Context: an optimization exercise on an open-source flow, tuned for small area and a short achievable clock period. The choices shown serve that exercise and are no tape-out recipe.
At most, simulation tests tie the RTL to the original design; equivalence was not proved.
The series may have gaps, and a smaller design here may also do less where the tests do not look.
For runs 2 to 9, only the layout was checked, not whether the RTL still works.

`config.mk`:
```
export PLATFORM = sky130hd
export DESIGN_NAME = bf16_mac_tree
export DESIGN_NICKNAME = bf16_mac_tree
export VERILOG_FILES = /design/flow/design.v
export SDC_FILE = /design/flow/constraint.sdc
export NUM_CORES = 4
export LEC_CHECK = 0
export CAP_MARGIN = 20
export CORE_MARGIN = 2
export CORE_UTILIZATION = 40
export SLEW_MARGIN = 20
```
`design.v`:
```
module multiplier_bf16 (
    input  [15:0] A,
    input  [15:0] B,
    output [15:0] P
);
    wire sign;
    wire [9:0] exponent_sum;
    wire [7:0] exponent;
    wire [15:0] mantissa_product;
    wire [6:0] mantissa;
    wire normalized;
    wire A_is_zero = (A[14:7] == 8'b0);    
    wire B_is_zero = (B[14:7] == 8'b0);
    wire A_is_inf  = (A[14:7] == 8'hFF) && (A[6:0] == 0);
    wire B_is_inf  = (B[14:7] == 8'hFF) && (B[6:0] == 0);
    wire A_is_nan  = (A[14:7] == 8'hFF) && (A[6:0] != 0);
    wire B_is_nan  = (B[14:7] == 8'hFF) && (B[6:0] != 0);
    assign sign = A[15] ^ B[15]; 
    assign exponent_sum = {2'b0, A[14:7]} + {2'b0, B[14:7]} - 10'd127; 
    assign mantissa_product = {1'b1, A[6:0]} * {1'b1, B[6:0]}; 
    assign normalized = mantissa_product[15];  
    assign mantissa   = normalized ? mantissa_product[14:8] : mantissa_product[13:7];  
    wire [9:0] exponent_full = normalized ? exponent_sum + 10'd1 : exponent_sum;  
    assign exponent   = exponent_full[7:0];
    wire underflow = exponent_full[9] | (exponent_full == 10'd0);
    wire overflow  = ~exponent_full[9] & (exponent_full[8] | (exponent_full[7:0] == 8'hFF));
    assign P = (A_is_nan | B_is_nan) ? {1'b0, 8'hFF, 7'b1} :     
               ((A_is_inf & B_is_zero) | (B_is_inf & A_is_zero)) ? {1'b0, 8'hFF, 7'b1} :  
               (A_is_inf | B_is_inf) ? {sign, 8'hFF, 7'b0} :   
               (A_is_zero | B_is_zero) ? {sign, 15'b0} :      
               underflow ? {sign, 15'b0} :                    
               overflow ? {sign, 8'hFF, 7'b0} :               
               {sign, exponent[7:0], mantissa};              
endmodule
module adder_bf16 (
    input  [15:0] A,    
    input  [15:0] B,    
    output [15:0] S     
);
    wire signA, signB, signS;
    wire [7:0] exponentA, exponentB, exponentS;
    wire [7:0] mantissaA, mantissaB;          
    wire [9:0] aligned_mantissaA, aligned_mantissaB;
    wire [10:0] sum_mantissa;
    wire [7:0] exponent_diff;
    wire [7:0] final_exponent;
    wire [6:0] final_mantissa;
    wire [7:0] adjusted_exponent;
    wire A_is_zero = (A[14:0] == 0);
    wire B_is_zero = (B[14:0] == 0);
    wire A_is_inf  = (A[14:7] == 8'hFF) && (A[6:0] == 0);
    wire B_is_inf  = (B[14:7] == 8'hFF) && (B[6:0] == 0);
    wire A_is_nan  = (A[14:7] == 8'hFF) && (A[6:0] != 0);
    wire B_is_nan  = (B[14:7] == 8'hFF) && (B[6:0] != 0);
    assign signA = A[15];
    assign signB = B[15];
    assign exponentA = A[14:7];
    assign exponentB = B[14:7];
    assign mantissaA = (exponentA == 0) ? {1'b0, A[6:0]} : {1'b1, A[6:0]};
    assign mantissaB = (exponentB == 0) ? {1'b0, B[6:0]} : {1'b1, B[6:0]};
    assign exponent_diff    = (exponentA > exponentB) ? (exponentA - exponentB) : (exponentB - exponentA);
    wire       a_ge_b = (exponentA >= exponentB);
    wire [7:0] mantissa_small = a_ge_b ? mantissaB : mantissaA;
    wire [9:0] shifted_small  = {mantissa_small, 2'b00} >> exponent_diff;
    assign aligned_mantissaA = a_ge_b ? {mantissaA, 2'b00} : shifted_small;
    assign aligned_mantissaB = a_ge_b ? shifted_small : {mantissaB, 2'b00};
    assign exponentS = (exponentA >= exponentB) ? exponentA : exponentB;
    assign sum_mantissa = (signA == signB) ? (aligned_mantissaA + aligned_mantissaB) :
                                             (aligned_mantissaA >= aligned_mantissaB ?
                                              (aligned_mantissaA - aligned_mantissaB) :
                                              (aligned_mantissaB - aligned_mantissaA));
    assign signS = (aligned_mantissaA >= aligned_mantissaB) ? signA : signB;
    reg [3:0] lz;
    reg       lz_found;
    integer   lz_i;
    always @* begin
        lz = 4'd0;
        lz_found = 1'b0;
        for (lz_i = 9; lz_i >= 0; lz_i = lz_i - 1) begin
            if (!lz_found) begin
                if (sum_mantissa[lz_i]) lz_found = 1'b1;
                else lz = lz + 4'd1;
            end
        end
    end
    wire [9:0] norm_mantissa = sum_mantissa[9:0] << lz;
    wire       sum_is_zero   = (sum_mantissa == 11'd0);
    wire       underflow     = ~sum_mantissa[10] & ({4'b0, exponentS} <= {8'b0, lz});
    wire       overflow      = sum_mantissa[10] & (exponentS == 8'hFE);
    assign adjusted_exponent = sum_mantissa[10] ? (exponentS + 8'd1) : (exponentS - {4'b0, lz});
    assign final_mantissa    = sum_mantissa[10] ? sum_mantissa[9:3] : norm_mantissa[8:2];
    assign final_exponent    = adjusted_exponent;
    wire [15:0] normal_result = sum_is_zero ? 16'h0000 :
                                underflow   ? {signS, 15'b0} :
                                overflow    ? {signS, 8'hFF, 7'b0} :
                                {signS, final_exponent, final_mantissa};
    assign S = (A_is_nan | B_is_nan) ? {1'b0, 8'hFF, 7'b1} :                  
               (A_is_inf & B_is_inf & (signA != signB)) ? {1'b0, 8'hFF, 7'b1} :  
               (A_is_inf) ? A :
               (B_is_inf) ? B :
               (A_is_zero & B_is_zero) ? {signA & signB, 15'b0} :
               (A_is_zero) ? B :
               (B_is_zero) ? A :
               normal_result;
endmodule
module bf16_mac_tree (
    input clk,
    input reset,
    input [15:0] in0, in1, in2, in3,
    input [15:0] in4, in5, in6, in7,
    input [15:0] in8, in9, in10, in11,
    input [15:0] in12, in13, in14, in15,
    output reg [15:0] out
);
    reg [15:0] in_reg[0:15];
    wire [15:0] prod[0:7];
    wire [15:0] sum[0:6];
    wire [15:0] final_sum;
    always @(posedge clk or posedge reset) begin
        if (reset) begin
            in_reg[0]  <= 0; in_reg[1]  <= 0; in_reg[2]  <= 0; in_reg[3]  <= 0;
            in_reg[4]  <= 0; in_reg[5]  <= 0; in_reg[6]  <= 0; in_reg[7]  <= 0;
            in_reg[8]  <= 0; in_reg[9]  <= 0; in_reg[10] <= 0; in_reg[11] <= 0;
            in_reg[12] <= 0; in_reg[13] <= 0; in_reg[14] <= 0; in_reg[15] <= 0;
        end else begin
            in_reg[0]  <= in0;  in_reg[1]  <= in1;  in_reg[2]  <= in2;  in_reg[3]  <= in3;
            in_reg[4]  <= in4;  in_reg[5]  <= in5;  in_reg[6]  <= in6;  in_reg[7]  <= in7;
            in_reg[8]  <= in8;  in_reg[9]  <= in9;  in_reg[10] <= in10; in_reg[11] <= in11;
            in_reg[12] <= in12; in_reg[13] <= in13; in_reg[14] <= in14; in_reg[15] <= in15;
        end
    end
    multiplier_bf16 m0 (.A(in_reg[0]), .B(in_reg[1]), .P(prod[0]));
    multiplier_bf16 m1 (.A(in_reg[2]), .B(in_reg[3]), .P(prod[1]));
    multiplier_bf16 m2 (.A(in_reg[4]), .B(in_reg[5]), .P(prod[2]));
    multiplier_bf16 m3 (.A(in_reg[6]), .B(in_reg[7]), .P(prod[3]));
    multiplier_bf16 m4 (.A(in_reg[8]), .B(in_reg[9]), .P(prod[4]));
    multiplier_bf16 m5 (.A(in_reg[10]), .B(in_reg[11]), .P(prod[5]));
    multiplier_bf16 m6 (.A(in_reg[12]), .B(in_reg[13]), .P(prod[6]));
    multiplier_bf16 m7 (.A(in_reg[14]), .B(in_reg[15]), .P(prod[7]));
    adder_bf16 a0 (.A(prod[0]), .B(prod[1]), .S(sum[0]));
    adder_bf16 a1 (.A(prod[2]), .B(prod[3]), .S(sum[1]));
    adder_bf16 a2 (.A(prod[4]), .B(prod[5]), .S(sum[2]));
    adder_bf16 a3 (.A(prod[6]), .B(prod[7]), .S(sum[3]));
    adder_bf16 a4 (.A(sum[0]), .B(sum[1]), .S(sum[4]));
    adder_bf16 a5 (.A(sum[2]), .B(sum[3]), .S(sum[5]));
    adder_bf16 a6 (.A(sum[4]), .B(sum[5]), .S(final_sum));
    always @(posedge clk or posedge reset) begin
        if (reset)
            out <= 16'b0;
        else
            out <= final_sum;
    end
endmodule
```
`run.sh`:
```
#!/bin/bash
# synth_recipe.tcl (not shown) runs the flow's synth.tcl, then flattens the netlist and writes it again
# the make line also repeats each setting of config.mk as NAME=value (left out here)
make -C /OpenROAD-flow-scripts/flow DESIGN_CONFIG=/design/flow/config.mk WORK_HOME=/design/flow/orfs CLKGATE_MAP_FILE= SYNTH_SCRIPT=/design/flow/synth_recipe.tcl finish
```
`constraint.sdc`:
```
create_clock -name core_clock -period 46.0 [get_ports {clk}]
set_input_delay 9.2000 -clock core_clock [delete_from_list [all_inputs] [get_ports {clk}]]
set_output_delay 9.2000 -clock core_clock [all_outputs]
set_load 0.01 [all_outputs]
```
Figure 1. Floorplan with the power grid (run 1).
Scale: 1 px per µm. Pins as bars on the die edge.
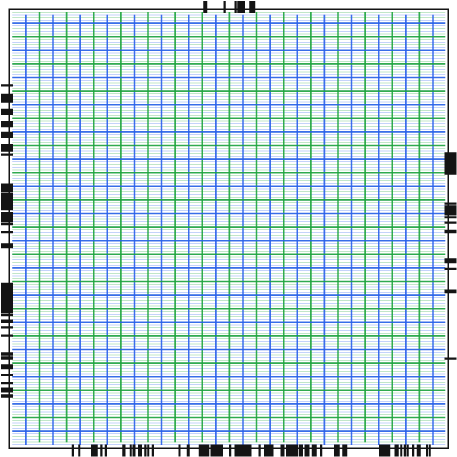
color	net
blue	VSS
green	VDD
rows	159
signal pins	274
met5 straps	31
met4 straps	31
Die W: 437 µm

Figure 2. Placement by cell class (run 1).
Scale: 1 px per µm.
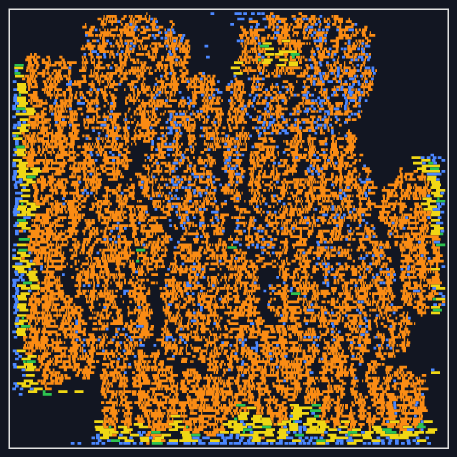
color	class	cells
orange	combinational and other logic	9711
blue	other buffers and delay cells	1114
green	clock drivers and dummy loads	57
yellow	flops	272
core area: 0.187 mm²
Rows: 159
sequential share of cell area: 7.64%
post-route cell area: 0.0898 mm²

Figure 3. Clock distribution (run 1).
Scale: 1 px per µm.
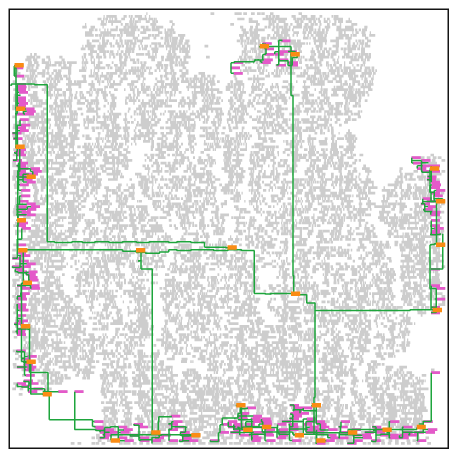
[green] clock wires | length: 4760 µm
[orange] clock drivers | count: 31
[magenta] flip-flops | count: 272
routed clock nets	32
Setup Skew: 0.0489 ns
clk latency of the worst-skew pair: 0.68 ns

Figure 4. Metal layers overlaid (run 1).
Scale: 1 px per µm.
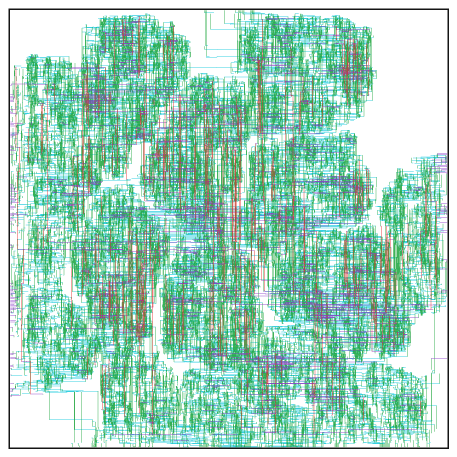
color	layer	wire length
red	metal 4	14400 µm
green	metal 2	134 mm
purple	metal 3	17700 µm
cyan	metal 1	121 mm
gr usage total: 28.5%
routed length per instance: 21.0 µm
via count: 83.9k
total wire length: 287000 µm

[run 1: cell usage after synthesis, types with 40 or more instances]
cell / n
o21bai_1: 95
o21ai_0: 492
xor2_1: 120
nor2b_1: 93
a21o_1: 161
nand2_1: 894
dfrtp_1: 272
nor3_1: 303
nand4_1: 185
xnor2_1: 256
o211ai_1: 145
nand3_1: 298
a221oi_1: 46
a211oi_1: 125
buf_2: 40
and2_1: 362
or2_2: 83
o31ai_1: 74
o21a_1: 108
or4_1: 56
o22ai_1: 65
ha_1: 728
a211o_1: 57
a31oi_1: 130
nor2_1: 983
and3_1: 104
nor4_1: 159
mux2_2: 75
fa_1: 307
or3_1: 111
mux2i_1: 172
o21ai_1: 69
a21oi_1: 627
o221ai_1: 52
nand2b_1: 101
inv_1: 1013
clkbuf_1: 262
[run 1: critical path, delay by kind of cell, from the launching register on]
| kind | cells | cell delay (ns) |
|---|---|---|
| buffers and inverters | 31 | 3.73 |
| AND/OR/NAND/NOR | 74 | 10.71 |
| multiplexers | 13 | 3.40 |
| adder cells (fa/ha/maj) | 34 | 10.22 |
| flip-flops | 1 | 0.47 |
| XOR/XNOR | 7 | 1.31 |
| AO/OA/AOI/OAI | 81 | 14.00 |
[run 1: routing by layer]
metal  vias to the layer above  global-route usage (%)  wire length, µm
met4                         0                    12.5            14400
met3                       759                    2.97            17700
met2                      3435                    48.5           134000
met5                         -                       0                0
li1                      39251                       -                -
met1                     40443                    36.3           121000
[run 1: final cells by class]
type,count,area [µm²]
clock inverter,17,221
tap,2495,3120
multi-input combinational,8673,65700
timing repair buffer,1114,9150
sequential,272,6860
fill,18577,97400
inverter,1038,3920
clock buffer,40,840
[run 1: final timing paths]
kind,end,from
min in group asynchronous,in_reg[14][6]$_DFF_PP0_,reset
worst max register to register,out[14]$_DFF_PP0_,in_reg[3][2]$_DFF_PP0_
worst max-delay path,out[14]$_DFF_PP0_,in_reg[3][2]$_DFF_PP0_
worst min-delay path,out[15]$_DFF_PP0_,in_reg[0][15]$_DFF_PP0_
worst min register to register,out[15]$_DFF_PP0_,in_reg[0][15]$_DFF_PP0_
max in group asynchronous,in_reg[3][2]$_DFF_PP0_,reset
==> results.toml, run 1 <==
[die]
start_util_pct = 40.1
ios = 274
dieArea_mm2 = 0.191

[timing]
tightestPinTransition_ns = 1.16
drv_slew = 0
layout_setup_ws_ns = 1.97
finalHoldViolCount = 0
max_freq_ghz = 0.0227
worst_hold_slack_ns = 1.59
min_period_ns = 44.03
setup_tns_ns = 0
fin_crit_sh_pct = 95.7
max_slew_margin_pct = 22.2
setup-violations-final = 0

[layout]
stdcell_count = 13649
fin_nets = 12423
syn2layout_area_growth_pct = 19.5
final_core_util_pct = 48.0
antenna_cells = 0
final_cell_mix = "inv_1 (1006), nor2_1 (946), nand2_1 (881)"
largest_reg_flops = 256

[synth]
synth_nets = 11621
syn_avg_cell_area_um2 = 7.28
synthAdderAreaFrac_pct = 20.3
synth.area.top_cells = "ha_1 (12%), dfrtp_1 (9.1%), fa_1 (8.2%)"
synth_top_flop_cell = "dfrtp_1"
synth_top_family_by_area = "compound AO/OA/AOI/OAI gates"
synth_edf_count = 0
synth_top_area_cell = "ha_1"
synth_top_area_share_pct = 12.1
yosys_warnings = 4
netlist_instances = 10328
ys_seq_area_share_pct = 9.06
synth_xor_area_share_pct = 4.78
synth_compound_area_share_pct = 28.1
synthSimpleGateAreaFrac_pct = 27.0

[clock_network]
cts_buffers = 31
htree_levels = 1
clock-root-buffer = "clkbuf_16"
clock-sinks = 272
clockBufferDepth = 3
clk_pin_slew_ns = 0.06
cts_tree = "done"
cts-hold-fix-buffers = 0
post_cts_resized = 60

[placement]
place_inst = 13445
dpl_cell_area_mm2 = 0.0849
io_buffers = 273
pre_cts_ws_ns = -2.58
dp_hpwl_um = 234000
place.gp.congestion = 1.00

[hold_path]
hold-path-cell-count = 6
min_path_type = "reg2reg"

[global_route]
grt_max_degree = 89
grt_pass1_wl_um = 449000
antenna_found_initial = 1

[setup_path]
cpMostUsedCell = "ha_1"
path_max_fanout = 11
crit_type = "reg2reg"
cp_slowest_cell = "fa_1"
worstRegToRegCells = 240
cp-end-kind = "flip-flop"
cp.required_ns = 46.61
worstPathArrival_ns = 44.65

[drt]
antenna_left = 0
viasPerCell = 6.15
firstDrtPassIters = 7

[run_status]
status = "timing/DRC/antenna clean"
Figure 5. Full-chip view from the flow's report step (run 1).
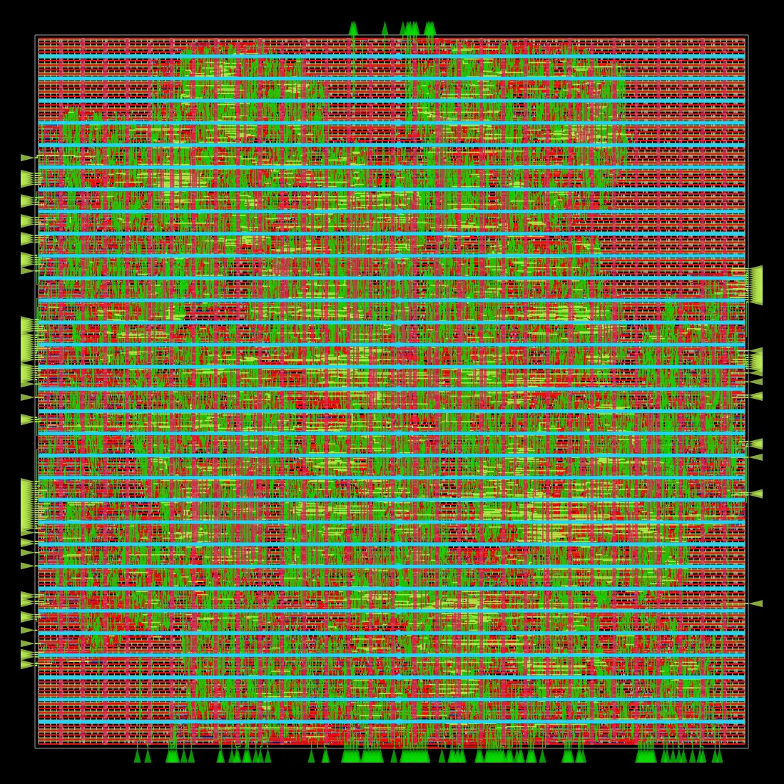

## Run 2: files that changed since run 1, shown whole
==> design.v <==
module multiplier_bf16 (
    input  [15:0] A,
    input  [15:0] B,
    output [15:0] P
);
    wire [7:0] ea = A[14:7];
    wire [7:0] eb = B[14:7];
    wire       sign = A[15] ^ B[15];
    wire za = ~|ea;
    wire zb = ~|eb;
    wire ma = &ea;
    wire mb = &eb;
    wire na = ma & (|A[6:0]);
    wire nb = mb & (|B[6:0]);
    wire ia = ma & ~(|A[6:0]);
    wire ib = mb & ~(|B[6:0]);
    wire [7:0] x = {1'b1, A[6:0]};
    wire [7:0] y = {1'b1, B[6:0]};
    wire [8:0] s [0:7];
    wire [7:0] c [0:7];
    wire [15:0] mp;
    genvar i, j;
    generate
        for (i = 0; i < 8; i = i + 1) begin : r0
            assign s[0][i] = x[i] & y[0];
            assign c[0][i] = 1'b0;
        end
        assign s[0][8] = 1'b0;
        assign mp[0] = s[0][0];
        for (j = 1; j < 8; j = j + 1) begin : rows
            for (i = 0; i < 8; i = i + 1) begin : cols
                wire pp = x[i] & y[j];
                wire a1 = s[j-1][i+1];
                wire a2 = c[j-1][i];
                assign s[j][i] = pp ^ a1 ^ a2;
                assign c[j][i] = (pp & a1) | (pp & a2) | (a1 & a2);
            end
            assign s[j][8] = 1'b0;
            assign mp[j] = s[j][0];
        end
        wire [8:0] rc;
        assign rc[0] = 1'b0;
        for (i = 0; i < 8; i = i + 1) begin : fin
            wire a1 = s[7][i+1];
            wire a2 = c[7][i];
            assign mp[8+i] = a1 ^ a2 ^ rc[i];
            assign rc[i+1] = (a1 & a2) | (a1 & rc[i]) | (a2 & rc[i]);
        end
    endgenerate
    wire       nrm = mp[15];
    wire [6:0] m   = nrm ? mp[14:8] : mp[13:7];
    wire [8:0] t;
    wire [8:0] tc;
    assign tc[0] = nrm;
    generate
        for (i = 0; i < 8; i = i + 1) begin : ex
            assign t[i]    = ea[i] ^ eb[i] ^ tc[i];
            assign tc[i+1] = (ea[i] & eb[i]) | (ea[i] & tc[i]) | (eb[i] & tc[i]);
        end
    endgenerate
    assign t[8] = tc[8];
    wire       uf = ~t[8] & ~t[7];                         
    wire       of = t[8] & (t[7] | (&t[6:1]));            
    wire [7:0] e  = t[7:0] - 8'd127;
    assign P = (na | nb | (ia & zb) | (ib & za)) ? 16'h7F81 :
               (ia | ib)                        ? {sign, 8'hFF, 7'b0} :
               (za | zb | uf)                   ? {sign, 15'b0} :
               of                               ? {sign, 8'hFF, 7'b0} :
                                                  {sign, e, m};
endmodule
module adder_bf16 (
    input  [15:0] A,
    input  [15:0] B,
    output [15:0] S
);
    wire       sa = A[15];
    wire       sb = B[15];
    wire [7:0] ea = A[14:7];
    wire [7:0] eb = B[14:7];
    wire za = ~|ea;
    wire zb = ~|eb;
    wire ma = &ea;
    wire mb = &eb;
    wire na = ma & (|A[6:0]);
    wire nb = mb & (|B[6:0]);
    wire ia = ma & ~(|A[6:0]);
    wire ib = mb & ~(|B[6:0]);
    wire [15:0] gc;
    assign gc[0] = 1'b1;
    genvar i;
    generate
        for (i = 0; i < 15; i = i + 1) begin : cmp
            assign gc[i+1] = (A[i] & ~B[i]) | (A[i] & gc[i]) | (~B[i] & gc[i]);
        end
    endgenerate
    wire agb = gc[15];
    wire [14:0] big   = agb ? A[14:0] : B[14:0];
    wire [14:0] sml = agb ? B[14:0] : A[14:0];
    wire        sbig  = agb ? sa : sb;
    wire [7:0]  eg    = big[14:7];
    wire [7:0] d;
    wire [8:0] dc;
    assign dc[0] = 1'b1;
    generate
        for (i = 0; i < 8; i = i + 1) begin : ds
            assign d[i]    = eg[i] ^ ~sml[7+i] ^ dc[i];
            assign dc[i+1] = (eg[i] & ~sml[7+i]) | (eg[i] & dc[i]) | (~sml[7+i] & dc[i]);
        end
    endgenerate
    wire [9:0] xs = {1'b1, sml[6:0], 2'b00};
    wire [9:0] ys = (|d[7:4]) ? 10'd0 : (xs >> d[3:0]);
    wire [9:0] xb = {1'b1, big[6:0], 2'b00};
    wire       op = sa ^ sb;
    wire [9:0] yo = ys ^ {10{op}};
    wire [10:0] sc;
    wire [10:0] sum;
    assign sc[0] = op;
    generate
        for (i = 0; i < 10; i = i + 1) begin : ad
            assign sum[i]  = xb[i] ^ yo[i] ^ sc[i];
            assign sc[i+1] = (xb[i] & yo[i]) | (xb[i] & sc[i]) | (yo[i] & sc[i]);
        end
    endgenerate
    assign sum[10] = sc[10] & ~op;
    reg [3:0] lz;
    integer k;
    always @* begin
        lz = 4'd11;
        for (k = 0; k <= 10; k = k + 1)
            if (sum[k]) lz = 4'd10 - k[3:0];
    end
    wire [10:0] ns = sum << lz;
    wire [8:0]  ex = {1'b0, eg} + 9'd1 - {5'b0, lz};
    wire zero = ~|sum;
    wire uf   = ex[8] | ~|ex;
    wire of   = &ex[7:0];
    wire [15:0] nres = zero ? 16'h0000 :
                       uf   ? {sbig, 15'b0} :
                       of   ? {sbig, 8'hFF, 7'b0} :
                              {sbig, ex[7:0], ns[9:3]};
    assign S = (na | nb | (ia & ib & (sa ^ sb))) ? 16'h7F81 :
               ia        ? A :
               ib        ? B :
               (za & zb) ? {sa & sb, 15'b0} :
               za        ? B :
               zb        ? A :
                           nres;
endmodule
module bf16_mac_tree (
    input clk,
    input reset,
    input [15:0] in0, in1, in2, in3,
    input [15:0] in4, in5, in6, in7,
    input [15:0] in8, in9, in10, in11,
    input [15:0] in12, in13, in14, in15,
    output reg [15:0] out
);
    wire [15:0] prod[0:7];
    wire [15:0] sum[0:3];
    reg  [15:0] sum_reg[0:3];
    wire [15:0] s4, s5, final_sum;
    multiplier_bf16 m0 (.A(in0),  .B(in1),  .P(prod[0]));
    multiplier_bf16 m1 (.A(in2),  .B(in3),  .P(prod[1]));
    multiplier_bf16 m2 (.A(in4),  .B(in5),  .P(prod[2]));
    multiplier_bf16 m3 (.A(in6),  .B(in7),  .P(prod[3]));
    multiplier_bf16 m4 (.A(in8),  .B(in9),  .P(prod[4]));
    multiplier_bf16 m5 (.A(in10), .B(in11), .P(prod[5]));
    multiplier_bf16 m6 (.A(in12), .B(in13), .P(prod[6]));
    multiplier_bf16 m7 (.A(in14), .B(in15), .P(prod[7]));
    adder_bf16 a0 (.A(prod[0]), .B(prod[1]), .S(sum[0]));
    adder_bf16 a1 (.A(prod[2]), .B(prod[3]), .S(sum[1]));
    adder_bf16 a2 (.A(prod[4]), .B(prod[5]), .S(sum[2]));
    adder_bf16 a3 (.A(prod[6]), .B(prod[7]), .S(sum[3]));
    reg live;
    always @(posedge clk) begin
        sum_reg[0] <= sum[0];
        sum_reg[1] <= sum[1];
        sum_reg[2] <= sum[2];
        sum_reg[3] <= sum[3];
    end
    always @(posedge clk or posedge reset) begin
        if (reset) live <= 1'b0;
        else       live <= 1'b1;
    end
    adder_bf16 a4 (.A(sum_reg[0]), .B(sum_reg[1]), .S(s4));
    adder_bf16 a5 (.A(sum_reg[2]), .B(sum_reg[3]), .S(s5));
    adder_bf16 a6 (.A(s4), .B(s5), .S(final_sum));
    always @(posedge clk or posedge reset) begin
        if (reset)
            out <= 16'b0;
        else
            out <= live ? final_sum : 16'b0;
    end
endmodule
Figure 6. Full-chip view from the flow's report step (run 2).
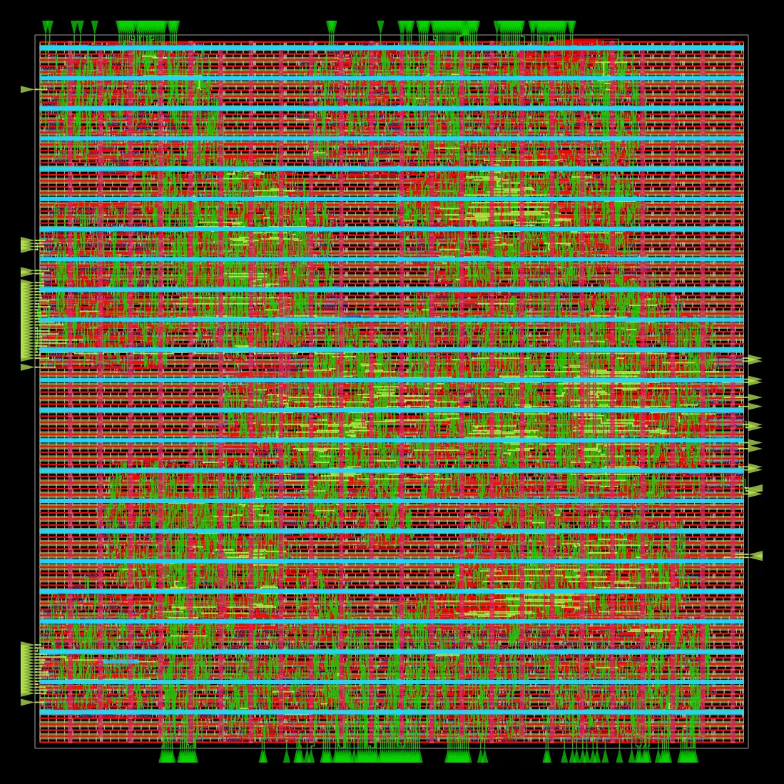
Rows: 116
Die W: 321 µm
Die Area: 0.103 mm²

Figure 7. Signal routing as the flow saved it (run 2).
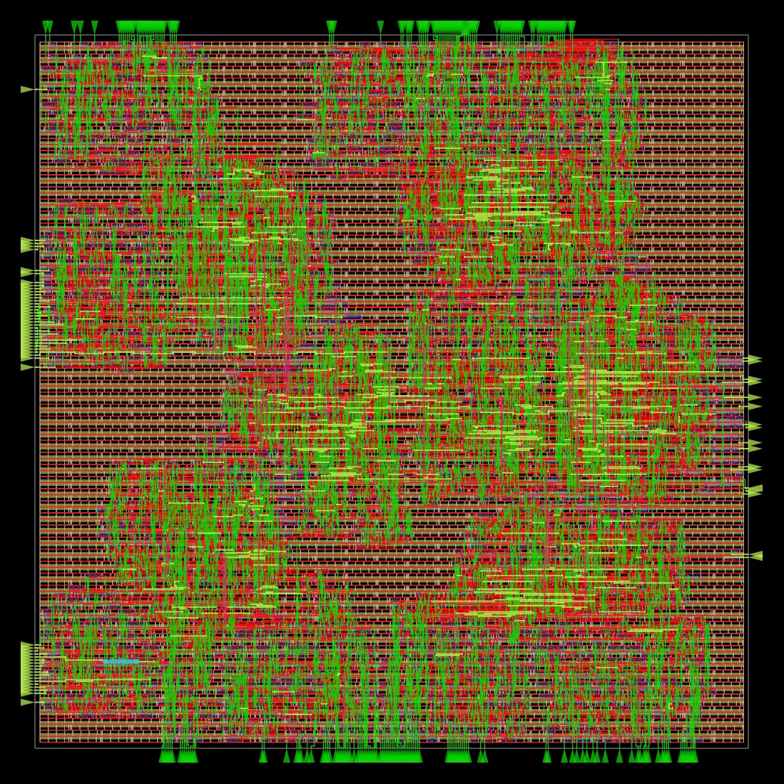
met2 WL post-DR: 55300 µm
routed length on met1: 53800 µm
routed length per instance: 17.0 µm
Top Layer Used: met5
via count: 38.5k

==> results.toml, run 2 <==
[placement]
place_inst = 6814
place.gp.congestion = 0.932
io_buffers = 273
dp_hpwl_um = 98200

[clock_network]
clockBufferDepth = 2
htree_levels = 3
cts_buffers = 9
cts-hold-fix-buffers = 0
clock-root-buffer = "clkbuf_16"
post_cts_buffers = 0
clk_pin_slew_ns = 0.07
cts_tree = "done"
post_cts_resized = 0
clock-sinks = 81

[setup_path]
startpoint = "in8[6]"
r2r_end = "out[5]$_DFF_PP0_"
cp_top_family = "adder cells"
path_max_fanout = 39
cp-end-kind = "flip-flop"
worstSetupEndpoint = "sum_reg[2][3]$_SDFF_PP0_"
crit_type = "in2reg"
cp_slowest_cell = "nor3_1"
reg2reg_from = "sum_reg[0][0]$_SDFF_PP1_"
r2r_slack_ns = 23.09
cp.required_ns = 46.22
cp_num_cells = 79
cpMostUsedCell = "fa_1"
critical_path_buf_inv_count = 13
worstPathArrival_ns = 31.75
worstRegToRegCells = 86
slowest_delay_ns = 0.77

[synth]
synth.cell_area_mm2 = 0.0403
synth_top_area_cell = "fa_1"
syn_avg_cell_area_um2 = 7.50
synth_nets = 6333
async_flop_share_pct = 21.0
synth_top_flop_cell = "dfxtp_1"
synth.top_cells.by_count = "inv_1 (787), nor2_1 (587), fa_1 (456)"
synth-seq-cells = 81
synth_most_common_cell = "inv_1"
synth.area.top_cells = "fa_1 (23%), ha_1 (7.7%), inv_1 (7.3%)"
synth_edf_count = 0
netlist_instances = 5371
ys_seq_area_share_pct = 4.24
synth_top_area_share_pct = 22.7
yosys_warnings = 5

[drt]
firstDrtPassIters = 6
drt_wl_total_um = 116000
antenna_left = 0
drtIter0Drc = 2776
drc = 0
viasPerCell = 5.64
dr_wl_met3_um = 5230

[global_route]
busiest_layer = "met2"
grt-ovfl-total = 0
grtUsageMet2_pct = 38.1
antenna_found_initial = 2
grt_util_met1_pct = 31.0
grt_max_degree = 46
grt_use_met3_pct = 1.84
grtUsageTotal_pct = 22.3
grt_pass1_wl_um = 193000
grt_pass1_vias = 37701

[hold_path]
min_path_type = "reg2reg"

[layout]
nFillCells = 10144
drive_gt1_share_pct = 4.32
final_cell_mix = "inv_1 (787), nor2_1 (587), fa_1 (456)"
syn2layout_area_growth_pct = 10.7
stdcell_count = 6830
largest_reg_flops = 64
final_common_cell = "inv_1"
antenna_cells = 0
final_core_util_pct = 44.6
fin_nets = 6489

[die]
start_util_pct = 40.3
ios = 274
coreArea_mm2 = 0.100

[timing]
tightestPinTransition_ns = 1.12
fin_crit_sh_pct = 68.5
setup-violations-final = 0
rsz0062_at_grt = "no"
drv_slew = 0
min_period_ns = 31.53
max_slew_margin_pct = 24.5
max_freq_ghz = 0.0317
worst_hold_slack_ns = 0.719
setup_tns_ns = 0
finalHoldViolCount = 0

[run]
maxCapViolations = 0

[run_status]
status = "timing/DRC/antenna clean"
Figure 8. Clock distribution (run 2).
Scale: 1 px per µm.
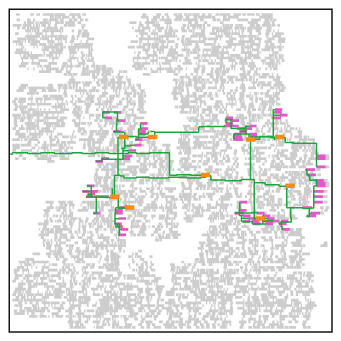
[green] clock wires | length: 1540 µm
[orange] clock drivers | count: 9
[magenta] flip-flops | count: 81
routed clock nets	10
Setup Skew: 0.0135 ns
clk latency of the worst-skew pair: 0.38 ns

Figure 9. Metal layers overlaid (run 2).
Scale: 1.5 px per µm.
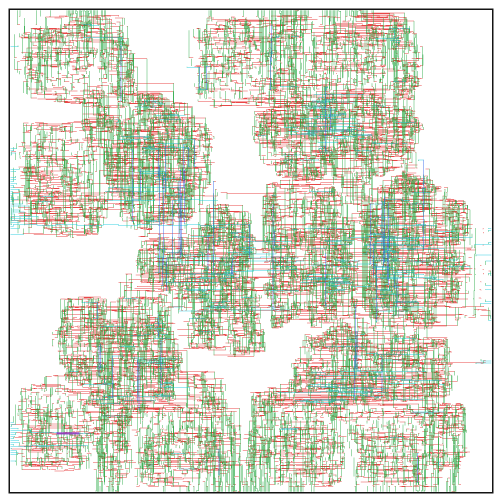
color	layer	wire length
blue	metal 4	1650 µm
purple	metal 5	13.8 µm
cyan	metal 3	5230 µm
red	metal 1	53.8 mm
green	metal 2	55.3 mm

[run 2: changes by cell type after synthesis, sizes merged, moves of 255 or more]
cell	previous run	this run
nor2	985	588
dfrtp	272	17
nand2	898	440
a21oi	638	290
o21ai	567	257
ha	728	248
[run 2: cell type report]
| type | instances | area (µm²) | share of cell area [%] |
|---|---|---|---|
| Timing Repair Buffer | 309 | 3000 | 6.74 |
| Clock buffer | 11 | 243 | 0.544 |
| Sequential cell | 81 | 1710 | 3.83 |
| Inverter | 804 | 3020 | 6.77 |
| Clock inverter | 5 | 40.0 | 0.0898 |
| Multi-Input combinational cell | 4322 | 34900 | 78.4 |
| Tap cell | 1298 | 1620 | 3.64 |
[run 2: cells by family after synthesis]
kind of cell / after synthesis / share of synthesized area (%)
DFF: 81 / 4.24
other: 1 / 0.00931
AOI/OAI and AO/OA: 1182 / 19.7
muxes: 310 / 8.07
xor gates and xnor gates: 199 / 4.38
adders and majority gates: 730 / 31.0
buffers and inverters: 968 / 9.19
and+or+nand+nor: 1900 / 23.4
[run 2: tightest hold or removal path, delay by kind of cell (launching register included)]
family | cells | cell delay [ns]
DFF | 1 | 0.47
AOI/OAI and AO/OA | 2 | 0.20
[run 2: worst min path at each step]
stage,slack [ns],to,from,depth (start not counted)
2_1_floorplan,0.55,out[2]$_DFF_PP0_,live$_DFF_PP0_,2
3_3_place_gp,0.71,out[14]$_DFF_PP0_,live$_DFF_PP0_,2
3_5_place_dp,0.73,out[12]$_DFF_PP0_,live$_DFF_PP0_,2
4_1_cts,0.70,out[12]$_DFF_PP0_,live$_DFF_PP0_,2
5_1_grt,0.76,out[11]$_DFF_PP0_,live$_DFF_PP0_,1
6_report,0.72,out[12]$_DFF_PP0_,live$_DFF_PP0_,2
[run 2: through the flow]
step / worst slack [ns] / area (µm²)
after floorplan: 17.05 / 40300
after global placement: 14.50 / 44300
after detailed placement: 14.11 / 44300
after CTS: 14.46 / 44600
after global routing: 13.07 / 44600
final: 14.47 / 44600
Figure 10. Floorplan with the power grid (run 2).
Scale: 1.5 px per µm. Pins as bars on the die edge.
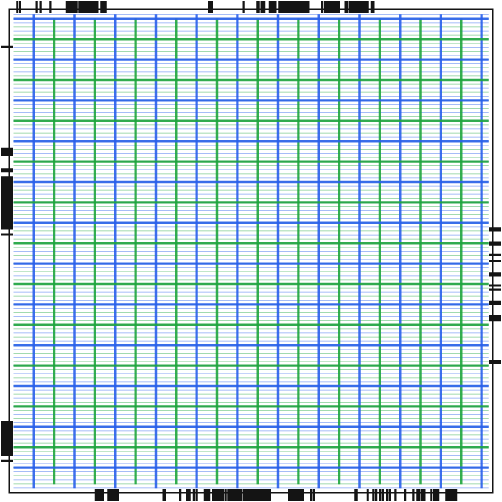

--- run 3 (diff from run 2) ---
==> flow/run.sh (new file) <==
#!/bin/bash
# Own layout flow: the standard flow, with an area-oriented ABC mapping and
# full-adder extraction only (no half adders) in the otherwise standard synthesis.
set -euo pipefail
W=$(pwd)
F=$W/flow
cat > $W/my_synth.tcl <<EOT
proc abc {args} {
  set i [lsearch -exact \$args -script]
  if {\$i >= 0} { set args [lreplace \$args [expr {\$i+1}] [expr {\$i+1}] $F/area.abc] }
  yosys abc {*}\$args
}
proc extract_fa {args} { yosys extract_fa -fa }
source $W/synth_recipe.tcl
EOT
bash standard.sh SYNTH_SCRIPT=$W/my_synth.tcl synth > $W/synth.log 2>&1
bash standard.sh > $W/layout.log 2>&1
==> flow/area.abc (new file) <==
strash
dch
map -a
==> standard.sh (new file) <==
#!/bin/bash
# synth_recipe.tcl (not shown) runs the flow's synth.tcl, then flattens the netlist and writes it again
# the make line also repeats each setting of config.mk as NAME=value (left out here)
make -C /OpenROAD-flow-scripts/flow DESIGN_CONFIG=/design/flow/config.mk WORK_HOME=/design/flow/orfs CLKGATE_MAP_FILE= SYNTH_SCRIPT=/design/flow/synth_recipe.tcl "${@:-finish}"
removed: run.sh
Figure 11. Floorplan with the power grid (run 3).
Scale: 1.5 px per µm. Pins as bars on the die edge.
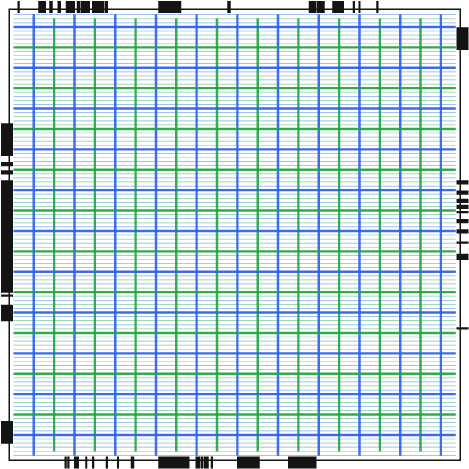
color	net
blue	VSS
green	VDD
rows	108
signal pins	274
met1 rails	109
met4 straps	21

Figure 12. Placement by cell class (run 3).
Scale: 2 px per µm.
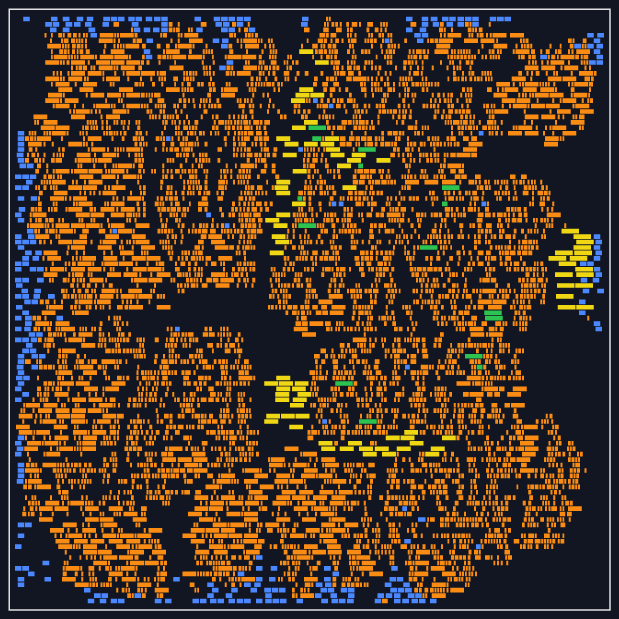
color	class	cells
yellow	flops	81
blue	other buffers and delay cells	291
orange	combinational and other logic	5696
green	clock drivers and dummy loads	15

Figure 13. Clock distribution (run 3).
Scale: 1 px per µm.
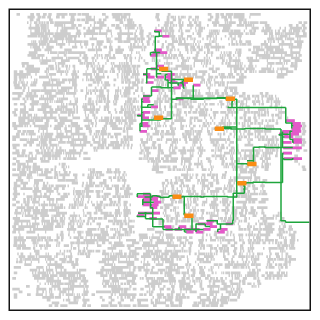
[magenta] flip-flops | count: 81
[orange] clock drivers | count: 9
[green] clock wires | length: 1580 µm
routed clock nets	10

Figure 14. Full-chip view from the flow's report step (run 3).
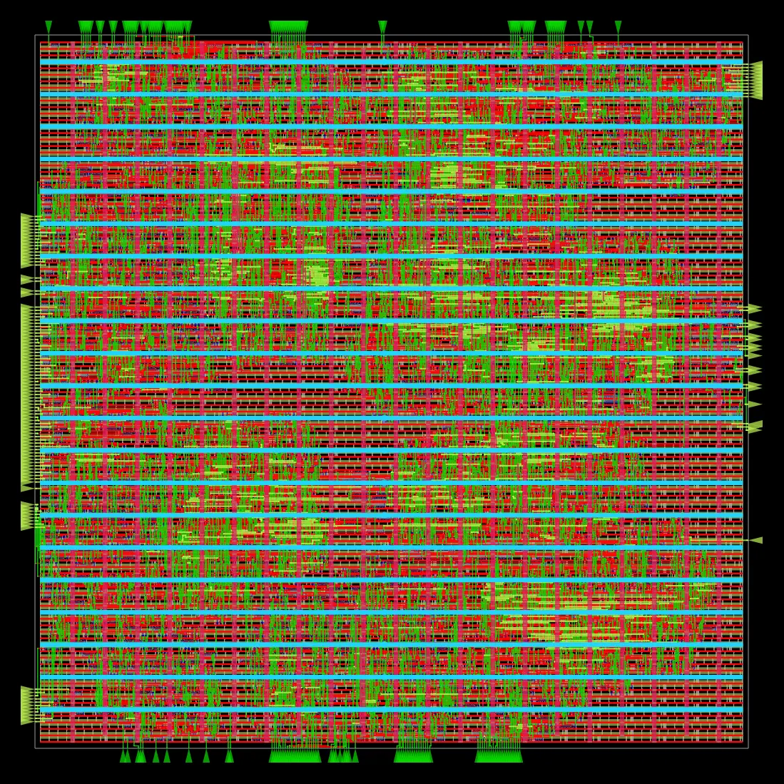
Rows: 108
I/O pin count: 274

==> results.toml, run 3 <==
[timing]
drv_slew = 0
tightestPinTransition_ns = 1.01
setup_tns_ns = 0
max_freq_ghz = 0.0302
layout_setup_ws_ns = 12.85
worst_hold_slack_ns = 0.754
min_period_ns = 33.15

[run_status]
status = "timing/DRC/antenna clean"

[layout]
nFillCells = 9319
fin_nets = 6793
drive_gt1_share_pct = 1.36
final_cell_mix = "clkinv_1 (1223), nor2_1 (1047), nand2_1 (1046)"
antenna_cells = 0
multi_input_area_mm2 = 0.0287
regArea_mm2 = 0.00171

[synth]
yosys_warnings = 5
synth_top_area_cell = "fa_1"
synth_nets = 6491
ys_seq_area_share_pct = 4.88
synth-seq-cells = 81
synth_top_flop_cell = "dfxtp_1"
synth_edf_count = 0
syn_avg_cell_area_um2 = 6.05
netlist_instances = 5777

[drt]
antenna_left = 0
viasPerCell = 5.36
avgRoutedWirePerCell_um = 15.2
drtIter0Drc = 3353
drc = 0
drt_wl_total_um = 110000

[die]
start_util_pct = 40.4
dieArea_mm2 = 0.0898
die_w_um = 300

[setup_path]
startpoint = "in15[1]"
path_max_fanout = 36
crit_type = "in2reg"
worstPathArrival_ns = 33.38
cpMostUsedCell = "fa_1"
r2r_end = "out[6]$_DFF_PP0_"
worstRegToRegCells = 120
cp.required_ns = 46.22
cp_slowest_cell = "nand2_1"
slowest_delay_ns = 0.72

[hold_path]
hold-path-cell-count = 2

[global_route]
grt_max_degree = 43
grt-ovfl-total = 0
grtUsageTotal_pct = 24.1
grt_pass1_vias = 35586
antenna_found_initial = 0

[clock_network]
post_cts_buffers = 0
clockBufferDepth = 2
cts-hold-fix-buffers = 0
post_cts_resized = 0
cts_buffers = 9

[placement]
pre_cts_ws_ns = 12.67
io_buffers = 273

[run]
maxCapViolations = 0
run 3: routing by layer:
layer,part of all wire (%),vias up,track usage (%)
met5,0,-,0
met4,1.1,0,3.02
met3,6.6,80,2.54
met2,43,1250,38.0
met1,49,17834,36.3
li1,-,19605,-
run 3: how the worst min path moves through the flow:
stage,slack [ns],end,start
detailed placement,0.70,out[15]$_DFF_PP0_,live$_DFF_PP0_
CTS,0.72,out[10]$_DFF_PP0_,live$_DFF_PP0_
finish,0.75,out[7]$_DFF_PP0_,live$_DFF_PP0_
global placement,0.69,out[7]$_DFF_PP0_,live$_DFF_PP0_
global route,0.77,out[15]$_DFF_PP0_,live$_DFF_PP0_
floorplan,0.59,out[15]$_DFF_PP0_,live$_DFF_PP0_
run 3: cells by family after synthesis:
| family | share of synthesized area, % |
|---|---|
| compound gates | 20.8 |
| xor+xnor | 3.43 |
| fa+ha+maj | 26.2 |
| buf+inv | 13.1 |
| flops | 4.88 |
| mux | 0.258 |
| other cells | 0.0107 |
| simple gates | 31.3 |
run 3: metrics by stage:
stage | utilization (%) | cell area (µm²) | instances
after floorplan | - | 35000 | 5777
after global placement | 45.3 | 39300 | 7222
after detailed placement | 45.3 | 39300 | 7222
after CTS | 45.7 | 39600 | 7237
after global routing | 45.7 | 39600 | 7238
final | 45.7 | 39600 | 7238
run 3: cell type report:
type                    instances  area share (%)
flip-flops and latches         81            4.31
clock inverters                 4          0.0822
inverters                    1223            11.6
clock buffers                  11           0.667
repair buffers                291            7.25
multi-input cells            4473            72.4
well taps                    1155            3.65
run 3: critical path: cells and delay by family:
kind,cells,cell delay [ns]
adders and majority gates,27,10.82
and+or+nand+nor,30,5.75
AOI/OAI and AO/OA,22,3.87
buffers and inverters,17,3.19
xor gates and xnor gates,3,0.55
Figure 15. Metal layers overlaid (run 3).
Scale: 1.5 px per µm.
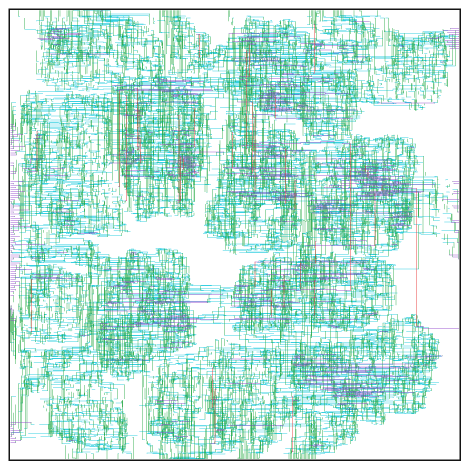

--- run 4 (changed files replaced; the others as in run 3) ---
==> design.v <==
module multiplier_bf16 (
    input  [15:0] A,
    input  [15:0] B,
    output [15:0] P
);
    wire [7:0] ea = A[14:7];
    wire [7:0] eb = B[14:7];
    wire       sign = A[15] ^ B[15];
    wire za = ~|ea;
    wire zb = ~|eb;
    wire ma = &ea;
    wire mb = &eb;
    wire na = ma & (|A[6:0]);
    wire nb = mb & (|B[6:0]);
    wire ia = ma & ~(|A[6:0]);
    wire ib = mb & ~(|B[6:0]);
    wire [6:0] a = A[6:0];
    wire [6:0] b = B[6:0];
    wire [15:0] mp;
    wire w1 = (a[0] & b[6]) ^ (a[1] & b[5]);
    wire w2 = (a[0] & b[6]) & (a[1] & b[5]);
    wire w3 = (a[1] & b[6]) ^ (a[2] & b[5]) ^ (a[3] & b[4]);
    wire w4 = ((a[1] & b[6]) & (a[2] & b[5])) | ((a[1] & b[6]) & (a[3] & b[4])) | ((a[2] & b[5]) & (a[3] & b[4]));
    wire w5 = (a[4] & b[3]) ^ (a[5] & b[2]);
    wire w6 = (a[4] & b[3]) & (a[5] & b[2]);
    wire w7 = (a[2] & b[6]) ^ (a[3] & b[5]) ^ (a[4] & b[4]);
    wire w8 = ((a[2] & b[6]) & (a[3] & b[5])) | ((a[2] & b[6]) & (a[4] & b[4])) | ((a[3] & b[5]) & (a[4] & b[4]));
    wire w9 = (a[5] & b[3]) ^ (a[6] & b[2]);
    wire w10 = (a[5] & b[3]) & (a[6] & b[2]);
    wire w11 = (a[3] & b[6]) ^ (a[4] & b[5]) ^ (a[5] & b[4]);
    wire w12 = ((a[3] & b[6]) & (a[4] & b[5])) | ((a[3] & b[6]) & (a[5] & b[4])) | ((a[4] & b[5]) & (a[5] & b[4]));
    wire w13 = (a[0] & b[4]) ^ (a[1] & b[3]);
    wire w14 = (a[0] & b[4]) & (a[1] & b[3]);
    wire w15 = (a[0] & b[5]) ^ (a[1] & b[4]) ^ (a[2] & b[3]);
    wire w16 = ((a[0] & b[5]) & (a[1] & b[4])) | ((a[0] & b[5]) & (a[2] & b[3])) | ((a[1] & b[4]) & (a[2] & b[3]));
    wire w17 = (a[3] & b[2]) ^ (a[4] & b[1]);
    wire w18 = (a[3] & b[2]) & (a[4] & b[1]);
    wire w19 = w1 ^ (a[2] & b[4]) ^ (a[3] & b[3]);
    wire w20 = (w1 & (a[2] & b[4])) | (w1 & (a[3] & b[3])) | ((a[2] & b[4]) & (a[3] & b[3]));
    wire w21 = (a[4] & b[2]) ^ (a[5] & b[1]) ^ (a[6] & b[0]);
    wire w22 = ((a[4] & b[2]) & (a[5] & b[1])) | ((a[4] & b[2]) & (a[6] & b[0])) | ((a[5] & b[1]) & (a[6] & b[0]));
    wire w23 = w3 ^ w5 ^ (a[6] & b[1]);
    wire w24 = (w3 & w5) | (w3 & (a[6] & b[1])) | (w5 & (a[6] & b[1]));
    wire w25 = a[0] ^ b[0] ^ w2;
    wire w26 = (a[0] & b[0]) | (a[0] & w2) | (b[0] & w2);
    wire w27 = w7 ^ w9 ^ a[1];
    wire w28 = (w7 & w9) | (w7 & a[1]) | (w9 & a[1]);
    wire w29 = b[1] ^ w4 ^ w6;
    wire w30 = (b[1] & w4) | (b[1] & w6) | (w4 & w6);
    wire w31 = w11 ^ (a[6] & b[3]) ^ a[2];
    wire w32 = (w11 & (a[6] & b[3])) | (w11 & a[2]) | ((a[6] & b[3]) & a[2]);
    wire w33 = b[2] ^ w8 ^ w10;
    wire w34 = (b[2] & w8) | (b[2] & w10) | (w8 & w10);
    wire w35 = (a[4] & b[6]) ^ (a[5] & b[5]) ^ (a[6] & b[4]);
    wire w36 = ((a[4] & b[6]) & (a[5] & b[5])) | ((a[4] & b[6]) & (a[6] & b[4])) | ((a[5] & b[5]) & (a[6] & b[4]));
    wire w37 = a[3] ^ b[3] ^ w12;
    wire w38 = (a[3] & b[3]) | (a[3] & w12) | (b[3] & w12);
    wire w39 = (a[5] & b[6]) ^ (a[6] & b[5]) ^ a[4];
    wire w40 = ((a[5] & b[6]) & (a[6] & b[5])) | ((a[5] & b[6]) & a[4]) | ((a[6] & b[5]) & a[4]);
    wire w41 = (a[0] & b[3]) ^ (a[1] & b[2]);
    wire w42 = (a[0] & b[3]) & (a[1] & b[2]);
    wire w43 = w13 ^ (a[2] & b[2]) ^ (a[3] & b[1]);
    wire w44 = (w13 & (a[2] & b[2])) | (w13 & (a[3] & b[1])) | ((a[2] & b[2]) & (a[3] & b[1]));
    wire w45 = w15 ^ w17 ^ (a[5] & b[0]);
    wire w46 = (w15 & w17) | (w15 & (a[5] & b[0])) | (w17 & (a[5] & b[0]));
    wire w47 = w19 ^ w21 ^ w16;
    wire w48 = (w19 & w21) | (w19 & w16) | (w21 & w16);
    wire w49 = w23 ^ w25 ^ w20;
    wire w50 = (w23 & w25) | (w23 & w20) | (w25 & w20);
    wire w51 = w27 ^ w29 ^ w24;
    wire w52 = (w27 & w29) | (w27 & w24) | (w29 & w24);
    wire w53 = w31 ^ w33 ^ w28;
    wire w54 = (w31 & w33) | (w31 & w28) | (w33 & w28);
    wire w55 = w35 ^ w37 ^ w32;
    wire w56 = (w35 & w37) | (w35 & w32) | (w37 & w32);
    wire w57 = w39 ^ b[4] ^ w36;
    wire w58 = (w39 & b[4]) | (w39 & w36) | (b[4] & w36);
    wire w59 = (a[6] & b[6]) ^ a[5] ^ b[5];
    wire w60 = ((a[6] & b[6]) & a[5]) | ((a[6] & b[6]) & b[5]) | (a[5] & b[5]);
    wire w61 = (a[0] & b[2]) ^ (a[1] & b[1]);
    wire w62 = (a[0] & b[2]) & (a[1] & b[1]);
    wire w63 = w41 ^ (a[2] & b[1]) ^ (a[3] & b[0]);
    wire w64 = (w41 & (a[2] & b[1])) | (w41 & (a[3] & b[0])) | ((a[2] & b[1]) & (a[3] & b[0]));
    wire w65 = w43 ^ (a[4] & b[0]) ^ w42;
    wire w66 = (w43 & (a[4] & b[0])) | (w43 & w42) | ((a[4] & b[0]) & w42);
    wire w67 = w45 ^ w14 ^ w44;
    wire w68 = (w45 & w14) | (w45 & w44) | (w14 & w44);
    wire w69 = w47 ^ w18 ^ w46;
    wire w70 = (w47 & w18) | (w47 & w46) | (w18 & w46);
    wire w71 = w49 ^ w22 ^ w48;
    wire w72 = (w49 & w22) | (w49 & w48) | (w22 & w48);
    wire w73 = w51 ^ w26 ^ w50;
    wire w74 = (w51 & w26) | (w51 & w50) | (w26 & w50);
    wire w75 = w53 ^ w30 ^ w52;
    wire w76 = (w53 & w30) | (w53 & w52) | (w30 & w52);
    wire w77 = w55 ^ w34 ^ w54;
    wire w78 = (w55 & w34) | (w55 & w54) | (w34 & w54);
    wire w79 = w57 ^ w38 ^ w56;
    wire w80 = (w57 & w38) | (w57 & w56) | (w38 & w56);
    wire w81 = w59 ^ w40 ^ w58;
    wire w82 = (w59 & w40) | (w59 & w58) | (w40 & w58);
    wire w83 = a[6] ^ b[6] ^ w60;
    wire w84 = (a[6] & b[6]) | (a[6] & w60) | (b[6] & w60);
    wire [16:0] rc;
    assign rc[0] = 1'b0;
    assign mp[0] = (a[0] & b[0]) ^ 1'b0 ^ rc[0];
    assign rc[1] = ((a[0] & b[0]) & 1'b0) | ((a[0] & b[0]) & rc[0]) | (1'b0 & rc[0]);
    assign mp[1] = (a[0] & b[1]) ^ (a[1] & b[0]) ^ rc[1];
    assign rc[2] = ((a[0] & b[1]) & (a[1] & b[0])) | ((a[0] & b[1]) & rc[1]) | ((a[1] & b[0]) & rc[1]);
    assign mp[2] = w61 ^ (a[2] & b[0]) ^ rc[2];
    assign rc[3] = (w61 & (a[2] & b[0])) | (w61 & rc[2]) | ((a[2] & b[0]) & rc[2]);
    assign mp[3] = w63 ^ w62 ^ rc[3];
    assign rc[4] = (w63 & w62) | (w63 & rc[3]) | (w62 & rc[3]);
    assign mp[4] = w65 ^ w64 ^ rc[4];
    assign rc[5] = (w65 & w64) | (w65 & rc[4]) | (w64 & rc[4]);
    assign mp[5] = w67 ^ w66 ^ rc[5];
    assign rc[6] = (w67 & w66) | (w67 & rc[5]) | (w66 & rc[5]);
    assign mp[6] = w69 ^ w68 ^ rc[6];
    assign rc[7] = (w69 & w68) | (w69 & rc[6]) | (w68 & rc[6]);
    assign mp[7] = w71 ^ w70 ^ rc[7];
    assign rc[8] = (w71 & w70) | (w71 & rc[7]) | (w70 & rc[7]);
    assign mp[8] = w73 ^ w72 ^ rc[8];
    assign rc[9] = (w73 & w72) | (w73 & rc[8]) | (w72 & rc[8]);
    assign mp[9] = w75 ^ w74 ^ rc[9];
    assign rc[10] = (w75 & w74) | (w75 & rc[9]) | (w74 & rc[9]);
    assign mp[10] = w77 ^ w76 ^ rc[10];
    assign rc[11] = (w77 & w76) | (w77 & rc[10]) | (w76 & rc[10]);
    assign mp[11] = w79 ^ w78 ^ rc[11];
    assign rc[12] = (w79 & w78) | (w79 & rc[11]) | (w78 & rc[11]);
    assign mp[12] = w81 ^ w80 ^ rc[12];
    assign rc[13] = (w81 & w80) | (w81 & rc[12]) | (w80 & rc[12]);
    assign mp[13] = w83 ^ w82 ^ rc[13];
    assign rc[14] = (w83 & w82) | (w83 & rc[13]) | (w82 & rc[13]);
    assign mp[14] = 1'b1 ^ w84 ^ rc[14];
    assign rc[15] = (1'b1 & w84) | (1'b1 & rc[14]) | (w84 & rc[14]);
    assign mp[15] = 1'b0 ^ 1'b0 ^ rc[15];
    assign rc[16] = (1'b0 & 1'b0) | (1'b0 & rc[15]) | (1'b0 & rc[15]);
    wire       nrm = mp[15];
    wire [6:0] m   = nrm ? mp[14:8] : mp[13:7];
    wire [8:0] t;
    wire [8:0] tc;
    genvar i;
    assign tc[0] = nrm;
    generate
        for (i = 0; i < 8; i = i + 1) begin : ex
            assign t[i]    = ea[i] ^ eb[i] ^ tc[i];
            assign tc[i+1] = (ea[i] & eb[i]) | (ea[i] & tc[i]) | (eb[i] & tc[i]);
        end
    endgenerate
    assign t[8] = tc[8];
    wire       uf = ~t[8] & ~t[7];                         
    wire       of = t[8] & (t[7] | (&t[6:1]));            
    wire [7:0] e  = t[7:0] - 8'd127;
    assign P = (na | nb | (ia & zb) | (ib & za)) ? 16'h7F81 :
               (ia | ib)                        ? {sign, 8'hFF, 7'b0} :
               (za | zb | uf)                   ? {sign, 15'b0} :
               of                               ? {sign, 8'hFF, 7'b0} :
                                                  {sign, e, m};
endmodule
module adder_bf16 (
    input  [15:0] A,
    input  [15:0] B,
    output [15:0] S
);
    wire       sa = A[15];
    wire       sb = B[15];
    wire [7:0] ea = A[14:7];
    wire [7:0] eb = B[14:7];
    wire ma  = &ea;
    wire mb  = &eb;
    wire nfa = |A[6:0];
    wire nfb = |B[6:0];
    wire na  = ma & nfa;
    wire nb  = mb & nfb;
    wire ia  = ma & ~nfa;
    wire ib  = mb & ~nfb;
    wire nan_out = na | nb | (ia & ib & (sa ^ sb));
    wire inf_out = ia | ib;
    wire sinf    = ia ? sa : sb;
    wire [15:0] gc;
    assign gc[0] = 1'b1;
    genvar i;
    generate
        for (i = 0; i < 15; i = i + 1) begin : cmp
            assign gc[i+1] = (A[i] & ~B[i]) | (A[i] & gc[i]) | (~B[i] & gc[i]);
        end
    endgenerate
    wire agb = gc[15];
    wire [14:0] big  = agb ? A[14:0] : B[14:0];
    wire [14:0] sml  = agb ? B[14:0] : A[14:0];
    wire        sbig = agb ? sa : sb;
    wire [7:0]  eg   = big[14:7];
    wire [7:0]  es   = sml[14:7];
    wire [7:0] d;
    wire [8:0] dc;
    assign dc[0] = 1'b1;
    generate
        for (i = 0; i < 8; i = i + 1) begin : ds
            assign d[i]    = eg[i] ^ ~es[i] ^ dc[i];
            assign dc[i+1] = (eg[i] & ~es[i]) | (eg[i] & dc[i]) | (~es[i] & dc[i]);
        end
    endgenerate
    wire [9:0] xs = {|es, sml[6:0], 2'b00};
    wire [9:0] xb = {|eg, big[6:0], 2'b00};
    wire [9:0] ys = (|d[7:4]) ? 10'd0 : (xs >> d[3:0]);
    wire       op = sa ^ sb;
    wire [9:0] yo = ys ^ {10{op}};
    wire [10:0] sc;
    wire [10:0] sum;
    assign sc[0] = op;
    generate
        for (i = 0; i < 10; i = i + 1) begin : ad
            assign sum[i]  = xb[i] ^ yo[i] ^ sc[i];
            assign sc[i+1] = (xb[i] & yo[i]) | (xb[i] & sc[i]) | (yo[i] & sc[i]);
        end
    endgenerate
    assign sum[10] = sc[10] & ~op;
    wire        z8 = ~|sum[10:3];
    wire [10:0] v1 = z8 ? {sum[2:0], 8'b0} : sum;
    wire        z4 = ~|v1[10:7];
    wire [10:0] v2 = z4 ? {v1[6:0], 4'b0} : v1;
    wire        z2 = ~|v2[10:9];
    wire [10:0] v3 = z2 ? {v2[8:0], 2'b0} : v2;
    wire        z1 = ~v3[10];
    wire [10:0] v4 = z1 ? {v3[9:0], 1'b0} : v3;
    wire [3:0]  lz = {z8, z4, z2, z1};
    wire [8:0] u = 9'd1 - {5'b0, lz};
    wire [8:0] ex;
    wire [9:0] xc;
    assign xc[0] = 1'b0;
    generate
        for (i = 0; i < 9; i = i + 1) begin : xa
            wire g = (i < 8) ? eg[i] : 1'b0;
            assign ex[i]   = g ^ u[i] ^ xc[i];
            assign xc[i+1] = (g & u[i]) | (g & xc[i]) | (u[i] & xc[i]);
        end
    endgenerate
    wire zero = ~|sum;
    wire uf   = ex[8] | ~|ex[7:0];
    wire of   = &ex[7:0];
    assign S = nan_out ? 16'h7F81 :
               inf_out ? {sinf, 8'hFF, 7'b0} :
               zero    ? {sa & sb, 15'b0} :
               uf      ? {sbig, 15'b0} :
               of      ? {sbig, 8'hFF, 7'b0} :
                         {sbig, ex[7:0], v4[9:3]};
endmodule
module bf16_mac_tree (
    input clk,
    input reset,
    input [15:0] in0, in1, in2, in3,
    input [15:0] in4, in5, in6, in7,
    input [15:0] in8, in9, in10, in11,
    input [15:0] in12, in13, in14, in15,
    output reg [15:0] out
);
    wire [15:0] prod[0:7];
    wire [15:0] sum[0:3];
    reg  [15:0] sum_reg[0:3];
    wire [15:0] s4, s5, final_sum;
    multiplier_bf16 m0 (.A(in0),  .B(in1),  .P(prod[0]));
    multiplier_bf16 m1 (.A(in2),  .B(in3),  .P(prod[1]));
    multiplier_bf16 m2 (.A(in4),  .B(in5),  .P(prod[2]));
    multiplier_bf16 m3 (.A(in6),  .B(in7),  .P(prod[3]));
    multiplier_bf16 m4 (.A(in8),  .B(in9),  .P(prod[4]));
    multiplier_bf16 m5 (.A(in10), .B(in11), .P(prod[5]));
    multiplier_bf16 m6 (.A(in12), .B(in13), .P(prod[6]));
    multiplier_bf16 m7 (.A(in14), .B(in15), .P(prod[7]));
    adder_bf16 a0 (.A(prod[0]), .B(prod[1]), .S(sum[0]));
    adder_bf16 a1 (.A(prod[2]), .B(prod[3]), .S(sum[1]));
    adder_bf16 a2 (.A(prod[4]), .B(prod[5]), .S(sum[2]));
    adder_bf16 a3 (.A(prod[6]), .B(prod[7]), .S(sum[3]));
    reg live;
    always @(posedge clk) begin
        sum_reg[0] <= sum[0];
        sum_reg[1] <= sum[1];
        sum_reg[2] <= sum[2];
        sum_reg[3] <= sum[3];
    end
    always @(posedge clk or posedge reset) begin
        if (reset) live <= 1'b0;
        else       live <= 1'b1;
    end
    adder_bf16 a4 (.A(sum_reg[0]), .B(sum_reg[1]), .S(s4));
    adder_bf16 a5 (.A(sum_reg[2]), .B(sum_reg[3]), .S(s5));
    adder_bf16 a6 (.A(s4), .B(s5), .S(final_sum));
    always @(posedge clk or posedge reset) begin
        if (reset)
            out <= 16'b0;
        else
            out <= live ? final_sum : 16'b0;
    end
endmodule
Figure 16. Metal layers overlaid (run 4).
Scale: 1.5 px per µm.
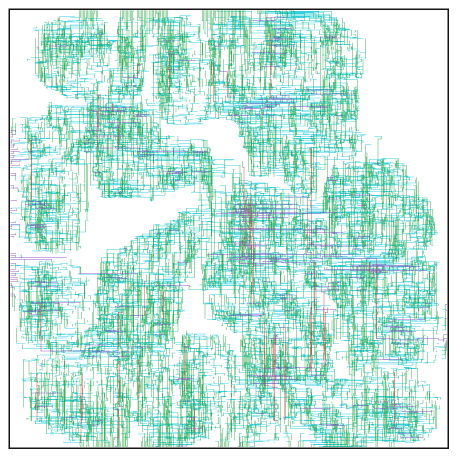
color	layer	wire length
cyan	metal 1	44.8 mm
green	metal 2	43.9 mm
red	metal 4	1340 µm
purple	metal 3	3450 µm
routed length per instance: 14.0 µm
gr usage total: 21.9%
total wire length: 93500 µm
via count: 34.0k

Figure 17. Full-chip view from the flow's report step (run 4).
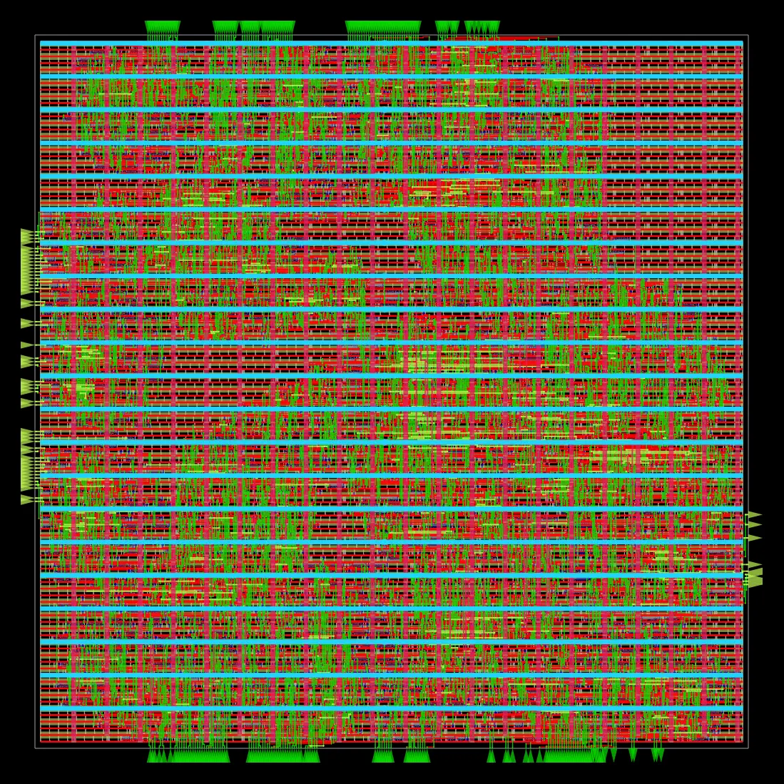
Final Util: 45.9%
Rows: 105
Die W: 292 µm
Die Area: 0.0851 mm²

==> results.toml, run 4 <==
[placement]
dpl_cell_area_mm2 = 0.0373
io_buffers = 273

[clock_network]
clockBufferDepth = 2
post_cts_buffers = 0
cts-hold-fix-buffers = 0

[global_route]
antenna_found_initial = 0
grt-ovfl-total = 0
grt_pass1_vias = 32729

[hold_path]
hold-path-cell-count = 2
min_from = "live$_DFF_PP0_"
min_to = "out[15]$_DFF_PP0_"

[synth]
synth_top_flop_cell = "dfxtp_1"
synth-seq-cells = 81
yosys_warnings = 3
syn_avg_cell_area_um2 = 6.24
netlist_instances = 5301
ys_seq_area_share_pct = 5.16
synth_edf_count = 0

[setup_path]
crit_type = "in2reg"
slowest_delay_ns = 0.72
path_max_fanout = 45
worstRegToRegCells = 150
cpMostUsedCell = "fa_1"
startpoint = "in9[3]"
worstPathArrival_ns = 35.44
cp_slowest_cell = "clkdlybuf4s50_1"

[run]
maxCapViolations = 0

[layout]
fin_nets = 6358
drive_gt1_share_pct = 1.13
final_cell_mix = "clkinv_1 (1207), nand2_1 (993), nor2_1 (937)"
nFillCells = 8838
final_area_mm2 = 0.0376

[die]
ios = 274

[timing]
min_period_ns = 35.17
setup_tns_ns = 0
drv_slew = 0
max_freq_ghz = 0.0284

[drt]
viasPerCell = 5.09

[run_status]
status = "timing/DRC/antenna clean"
Figure 18. Clock distribution (run 4).
Scale: 1 px per µm.
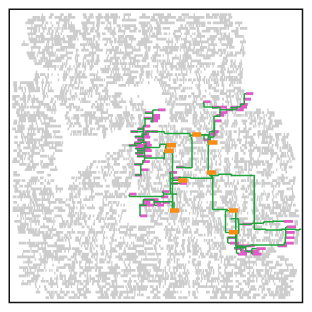
[orange] clock drivers | count: 9
[green] clock wires | length: 1390 µm
[magenta] flip-flops | count: 81
routed clock nets	10

Figure 19. Floorplan with the power grid (run 4).
Scale: 1.5 px per µm. Pins as bars on the die edge.
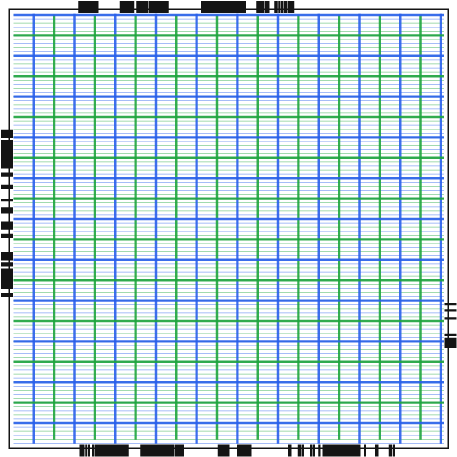
color	net
blue	VSS
green	VDD
met1 rails	106
met5 straps	21
signal pins	274
met4 straps	21
Die Y: 292 µm

## run 4: cell types whose count changed after synthesis, sizes merged, moves of 15 or more
cell     delta
maj3       +28
a31oi      -15
nand4      -45
fa         +49
a221oi     -26
a2111oi    -15
o21ai     -143
nor2      -111
clkinv     -16
o211ai     -27
o22ai      -18
nand2      -53
o221ai     -38
a211oi     -18
## run 4: cell families (layout without fill, tap and decap cells)
logic type                 Yosys count  after routing  synth area share [%]
and+or+nand+nor                   2416           2416                  30.2
adders and majority gates          535            535                  31.5
xor gates and xnor gates           124            124                  3.28
muxes                               16             16                 0.484
other                                1              1                0.0113
AOI/OAI and AO/OA                  921            921                  15.7
buffers and inverters             1207           1506                  13.7
DFF                                 81             81                  5.16
## run 4: final cells by class
type	count	area (µm²)	area share, %
flip-flops and latches	81	1710	4.54
well taps	1070	1340	3.56
inverters	1207	4530	12.0
clock inverters	7	109	0.289
multi-input cells	4013	26900	71.5
clock buffers	9	225	0.599
repair buffers	283	2810	7.47
## run 4: metal layers
metal	wire length (µm)	track usage (%)
met5	0	0
met4	1340	4.04
met3	3450	1.48
met2	43900	36.9
met1	44800	31.0
## run 4: worst max-delay path by stage
stage | to | cells past startpoint
3_3_place_gp | sum_reg[2][0]$_SDFF_PP1_ | 101
3_5_place_dp | sum_reg[2][0]$_SDFF_PP1_ | 100
5_1_grt | sum_reg[2][0]$_SDFF_PP1_ | 104
2_1_floorplan | sum_reg[2][0]$_SDFF_PP1_ | 98
6_report | sum_reg[2][0]$_SDFF_PP1_ | 101
4_1_cts | sum_reg[2][0]$_SDFF_PP1_ | 101
## run 4: critical path: cells and delay by family
family                     cells  cell delay, ns
adders and majority gates     37           13.83
and+or+nand+nor               26            4.07
AOI/OAI and AO/OA             22            5.56
buffers and inverters         16            2.79
## run 4: stage by stage
stage               setup WS (ns)  cells
detailed placement          10.49   6654
floorplan                   12.01   5301
global placement            10.84   6654
finish                      10.83   6670
global route                 8.58   6670
CTS                         10.84   6670
Figure 20. Placement by cell class (run 4).
Scale: 2 px per µm.
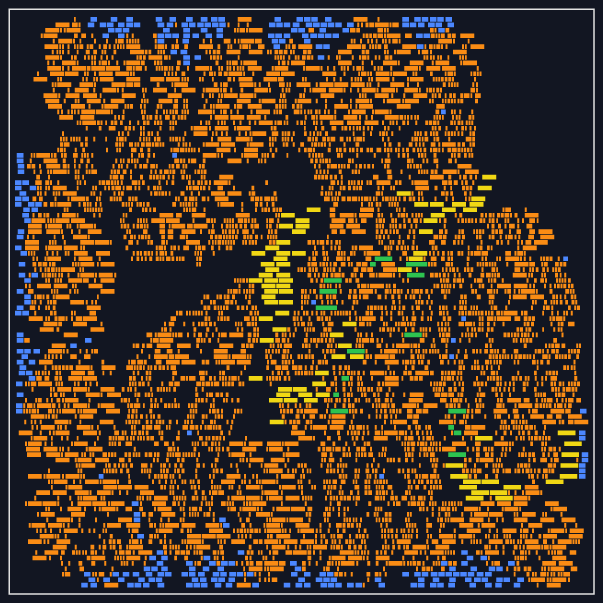

--- run 5 (diff from run 4) ---
==> flow/run.sh (replaced) <==
#!/bin/bash
# Own layout flow: the standard flow, with an area-oriented ABC mapping and no
# full- or half-adder extraction in the otherwise standard synthesis.
set -euo pipefail
W=$(pwd)
F=$W/flow
cat > $W/my_synth.tcl <<EOT
proc abc {args} {
  set i [lsearch -exact \$args -script]
  if {\$i >= 0} { set args [lreplace \$args [expr {\$i+1}] [expr {\$i+1}] $F/area.abc] }
  yosys abc {*}\$args
}
proc extract_fa {args} { }
source $W/synth_recipe.tcl
EOT
bash standard.sh SYNTH_SCRIPT=$W/my_synth.tcl synth > $W/synth.log 2>&1
bash standard.sh > $W/layout.log 2>&1
Figure 21. Placement by cell class (run 5).
Scale: 2 px per µm.
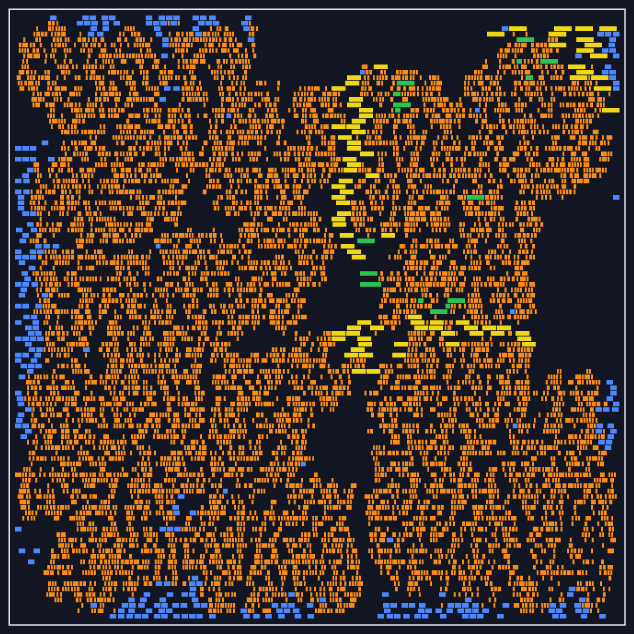
color	class	cells
orange	combinational and other logic	7531
yellow	flops	81
green	clock drivers and dummy loads	16
blue	other buffers and delay cells	281
sequential share of cell area: 4.12%
core area: 0.0914 mm²
post-route cell area: 0.0414 mm²
Rows: 111
Final Util: 45.3%

Figure 22. Floorplan with the power grid (run 5).
Scale: 1.5 px per µm. Pins as bars on the die edge.
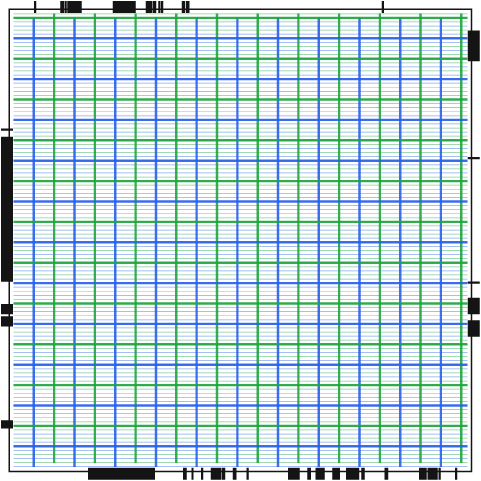
color	net
green	VDD
blue	VSS
met5 straps	22
signal pins	274
rows	111

Figure 23. Full-chip view from the flow's report step (run 5).
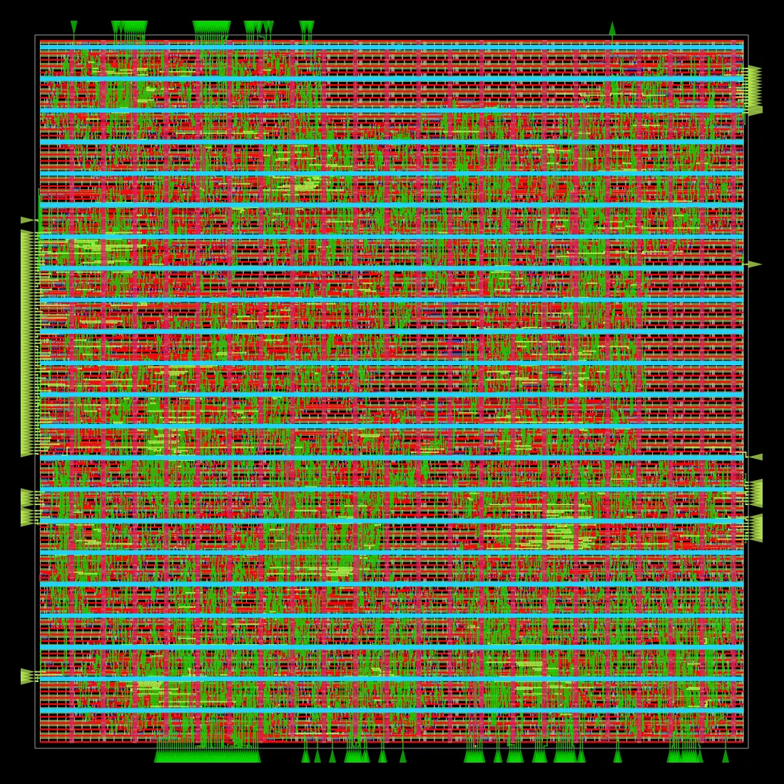
Die Y: 307 µm
total wire length: 113000 µm
Die W: 307 µm
Post-Layout Cell Count: 9095

Figure 24. Signal routing as the flow saved it (run 5).
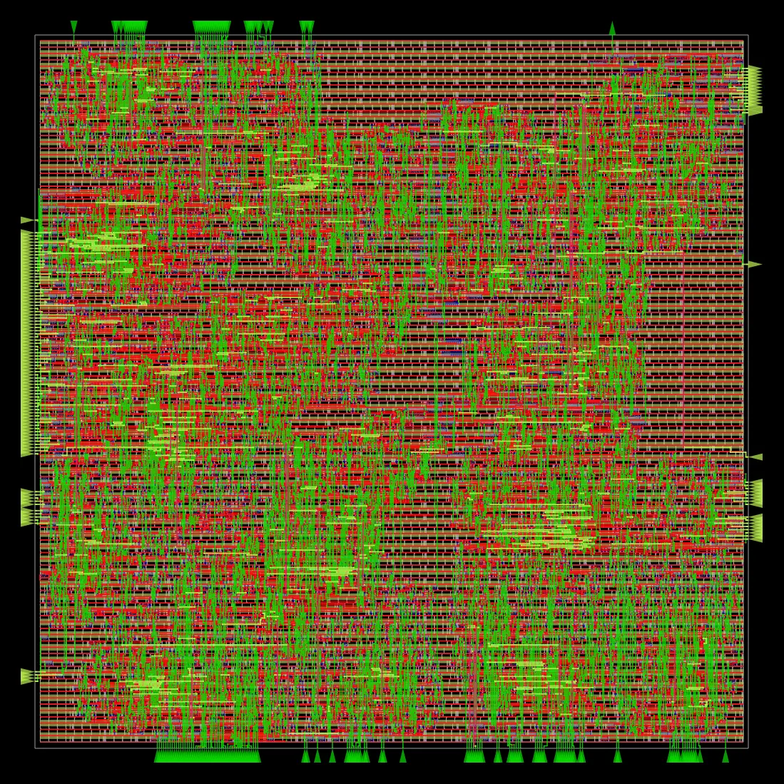
gr usage total: 23.3%
Top Layer Used: met4
metal3 WL: 4420 µm

==> results.toml, run 5 <==
[synth]
async_flop_share_pct = 21.0
yosys_warnings = 3
synth_top_flop_cell = "dfxtp_1"
ys_seq_area_share_pct = 4.64
syn_avg_cell_area_um2 = 4.83
synth_nets = 7870
synth.area.top_cells = "nor2_1 (18%), nand2_1 (18%), clkinv_1 (14%)"
synth_edf_count = 0
synth-seq-cells = 81
synth.top_cells.by_count = "nor2_1 (1743), nand2_1 (1742), clkinv_1 (1408)"
synth_top_area_share_pct = 17.8
synth_top_area_cell = "nor2_1"
synth_most_common_cell = "nor2_1"
netlist_instances = 7612

[timing]
clock_skew_ns = 0.00426
layout_setup_ws_ns = 16.70
finalHoldViolCount = 0
tightestPinTransition_ns = 1.09
min_period_ns = 29.30
drv_slew = 0
max_freq_ghz = 0.0341
fin_crit_sh_pct = 63.7
max_slew_margin_pct = 27.3
rsz0062_at_grt = "no"
setup_tns_ns = 0

[clock_network]
clk_pin_slew_ns = 0.06
post_cts_buffers = 0
clock-root-buffer = "clkbuf_16"
clockBufferDepth = 2
clock-sinks = 81
cts_buffers = 9
clk_latency_ns = 0.36
cts-hold-fix-buffers = 0
htree_levels = 3
post_cts_resized = 0
cts_tree = "done"

[run]
maxCapViolations = 0

[global_route]
grt_pass1_vias = 40713
grt_pass1_wl_um = 190000
antenna_found_initial = 0
grt_max_degree = 49
grt-ovfl-total = 0

[placement]
io_buffers = 273
dp_hpwl_um = 98000
pre_cts_ws_ns = 16.58

[drt]
viasPerCell = 5.02
vias = 45642
drc = 0
avgRoutedWirePerCell_um = 12.4
antenna_left = 0
drtIter0Drc = 2855

[layout]
final_cell_mix = "nand2_1 (1742), nor2_1 (1742), clkinv_1 (1408)"
largest_reg_flops = 64
antenna_cells = 0
drive_gt1_share_pct = 2.77
nFillCells = 10159
multi_input_area_mm2 = 0.0298
regArea_mm2 = 0.00171
fin_nets = 8162

[setup_path]
cpMostUsedCell = "nand2_1"
cp_top_family = "simple AND/OR/NAND/NOR gates"
start_kind = "input pin"
path_max_fanout = 44
cp_slowest_cell = "o21ai_0"
cp.required_ns = 46.20
crit_type = "in2reg"
worstPathArrival_ns = 29.50
critical_path_buf_inv_count = 22
slowest_delay_ns = 0.71

[run_status]
status = "timing/DRC/antenna clean"

[hold_path]
min_path_type = "reg2reg"

[die]
ios = 274
start_util_pct = 40.2
dieArea_mm2 = 0.0944
[run 5: changes by cell type after synthesis, moves of 201 or more]
cell      delta
xor2_1     +215
nand2_1    +749
clkinv_1   +201
fa_1       -505
nor2_1     +806
a21oi_1    +255
[run 5: kinds of logic after synthesis]
logic type,count (synthesis),share of synthesized area [%]
AOI/OAI and AO/OA,1423,21.3
xor gates and xnor gates,539,12.8
adders and majority gates,22,0.599
buffers and inverters,1408,14.4
DFF,81,4.64
muxes,11,0.303
other,1,0.0102
and+or+nand+nor,4127,45.9
[run 5: worst paths after layout]
check / start / endpoint / slack, ns / cells after the start
worst max register to register: sum_reg[1][1]$_SDFF_PP0_ / out[5]$_DFF_PP0_ / 21.64 / 143
worst max-delay path: in6[2] / sum_reg[1][5]$_SDFF_PP0_ / 16.70 / 133
max in group asynchronous: reset / live$_DFF_PP0_ / 36.56 / 2
min in group asynchronous: reset / out[6]$_DFF_PP0_ / 9.14 / 2
worst min register to register: live$_DFF_PP0_ / out[10]$_DFF_PP0_ / 0.66 / 2
worst min-delay path: live$_DFF_PP0_ / out[10]$_DFF_PP0_ / 0.66 / 2
[run 5: layout make-up]
cell class | instances | area share (%)
Sequential cell | 81 | 4.12
Clock inverter | 7 | 0.209
Timing Repair Buffer | 281 | 6.75
Multi-Input combinational cell | 6123 | 72.0
Inverter | 1408 | 12.8
Tap cell | 1186 | 3.58
Clock buffer | 9 | 0.544
[run 5: metal layers]
layer  up-vias  GRT usage, %  part of all wire, %
met4         0          3.98                  1.4
met1     19713          31.8                   49
met3       101          1.31                  3.9
met5         -             0                    0
li1      24875             -                    -
met2       953          41.0                   46
[run 5: worst register-to-register path: cells and delay by family, from the launching register on]
family	cells	cell delay (ns)
buffers and inverters	20	3.06
AND/OR/NAND/NOR	62	8.51
AO/OA/AOI/OAI	52	10.23
XOR/XNOR	5	0.99
flip-flops	1	0.32
adder cells (fa/ha/maj)	4	1.14
[run 5: stage by stage]
step	cell area (µm²)	instances
2_1_floorplan	36800	7612
3_3_place_gp	41100	9079
3_5_place_dp	41100	9079
4_1_cts	41400	9095
5_1_grt	41400	9095
6_report	41400	9095
Figure 25. Clock distribution (run 5).
Scale: 1 px per µm.
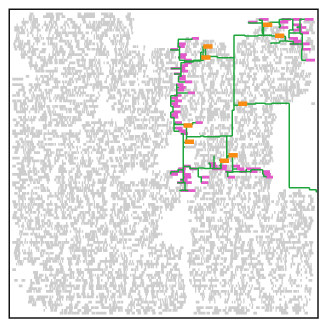

--- run 6 (diff from run 5) ---
--- a/design.v
+++ b/design.v
@@ -252,12 +252,12 @@
     input [15:0] in4, in5, in6, in7,
     input [15:0] in8, in9, in10, in11,
     input [15:0] in12, in13, in14, in15,
-    output reg [15:0] out
+    output [15:0] out
 );
-    wire [15:0] prod[0:7];
-    wire [15:0] sum[0:3];
-    reg  [15:0] sum_reg[0:3];
-    wire [15:0] s4, s5, final_sum;
+    wire [15:0] prod [0:7];
+    reg  [15:0] prod_r [0:7];
+    wire [15:0] sum [0:5];
+    reg  [15:0] s4_r, s5_r;
     multiplier_bf16 m0 (.A(in0),  .B(in1),  .P(prod[0]));
     multiplier_bf16 m1 (.A(in2),  .B(in3),  .P(prod[1]));
     multiplier_bf16 m2 (.A(in4),  .B(in5),  .P(prod[2]));
@@ -266,28 +266,31 @@
     multiplier_bf16 m5 (.A(in10), .B(in11), .P(prod[5]));
     multiplier_bf16 m6 (.A(in12), .B(in13), .P(prod[6]));
     multiplier_bf16 m7 (.A(in14), .B(in15), .P(prod[7]));
-    adder_bf16 a0 (.A(prod[0]), .B(prod[1]), .S(sum[0]));
-    adder_bf16 a1 (.A(prod[2]), .B(prod[3]), .S(sum[1]));
-    adder_bf16 a2 (.A(prod[4]), .B(prod[5]), .S(sum[2]));
-    adder_bf16 a3 (.A(prod[6]), .B(prod[7]), .S(sum[3]));
     reg live;
     always @(posedge clk) begin
-        sum_reg[0] <= sum[0];
-        sum_reg[1] <= sum[1];
-        sum_reg[2] <= sum[2];
-        sum_reg[3] <= sum[3];
+        prod_r[0] <= prod[0]; prod_r[1] <= prod[1];
+        prod_r[2] <= prod[2]; prod_r[3] <= prod[3];
+        prod_r[4] <= prod[4]; prod_r[5] <= prod[5];
+        prod_r[6] <= prod[6]; prod_r[7] <= prod[7];
     end
     always @(posedge clk or posedge reset) begin
         if (reset) live <= 1'b0;
         else       live <= 1'b1;
     end
-    adder_bf16 a4 (.A(sum_reg[0]), .B(sum_reg[1]), .S(s4));
-    adder_bf16 a5 (.A(sum_reg[2]), .B(sum_reg[3]), .S(s5));
-    adder_bf16 a6 (.A(s4), .B(s5), .S(final_sum));
+    adder_bf16 a0 (.A(prod_r[0]), .B(prod_r[1]), .S(sum[0]));
+    adder_bf16 a1 (.A(prod_r[2]), .B(prod_r[3]), .S(sum[1]));
+    adder_bf16 a2 (.A(prod_r[4]), .B(prod_r[5]), .S(sum[2]));
+    adder_bf16 a3 (.A(prod_r[6]), .B(prod_r[7]), .S(sum[3]));
+    adder_bf16 a4 (.A(sum[0]), .B(sum[1]), .S(sum[4]));
+    adder_bf16 a5 (.A(sum[2]), .B(sum[3]), .S(sum[5]));
     always @(posedge clk or posedge reset) begin
-        if (reset)
-            out <= 16'b0;
-        else
-            out <= live ? final_sum : 16'b0;
+        if (reset) begin
+            s4_r <= 16'b0;
+            s5_r <= 16'b0;
+        end else begin
+            s4_r <= live ? sum[4] : 16'b0;
+            s5_r <= live ? sum[5] : 16'b0;
+        end
     end
+    adder_bf16 a6 (.A(s4_r), .B(s5_r), .S(out));
 endmodule
Figure 26. Clock distribution (run 6).
Scale: 1 px per µm.
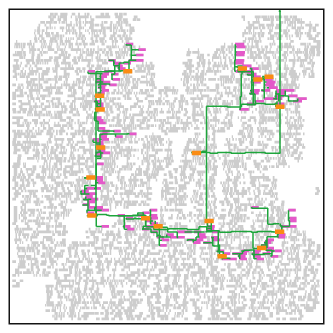
[green] clock wires | length: 2280 µm
[magenta] flip-flops | count: 161
[orange] clock drivers | count: 17
routed clock nets	18
Setup Skew: 0.0162 ns
clk latency of the worst-skew pair: 0.49 ns

Figure 27. Signal routing as the flow saved it (run 6).
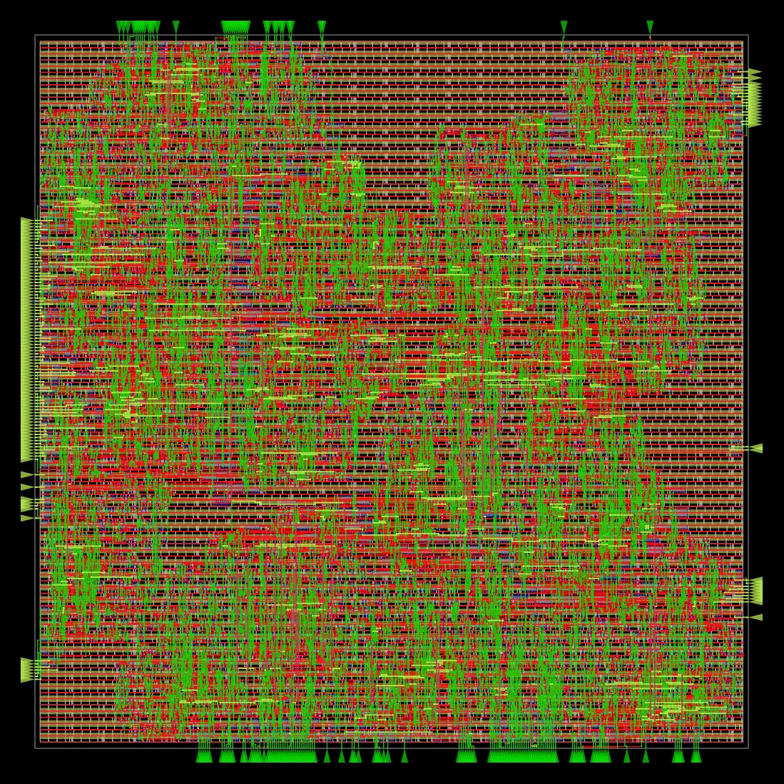
via count: 45.8k
met2 WL post-DR: 53600 µm
gr usage total: 22.9%

Figure 28. Metal layers overlaid (run 6).
Scale: 1.5 px per µm.
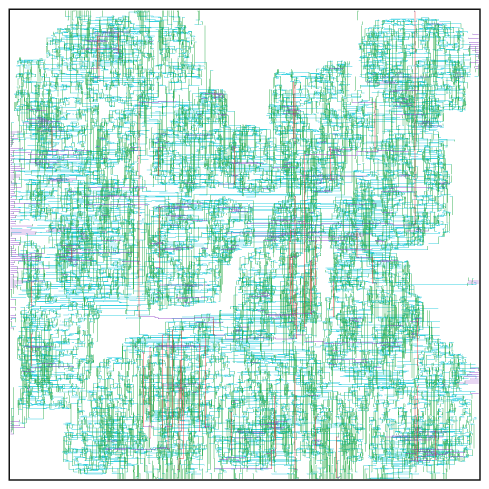
color	layer	wire length
cyan	metal 1	54.3 mm
purple	metal 3	3960 µm
green	metal 2	53.6 mm
red	metal 4	2050 µm

Figure 29. Full-chip view from the flow's report step (run 6).
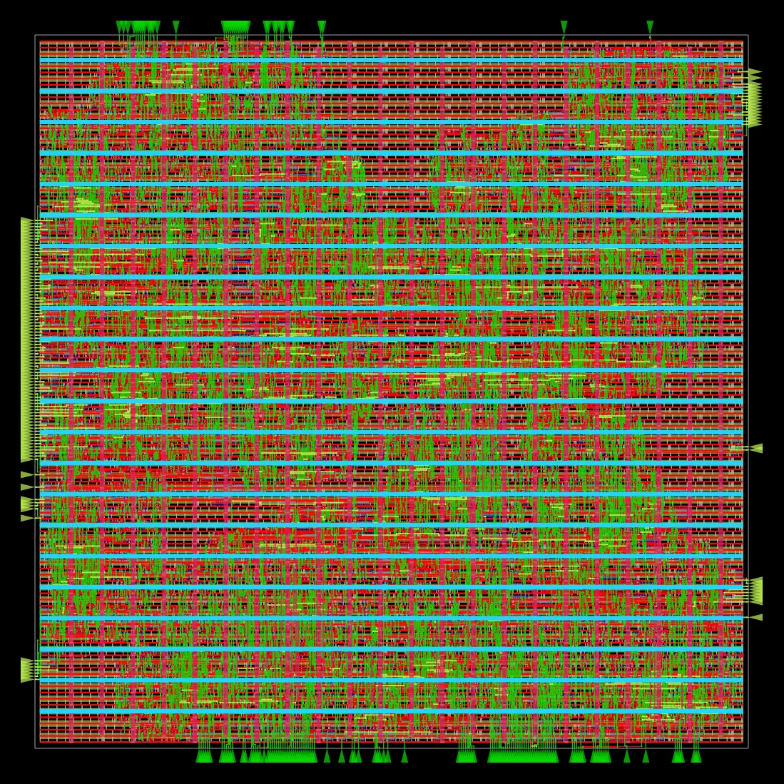
Die Area: 0.0979 mm²
Final Util: 45.7%
Post-Layout Cell Count: 9176
Die Y: 313 µm

==> results.toml, run 6 <==
[run_status]
status = "timing/DRC/antenna clean"

[layout]
fin_nets = 8155
nFillCells = 10651
final_cell_mix = "nor2_1 (1687), nand2_1 (1625), clkinv_1 (1453)"
syn2layout_area_growth_pct = 13.3
largest_reg_flops = 128
drive_gt1_share_pct = 2.50
final_area_mm2 = 0.0433

[clock_network]
clk_pin_slew_ns = 0.07
post_cts_buffers = 0
cts-hold-fix-buffers = 0
clock-root-buffer = "clkbuf_16"
htree_levels = 4
clock-sinks = 161
clockBufferDepth = 2
cts_buffers = 17
post_cts_resized = 0
cts_tree = "done"

[global_route]
grt_max_degree = 52
antenna_found_initial = 1
grt_use_met3_pct = 1.69
grt_pass1_vias = 41405
grt-ovfl-total = 0
grt_util_met1_pct = 29.8
grt_pass1_wl_um = 192000
grtUsageMet2_pct = 40.9
busiest_layer = "met2"

[synth]
synth_most_common_cell = "nor2_1"
yosys_warnings = 3
synth_top_family_by_area = "simple AND/OR/NAND/NOR gates"
syn_avg_cell_area_um2 = 5.03
async_flop_share_pct = 20.5
synth.area.top_cells = "nor2_1 (17%), nand2_1 (16%), clkinv_1 (14%)"
synth_nets = 7844
synth_top_area_share_pct = 16.6
synth_xor_area_share_pct = 13.3
synthMuxAreaShare_pct = 0.341
synth_top_flop_cell = "dfxtp_1"
synthSimpleGateAreaFrac_pct = 41.4
synth_edf_count = 0
synth-seq-cells = 161
synth_compound_area_share_pct = 21.1
synth_top_area_cell = "nor2_1"
synth.top_cells.by_count = "nor2_1 (1689), nand2_1 (1625), clkinv_1 (1454)"
netlist_instances = 7586
ys_types = 47
synthAdderAreaFrac_pct = 0.708
ys_seq_area_share_pct = 8.88

[timing]
max_slew_margin_pct = 37.9
finalHoldViolCount = 0
fin_crit_sh_pct = 52.3
drv_slew = 0
max_freq_ghz = 0.0416
min_period_ns = 24.05
tightestPinTransition_ns = 0.923
rsz0062_at_grt = "no"
setup_tns_ns = 0

[drt]
avgRoutedWirePerCell_um = 12.4
firstDrtPassIters = 5
dr_wl_met3_um = 3960
antenna_left = 0
drt_wl_total_um = 114000
drtIter0Drc = 2558
viasPerCell = 4.99
drc = 0
wl_met1_um = 54300
top_layer = "met4"

[die]
start_util_pct = 40.3
die_w_um = 313
rows = 113
ios = 274
coreArea_mm2 = 0.0947

[hold_path]
min_path_type = "reg2reg"

[setup_path]
crit_type = "reg2reg"
cp.required_ns = 46.37
slowest_delay_ns = 0.63
start_kind = "flip-flop"
cp_slowest_cell = "a32oi_1"
path_max_fanout = 45
worstPathArrival_ns = 24.43
cpMostUsedCell = "nand2_1"

[placement]
dp_hpwl_um = 99000
dpl_cell_area_mm2 = 0.0427
io_buffers = 273

[run]
maxCapViolations = 0
==> run 6: changes by cell type in the layout (fill, tap and decap cells not counted), sizes merged, moves of 49 or more <==
cell | before | now
a21oi | 532 | 631
clkinv | 1409 | 1458
o21ai | 586 | 537
nor2 | 1743 | 1689
nand2 | 1742 | 1625
dfxtp | 64 | 128
==> run 6: path summary, 6_finish.rpt <==
kind / cells past startpoint / to / from / slack, ns
max: 139 / s5_r[2]$_DFF_PP0_ / prod_r[7][1]$_SDFF_PP0_ / 21.95
min: 2 / s5_r[0]$_DFF_PP0_ / live$_DFF_PP0_ / 0.80
min in group asynchronous: 2 / s4_r[3]$_DFF_PP0_ / reset / 9.07
max reg2reg: 139 / s5_r[2]$_DFF_PP0_ / prod_r[7][1]$_SDFF_PP0_ / 21.95
min reg2reg: 2 / s5_r[0]$_DFF_PP0_ / live$_DFF_PP0_ / 0.80
max in group asynchronous: 2 / s5_r[14]$_DFF_PP0_ / reset / 36.58
==> run 6: area by class of cell <==
cell class	count	area, µm²	area share, %
Tap cell	1265	1580	3.66
Sequential cell	161	3390	7.83
Timing Repair Buffer	292	2880	6.65
Inverter	1454	5460	12.6
Antenna cell	1	2.50	0.00578
Clock inverter	15	173	0.399
Clock buffer	17	425	0.983
Multi-Input combinational cell	5971	29400	67.9
==> run 6: per-stage QoR <==
| stage | hold slack [ns] | util (%) | instances | worst slack, ns |
|---|---|---|---|---|
| final | 0.804 | 45.7 | 9176 | 21.95 |
| after floorplan | 0.696 | - | 7586 | 21.18 |
| after CTS | 0.816 | 45.7 | 9175 | 21.74 |
| after detailed placement | 0.803 | 45.0 | 9143 | 21.83 |
| after global placement | 0.793 | 45.0 | 9143 | 22.86 |
| after global routing | 0.889 | 45.7 | 9176 | 18.48 |
==> run 6: worst max-delay path, delay by kind of cell, from the launching register on <==
family          cells  cell delay [ns]
compound gates     54            10.68
xor+xnor            5             0.91
fa+ha+maj           4             1.04
buf+inv            23             3.90
flops               1             0.35
simple gates       53             6.95
Figure 30. Placement by cell class (run 6).
Scale: 2 px per µm.
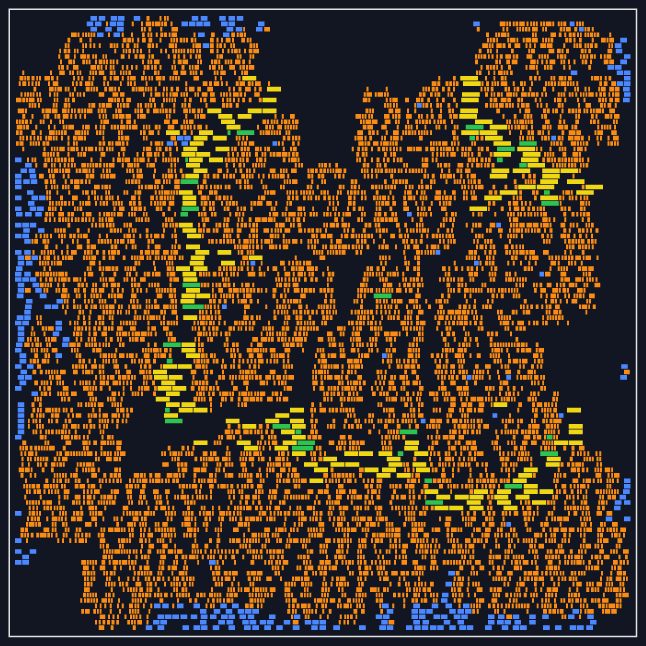

--- run 7 (diff from run 6) ---
==> flow/run.sh (replaced) <==
#!/bin/bash
# Own layout flow: the standard flow with three changes.
#  - Synthesis keeps the module hierarchy until the final flatten (SYNTH_HIERARCHICAL=1),
#    maps with an area-oriented ABC script (flow/area.abc), and extracts full-adder
#    cells only inside multiplier_bf16 (no half adders, no adder cells elsewhere).
#  - Port buffers are sky130_fd_sc_hd__buf_1.
# Each step's full output goes to its own log in this folder.
set -euo pipefail
W=$(pwd)
F=$W/flow
cat > $W/my_synth.tcl <<EOT
proc abc {args} {
  set i [lsearch -exact \$args -script]
  if {\$i >= 0} { set args [lreplace \$args [expr {\$i+1}] [expr {\$i+1}] $F/area.abc] }
  yosys abc {*}\$args
}
proc extract_fa {args} { yosys extract_fa -fa multiplier_bf16 }
source $W/synth_recipe.tcl
EOT
bash standard.sh SYNTH_SCRIPT=$W/my_synth.tcl SYNTH_HIERARCHICAL=1 synth > $W/synth.log 2>&1
bash standard.sh "BUFFER_PORTS_ARGS=-buffer_cell sky130_fd_sc_hd__buf_1" > $W/layout.log 2>&1
Figure 31. Placement by cell class (run 7).
Scale: 2 px per µm.
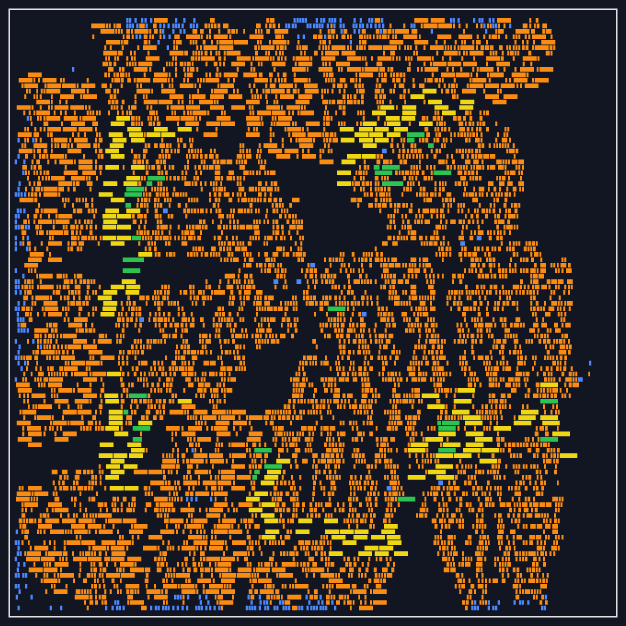
color	class	cells
blue	other buffers and delay cells	285
yellow	flops	161
orange	combinational and other logic	5715
green	clock drivers and dummy loads	32
Rows: 109
post-route cell area: 0.0390 mm²

Figure 32. Metal layers overlaid (run 7).
Scale: 1.5 px per µm.
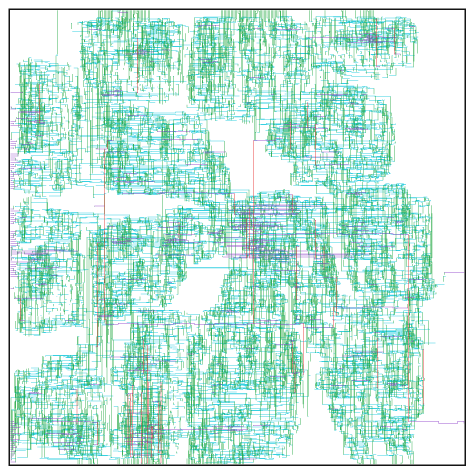
color	layer	wire length
purple	metal 3	3800 µm
red	metal 4	1430 µm
cyan	metal 1	45.9 mm
green	metal 2	46.3 mm
total wire length: 97500 µm
routed length per instance: 13.2 µm
gr usage total: 21.3%
via count: 37.1k

Figure 33. Full-chip view from the flow's report step (run 7).
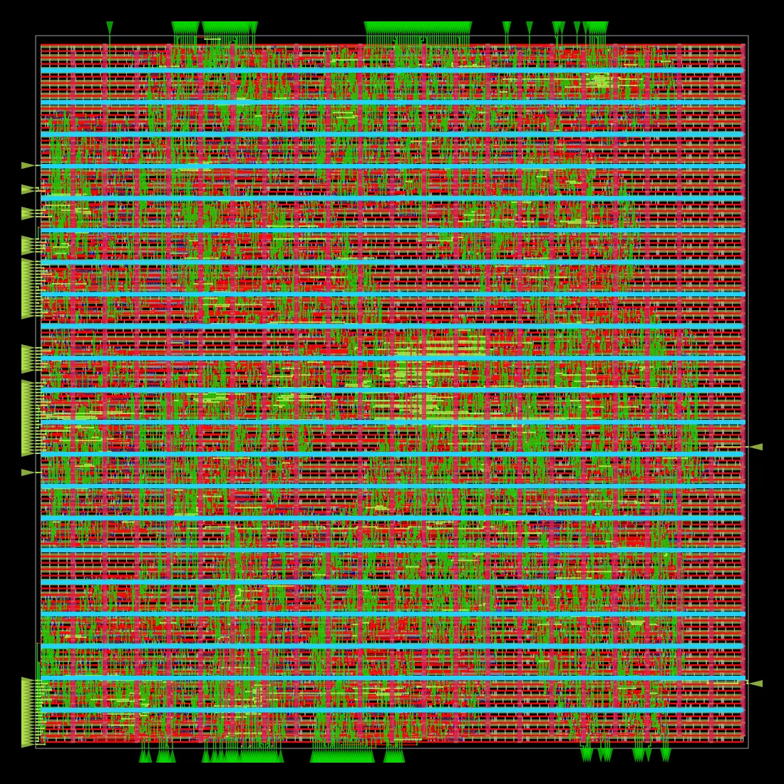
Post-Layout Cell Count: 7362
Final Util: 44.1%
Die W: 303 µm

Figure 34. Signal routing as the flow saved it (run 7).
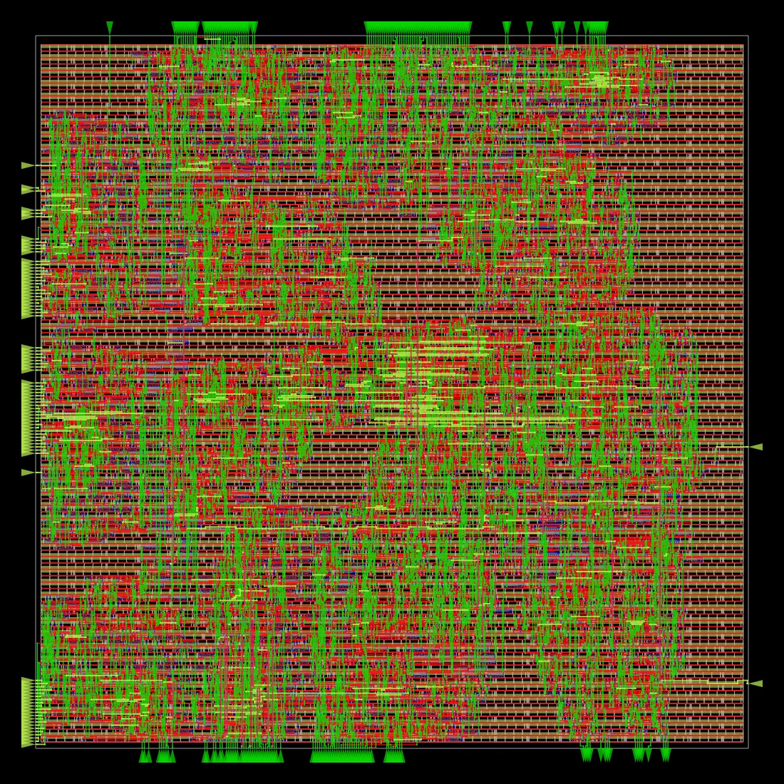
metal3 WL: 3800 µm
met2 WL post-DR: 46300 µm
routed length on met1: 45900 µm

==> results.toml, run 7 <==
[setup_path]
cpMostUsedCell = "nand2_1"
start_kind = "flip-flop"
path_max_fanout = 59
worstPathArrival_ns = 23.45
cp_top_family = "simple AND/OR/NAND/NOR gates"
critical_path_buf_inv_count = 21
crit_type = "reg2reg"
slowest_delay_ns = 0.80
cp.required_ns = 46.39

[clock_network]
cts_buffers = 17
htree_levels = 4
post_cts_buffers = 0
clock-root-buffer = "clkbuf_16"
clock-sinks = 161
cts-hold-fix-buffers = 0
cts_tree = "done"

[timing]
tightestPinTransition_ns = 1.10
finalHoldViolCount = 0
max_slew_margin_pct = 26.2
layout_setup_ws_ns = 22.94
worst_hold_slack_ns = 0.964
drv_slew = 0
fin_crit_sh_pct = 50.1

[synth]
ys_types = 36
synth_top_area_share_pct = 22.4
netlist_instances = 5876
synth_most_common_cell = "clkinv_1"
synth.area.top_cells = "fa_1 (22%), clkinv_1 (13%), nand2_1 (12%)"
synth_top_flop_cell = "dfxtp_1"
synth_edf_count = 0
synth_top_area_cell = "fa_1"
synth.top_cells.by_count = "clkinv_1 (1245), nand2_1 (1188), nor2_1 (1164)"
syn_avg_cell_area_um2 = 6.09
synth_nets = 6534

[global_route]
grt-ovfl-total = 0
antenna_found_initial = 4
grt_pass1_wl_um = 164000

[drt]
antenna_left = 0
firstDrtPassIters = 25
drc = 0
viasPerCell = 5.03

[layout]
syn2layout_area_growth_pct = 9.14
fin_nets = 6838
final_cell_mix = "clkinv_1 (1245), nand2_1 (1188), nor2_1 (1157)"
drive_gt1_share_pct = 1.91

[run_status]
status = "timing/DRC/antenna clean"

[die]
start_util_pct = 40.4
dieArea_mm2 = 0.0918
ios = 274

[placement]
dp_hpwl_um = 84700
io_buffers = 273
place_inst = 7326
dpl_cell_area_mm2 = 0.0384

[hold_path]
min_path_type = "reg2reg"

[run]
maxCapViolations = 0
-- run 7: changes by cell type after synthesis, moves of 52 or more --
cell / delta
nor3_1: -57
nor2_1: -525
nand2_1: -437
nand4_1: +52
clkinv_1: -209
a21oi_1: -461
or2_2: -56
xnor2_1: -164
xor2_1: -169
fa_1: +400
-- run 7: path summary, 6_finish.rpt --
kind                                           start                  to  depth (start not counted)  slack [ns]
max in group asynchronous                      reset   s4_r[9]$_DFF_PP0_                          3       36.91
worst max register to register  prod_r[3][2]$_DFF_P_   s4_r[3]$_DFF_PP0_                        148       22.94
min in group asynchronous                      reset      live$_DFF_PP0_                          3        8.78
worst min-delay path                  live$_DFF_PP0_  s5_r[12]$_DFF_PP0_                          2        0.96
worst max-delay path            prod_r[3][2]$_DFF_P_   s4_r[3]$_DFF_PP0_                        148       22.94
worst min register to register        live$_DFF_PP0_  s5_r[12]$_DFF_PP0_                          2        0.96
-- run 7: routing by layer --
metal  share of wire [%]  track usage (%)  up-vias
met3                 3.9             1.96       88
li1                    -                -    19354
met1                  47             29.3    16876
met2                  48             36.3      746
met4                 1.5             4.53        0
met5                   0                0        -
-- run 7: worst register-to-register path: cells and delay by family (launching register included) --
family,cells,cell delay (ns)
flops,1,0.31
simple gates,78,10.39
buf+inv,21,2.40
compound gates,43,8.28
mux,2,0.83
xor+xnor,4,0.77
-- run 7: cells by family after synthesis --
kind of cell             share of synthesized area, %
multiplexers                                    0.612
AO/OA/AOI/OAI                                    15.5
AND/OR/NAND/NOR                                  32.7
flip-flops                                       9.47
adder cells (fa/ha/maj)                          22.6
XOR/XNOR                                         6.00
buffers and inverters                            13.1
other                                          0.0105
-- run 7: area by class of cell --
type                       count  area [µm²]
tap                         1165        1460
inverter                    1245        4670
antenna                        4        10.0
clock inverter                11         136
clock buffer                  21         503
sequential                   161        3390
fill                        9556       49500
timing repair buffer         285        1110
multi-input combinational   4470       27800
-- run 7: modules after synthesis (local to each module, per instance) --
module | area, µm² | cells
adder_bf16 | 2290 | 488
bf16_mac_tree | 3640 | 228
multiplier_bf16 | 2010 | 279
Figure 35. Floorplan with the power grid (run 7).
Scale: 1.5 px per µm. Pins as bars on the die edge.
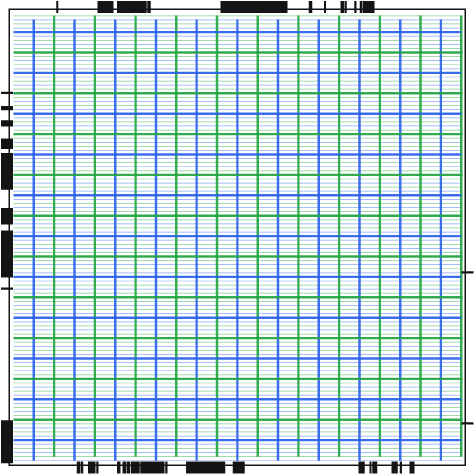

--- run 8 (diff from run 7) ---
--- a/design.v
+++ b/design.v
@@ -177,32 +177,36 @@
     wire nan_out = na | nb | (ia & ib & (sa ^ sb));
     wire inf_out = ia | ib;
     wire sinf    = ia ? sa : sb;
-    wire [15:0] gc;
-    assign gc[0] = 1'b1;
+    wire [7:0] t;
+    wire [8:0] tc;
+    assign tc[0] = 1'b0;
     genvar i;
     generate
-        for (i = 0; i < 15; i = i + 1) begin : cmp
-            assign gc[i+1] = (A[i] & ~B[i]) | (A[i] & gc[i]) | (~B[i] & gc[i]);
-        end
-    endgenerate
-    wire agb = gc[15];
-    wire [14:0] big  = agb ? A[14:0] : B[14:0];
-    wire [14:0] sml  = agb ? B[14:0] : A[14:0];
-    wire        sbig = agb ? sa : sb;
-    wire [7:0]  eg   = big[14:7];
-    wire [7:0]  es   = sml[14:7];
-    wire [7:0] d;
-    wire [8:0] dc;
-    assign dc[0] = 1'b1;
-    generate
-        for (i = 0; i < 8; i = i + 1) begin : ds
-            assign d[i]    = eg[i] ^ ~es[i] ^ dc[i];
-            assign dc[i+1] = (eg[i] & ~es[i]) | (eg[i] & dc[i]) | (~es[i] & dc[i]);
-        end
-    endgenerate
-    wire [9:0] xs = {|es, sml[6:0], 2'b00};
-    wire [9:0] xb = {|eg, big[6:0], 2'b00};
-    wire [9:0] ys = (|d[7:4]) ? 10'd0 : (xs >> d[3:0]);
+        for (i = 0; i < 8; i = i + 1) begin : td
+            assign t[i]    = ea[i] ^ ~eb[i] ^ tc[i];
+            assign tc[i+1] = (ea[i] & ~eb[i]) | (ea[i] & tc[i]) | (~eb[i] & tc[i]);
+        end
+    endgenerate
+    wire ce = tc[8];
+    wire ee = &t;                       
+    wire [7:0] fc;
+    assign fc[0] = 1'b1;
+    generate
+        for (i = 0; i < 7; i = i + 1) begin : fcmp
+            assign fc[i+1] = (A[i] & ~B[i]) | (A[i] & fc[i]) | (~B[i] & fc[i]);
+        end
+    endgenerate
+    wire agb = ce | (ee & fc[7]);       
+    wire [6:0] fbig = agb ? A[6:0] : B[6:0];
+    wire [6:0] fsml = agb ? B[6:0] : A[6:0];
+    wire       hsml = agb ? |eb : |ea;
+    wire       sbig = agb ? sa : sb;
+    wire [7:0] eg   = ce ? ea : eb;
+    wire [9:0] xb = {|eg, fbig, 2'b00};
+    wire [9:0] xs = {hsml, fsml, 2'b00};
+    wire [9:0] xp = ce ? {1'b0, xs[9:1]} : xs;
+    wire [7:0] sh = t ^ {8{~ce}};
+    wire [9:0] ys = (|sh[7:4]) ? 10'd0 : (xp >> sh[3:0]);
     wire       op = sa ^ sb;
     wire [9:0] yo = ys ^ {10{op}};
     wire [10:0] sc;
Figure 36. Floorplan with the power grid (run 8).
Scale: 1.5 px per µm. Pins as bars on the die edge.
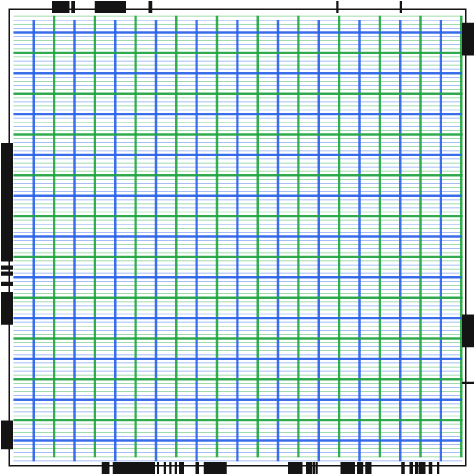
color	net
blue	VSS
green	VDD
rows	109
met5 straps	21
met4 straps	22
met1 rails	110
signal pins	274
Die Y: 303 µm
core area: 0.0886 mm²
Die W: 303 µm

Figure 37. Full-chip view from the flow's report step (run 8).
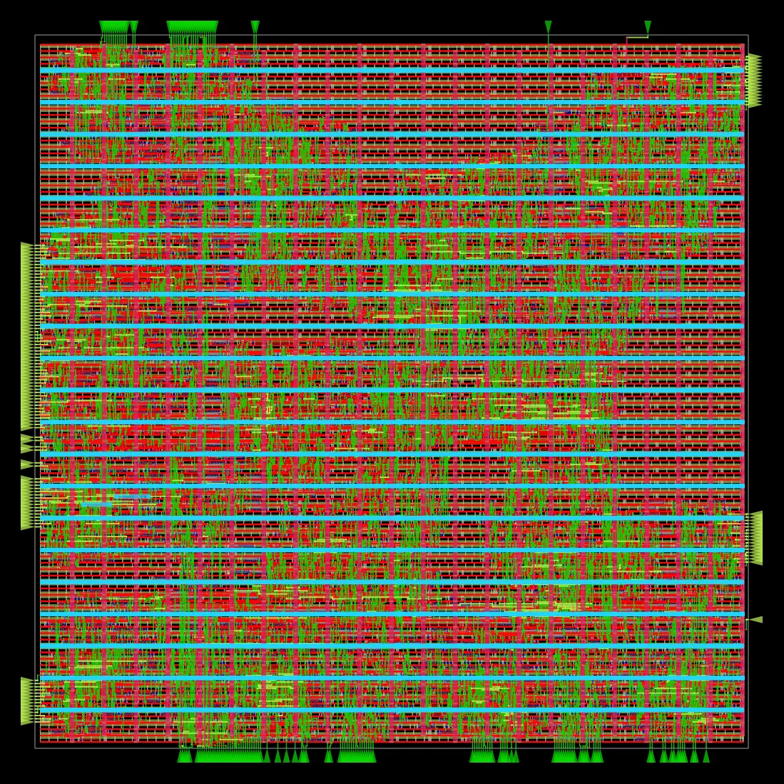
Die Area: 0.0920 mm²
Final Util: 43.9%
post-route cell area: 0.0390 mm²
total wire length: 95000 µm
Post-Layout Cell Count: 7288

Figure 38. Metal layers overlaid (run 8).
Scale: 1.5 px per µm.
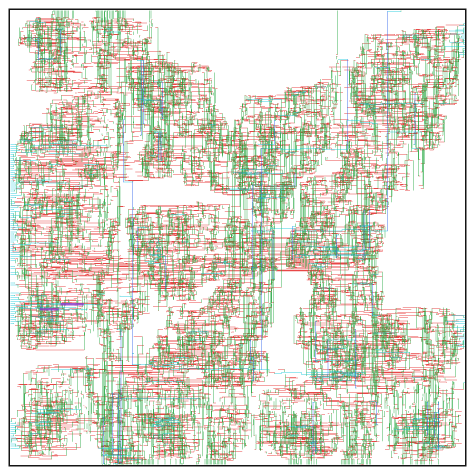
color	layer	wire length
green	metal 2	43.9 mm
red	metal 1	46.2 mm
purple	metal 5	24.8 µm
cyan	metal 3	3420 µm
blue	metal 4	1480 µm

Figure 39. Clock distribution (run 8).
Scale: 1 px per µm.
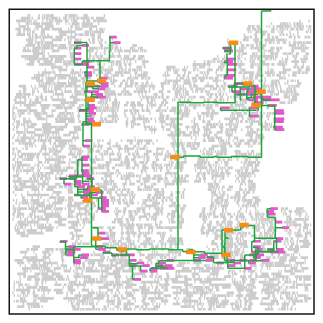
[orange] clock drivers | count: 17
[magenta] flip-flops | count: 161
[green] clock wires | length: 2520 µm
flops lie	widely spread
Setup Skew: 0.0159 ns

==> results.toml, run 8 <==
[run_status]
status = "timing/DRC/antenna clean"

[timing]
rsz0062_at_grt = "no"
min_period_ns = 22.20
max_freq_ghz = 0.0451
setup-violations-final = 0
drv_slew = 0
max_slew_margin_pct = 37.8
tightestPinTransition_ns = 0.927
setup_tns_ns = 0
fin_crit_sh_pct = 48.3
worst_hold_slack_ns = 0.901
finalHoldViolCount = 0

[clock_network]
cts_buffers = 17
cts-hold-fix-buffers = 0
clock-sinks = 161
cts_tree = "done"
clk_latency_ns = 0.49
htree_levels = 4
post_cts_resized = 0
post_cts_buffers = 0
clk_pin_slew_ns = 0.07
clockBufferDepth = 2
clock-root-buffer = "clkbuf_16"

[drt]
drtIter0Drc = 2010
antenna_left = 0
vias = 36778
avgRoutedWirePerCell_um = 13.0
viasPerCell = 5.05
firstDrtPassIters = 6
drc = 0

[global_route]
grtUsageTotal_pct = 21.0
antenna_found_initial = 5
grt-ovfl-total = 0
grt_pass1_vias = 34849
grt_max_degree = 34
grt_pass1_wl_um = 162000

[synth]
syn_avg_cell_area_um2 = 6.16
synth_edf_count = 0
netlist_instances = 5813
synth_top_area_cell = "fa_1"
synth.cell_area_mm2 = 0.0358
yosys_warnings = 9
synth_top_flop_cell = "dfxtp_1"
synth_top_area_share_pct = 22.3
synth.top_cells.by_count = "clkinv_1 (1273), nand2_1 (1160), nor2_1 (961)"
synth_nets = 6471
synth-seq-cells = 161
async_flop_share_pct = 20.5
ys_types = 33
synth.area.top_cells = "fa_1 (22%), clkinv_1 (13%), nand2_1 (12%)"
synth_most_common_cell = "clkinv_1"
ys_seq_area_share_pct = 9.45

[placement]
dpl_cell_area_mm2 = 0.0383
dp_hpwl_um = 82500
io_buffers = 273
place.gp.congestion = 0.907

[setup_path]
crit_type = "reg2reg"
cp_slowest_cell = "nand2_1"
cp-end-kind = "flip-flop"
path_max_fanout = 27
worstPathArrival_ns = 22.59
start_kind = "flip-flop"
cp.required_ns = 46.39
worstRegToRegCells = 127
slowest_delay_ns = 0.78
cpMostUsedCell = "nand2_1"

[layout]
final_common_cell = "clkinv_1"
drive_gt1_share_pct = 1.39
final_cell_mix = "clkinv_1 (1273), nand2_1 (1160), nor2_1 (961)"
fin_nets = 6765
syn2layout_area_growth_pct = 8.70
largest_reg_flops = 128

[die]
ios = 274
start_util_pct = 40.4
rows = 109

[run]
maxCapViolations = 0

[hold_path]
hold-path-cell-count = 2
min_path_type = "reg2reg"
==> run 8: area by class of cell <==
class / instances / area [µm²]
clock buffers: 17 / 425
fillers: 9572 / 49700
inverters: 1273 / 4780
flip-flops and latches: 161 / 3390
diodes: 3 / 7.51
multi-input cells: 4379 / 27700
repair buffers: 275 / 1040
well taps: 1165 / 1460
clock inverters: 15 / 188
==> run 8: worst paths after layout <==
kind / from / endpoint / slack [ns]
setup / recovery: prod_r[4][7]$_DFF_P_ / s5_r[4]$_DFF_PP0_ / 23.80
hold / removal: live$_DFF_PP0_ / s5_r[12]$_DFF_PP0_ / 0.90
setup reg to reg: prod_r[4][7]$_DFF_P_ / s5_r[4]$_DFF_PP0_ / 23.80
hold reg to reg: live$_DFF_PP0_ / s5_r[12]$_DFF_PP0_ / 0.90
max in group asynchronous: reset / s5_r[7]$_DFF_PP0_ / 36.96
min in group asynchronous: reset / s4_r[1]$_DFF_PP0_ / 8.76
==> run 8: kinds of logic (layout without fill, tap and decap cells) <==
family / Yosys count / in the layout / share of synthesized area, %
AOI/OAI and AO/OA: 979 / 979 / 15.6
xor gates and xnor gates: 301 / 301 / 7.36
adders and majority gates: 400 / 400 / 22.3
buffers and inverters: 1273 / 1580 / 13.3
DFF: 161 / 161 / 9.45
muxes: 21 / 21 / 0.587
other: 1 / 4 / 0.0105
and+or+nand+nor: 2677 / 2677 / 31.3
==> run 8: per-layer routing <==
| layer | vias up | share of wire, % | global-route usage [%] |
|---|---|---|---|
| li1 | 19204 | - | - |
| met2 | 751 | 46 | 35.9 |
| met4 | 4 | 1.6 | 4.97 |
| met1 | 16727 | 49 | 28.7 |
| met5 | - | 0.025 | 0 |
| met3 | 92 | 3.6 | 1.61 |
==> run 8: critical path, delay by kind of cell, from the launching register on <==
family,cells,cell delay (ns)
simple gates,71,11.01
flops,1,0.36
compound gates,32,6.60
xor+xnor,4,0.96
buf+inv,20,3.08
==> run 8: per-module statistics from Yosys, one instance, submodules excluded <==
module,copies in the design,cells
adder_bf16,7,479
bf16_mac_tree,1,228
multiplier_bf16,8,279
==> run 8: through the flow <==
stage	setup WS (ns)	utilization, %	instances
floorplan	27.42	-	5813
global placement	24.50	43.2	7253
detailed placement	24.11	43.2	7253
CTS	24.03	43.9	7285
global route	20.34	43.9	7288
finish	23.80	43.9	7288
Figure 40. Signal routing as the flow saved it (run 8).
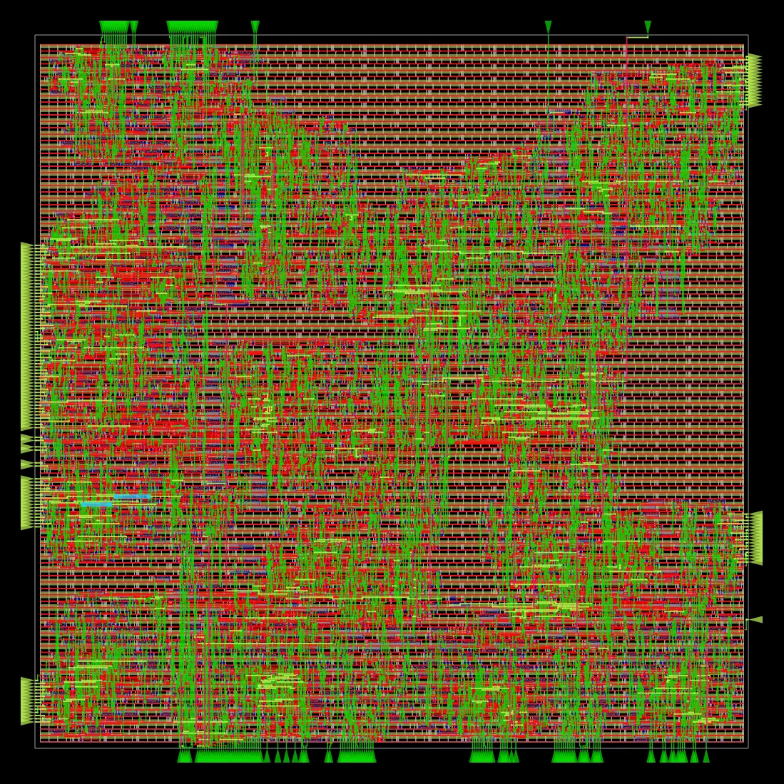

--- run 9 (diff from run 8) ---
--- a/flow/run.sh
+++ b/flow/run.sh
@@ -1,7 +1,7 @@
 #!/bin/bash
 # Own layout flow: the standard flow with three changes.
 #  - Synthesis keeps the module hierarchy until the final flatten (SYNTH_HIERARCHICAL=1),
-#    maps with an area-oriented ABC script (flow/area.abc), and extracts full-adder
+#    maps with the ABC script flow/area.abc, and extracts full-adder
 #    cells only inside multiplier_bf16 (no half adders, no adder cells elsewhere).
 #  - Port buffers are sky130_fd_sc_hd__buf_1.
 # Each step's full output goes to its own log in this folder.
==> flow/area.abc (replaced) <==
strash
dc2
dch
map -D 4000
Figure 41. Signal routing as the flow saved it (run 9).
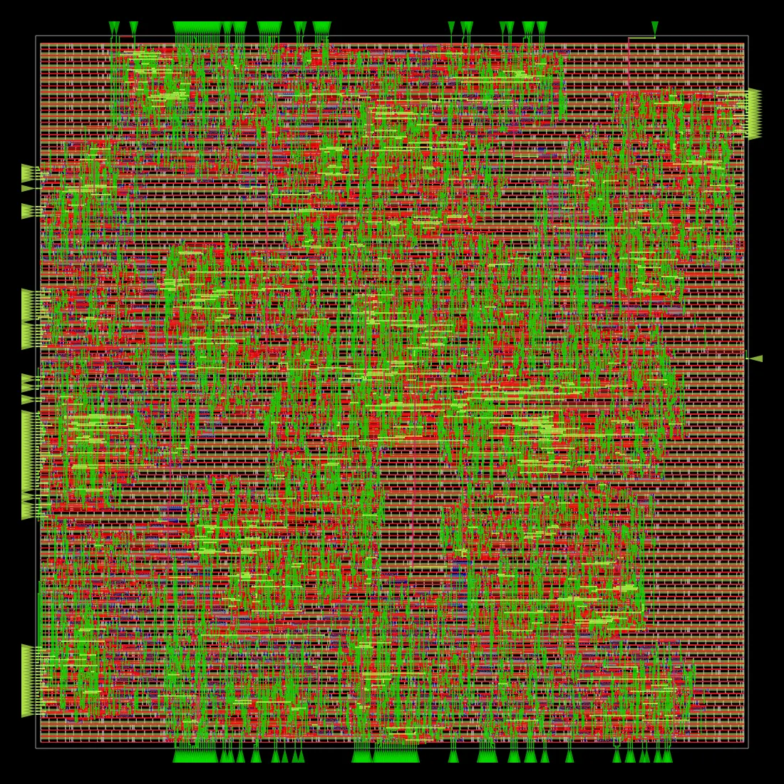
routed length on met1: 56000 µm
gr usage total: 22.9%

Figure 42. Clock distribution (run 9).
Scale: 1 px per µm.
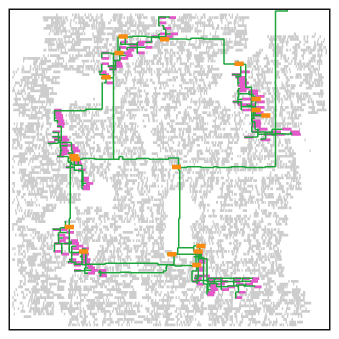
[green] clock wires | length: 2790 µm
[orange] clock drivers | count: 17
[magenta] flip-flops | count: 161
flops lie	widely spread
routed clock nets	18
clk latency of the worst-skew pair: 0.50 ns
Setup Skew: 0.0206 ns

Figure 43. Full-chip view from the flow's report step (run 9).
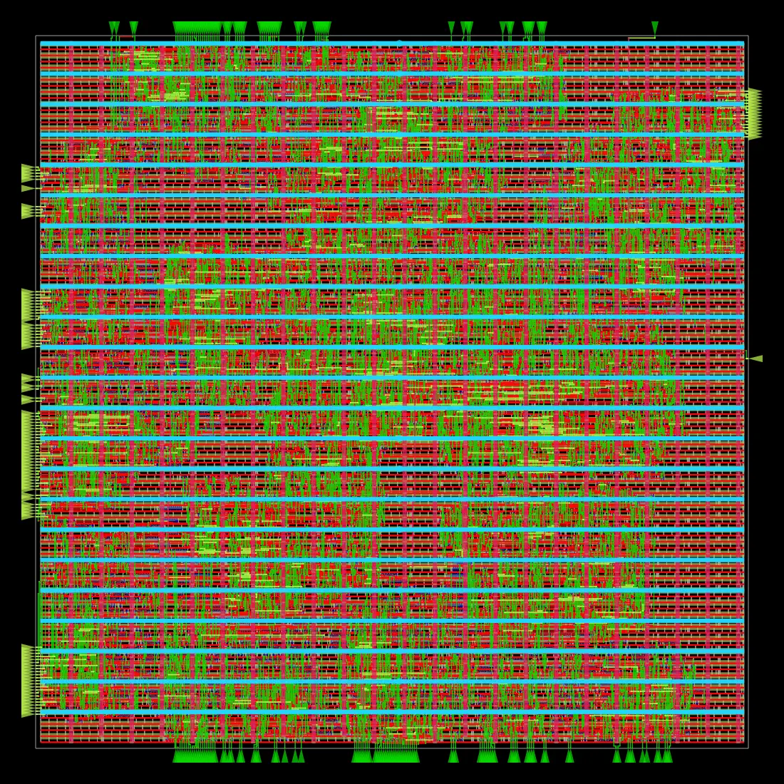
Rows: 115
post-route cell area: 0.0431 mm²
Die W: 319 µm

Figure 44. Floorplan with the power grid (run 9).
Scale: 1.5 px per µm. Pins as bars on the die edge.
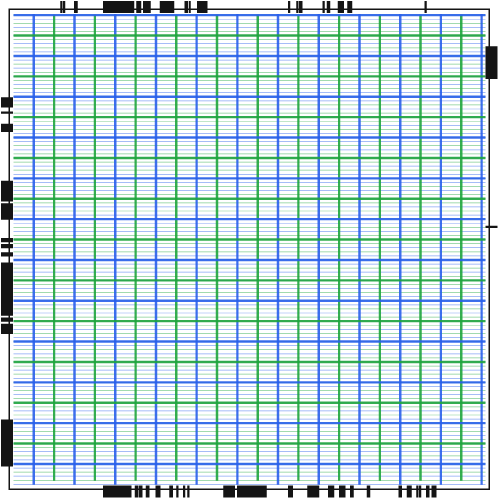
color	net
blue	VSS
green	VDD
met1 rails	116
rows	115
met5 straps	23

==> results.toml, run 9 <==
[run_status]
status = "timing/DRC/antenna clean"

[layout]
antenna_cells = 0
signal_buffers = 294

[placement]
place.gp.congestion = 0.948
pre_cts_ws_ns = 27.46

[synth]
synth-seq-cells = 161
yosys_warnings = 9
synth_most_common_cell = "nand2_1"
synthAdderAreaFrac_pct = 20.2
synth_top_flop_cell = "dfxtp_1"

[clock_network]
htree_levels = 4
post_cts_buffers = 0

[drt]
vias = 44131
top_layer = "met4"

[global_route]
antenna_found_initial = 0
grt_max_degree = 39

[die]
dieArea_mm2 = 0.102

[setup_path]
worstSetupEndpoint = "out[2]"
crit_type = "reg2out"

[timing]
worst_hold_slack_ns = 0.923
setup_tns_ns = 0
run 9: cell types whose count changed in the layout (fill, tap and decap cells not counted), moves of 37 or more:
cell      before   now
nand3_1      151   890
a41oi_1        0    42
o21ai_0      469   292
a211oi_1      79     7
nor2_1       961   761
nor4_1       162    67
nand4_1      112   293
xor2_1       212    87
xnor2_1       89    52
nand2_1     1160  1393
o211ai_1      14   127
clkinv_1    1273  1140

## port drivers added, routing unchanged
How much do the figures lean on ideal ports? The routed layouts below were timed once more, with nothing changed but the port constraints.
Step 1: set_driving_cell puts a clkbuf_16 on clk and a buf_2 on each other input, an assumption about the parent block.
Step 2 adds t to the input delays and takes it off the output delays; t is the mean of the earliest and latest rising clock arrival at the registers after step 1. Input paths then give back, and output paths get back, about the clock's delay inside the block.
Three values: no drivers, after step 1, after step 2; two values: the first two.
| run | shift t [ns] | setup WS [ns] | pins driven straight from the clock port |
|---|---|---|---|
| run 1 | 0.748 | 1.968 / 1.968 / 1.968 | 1 |
| run 2 | 0.439 | 14.468 / 14.509 / 14.071 | 1 |
| run 3 | 0.424 | 12.848 / 12.868 / 12.443 | 1 |
| run 4 | 0.404 | 10.832 / 10.858 / 10.454 | 1 |
| run 5 | 0.405 | 16.696 / 16.717 / 16.312 | 1 |
| run 6 | 0.547 | 21.947 / 21.947 / 21.947 | 1 |
| run 7 | 0.546 | 22.938 / 22.938 / 22.938 | 1 |
| run 8 | 0.548 | 23.803 / 23.803 / 23.803 | 1 |
| run 9 | 0.559 | 27.003 / 26.931 / 27.490 | 1 |
After both steps setup and hold are still met in every run listed. For run 3, which loses most, drivers alone change the setup slack by +0.020 ns; drivers and shift together by -0.405 ns.
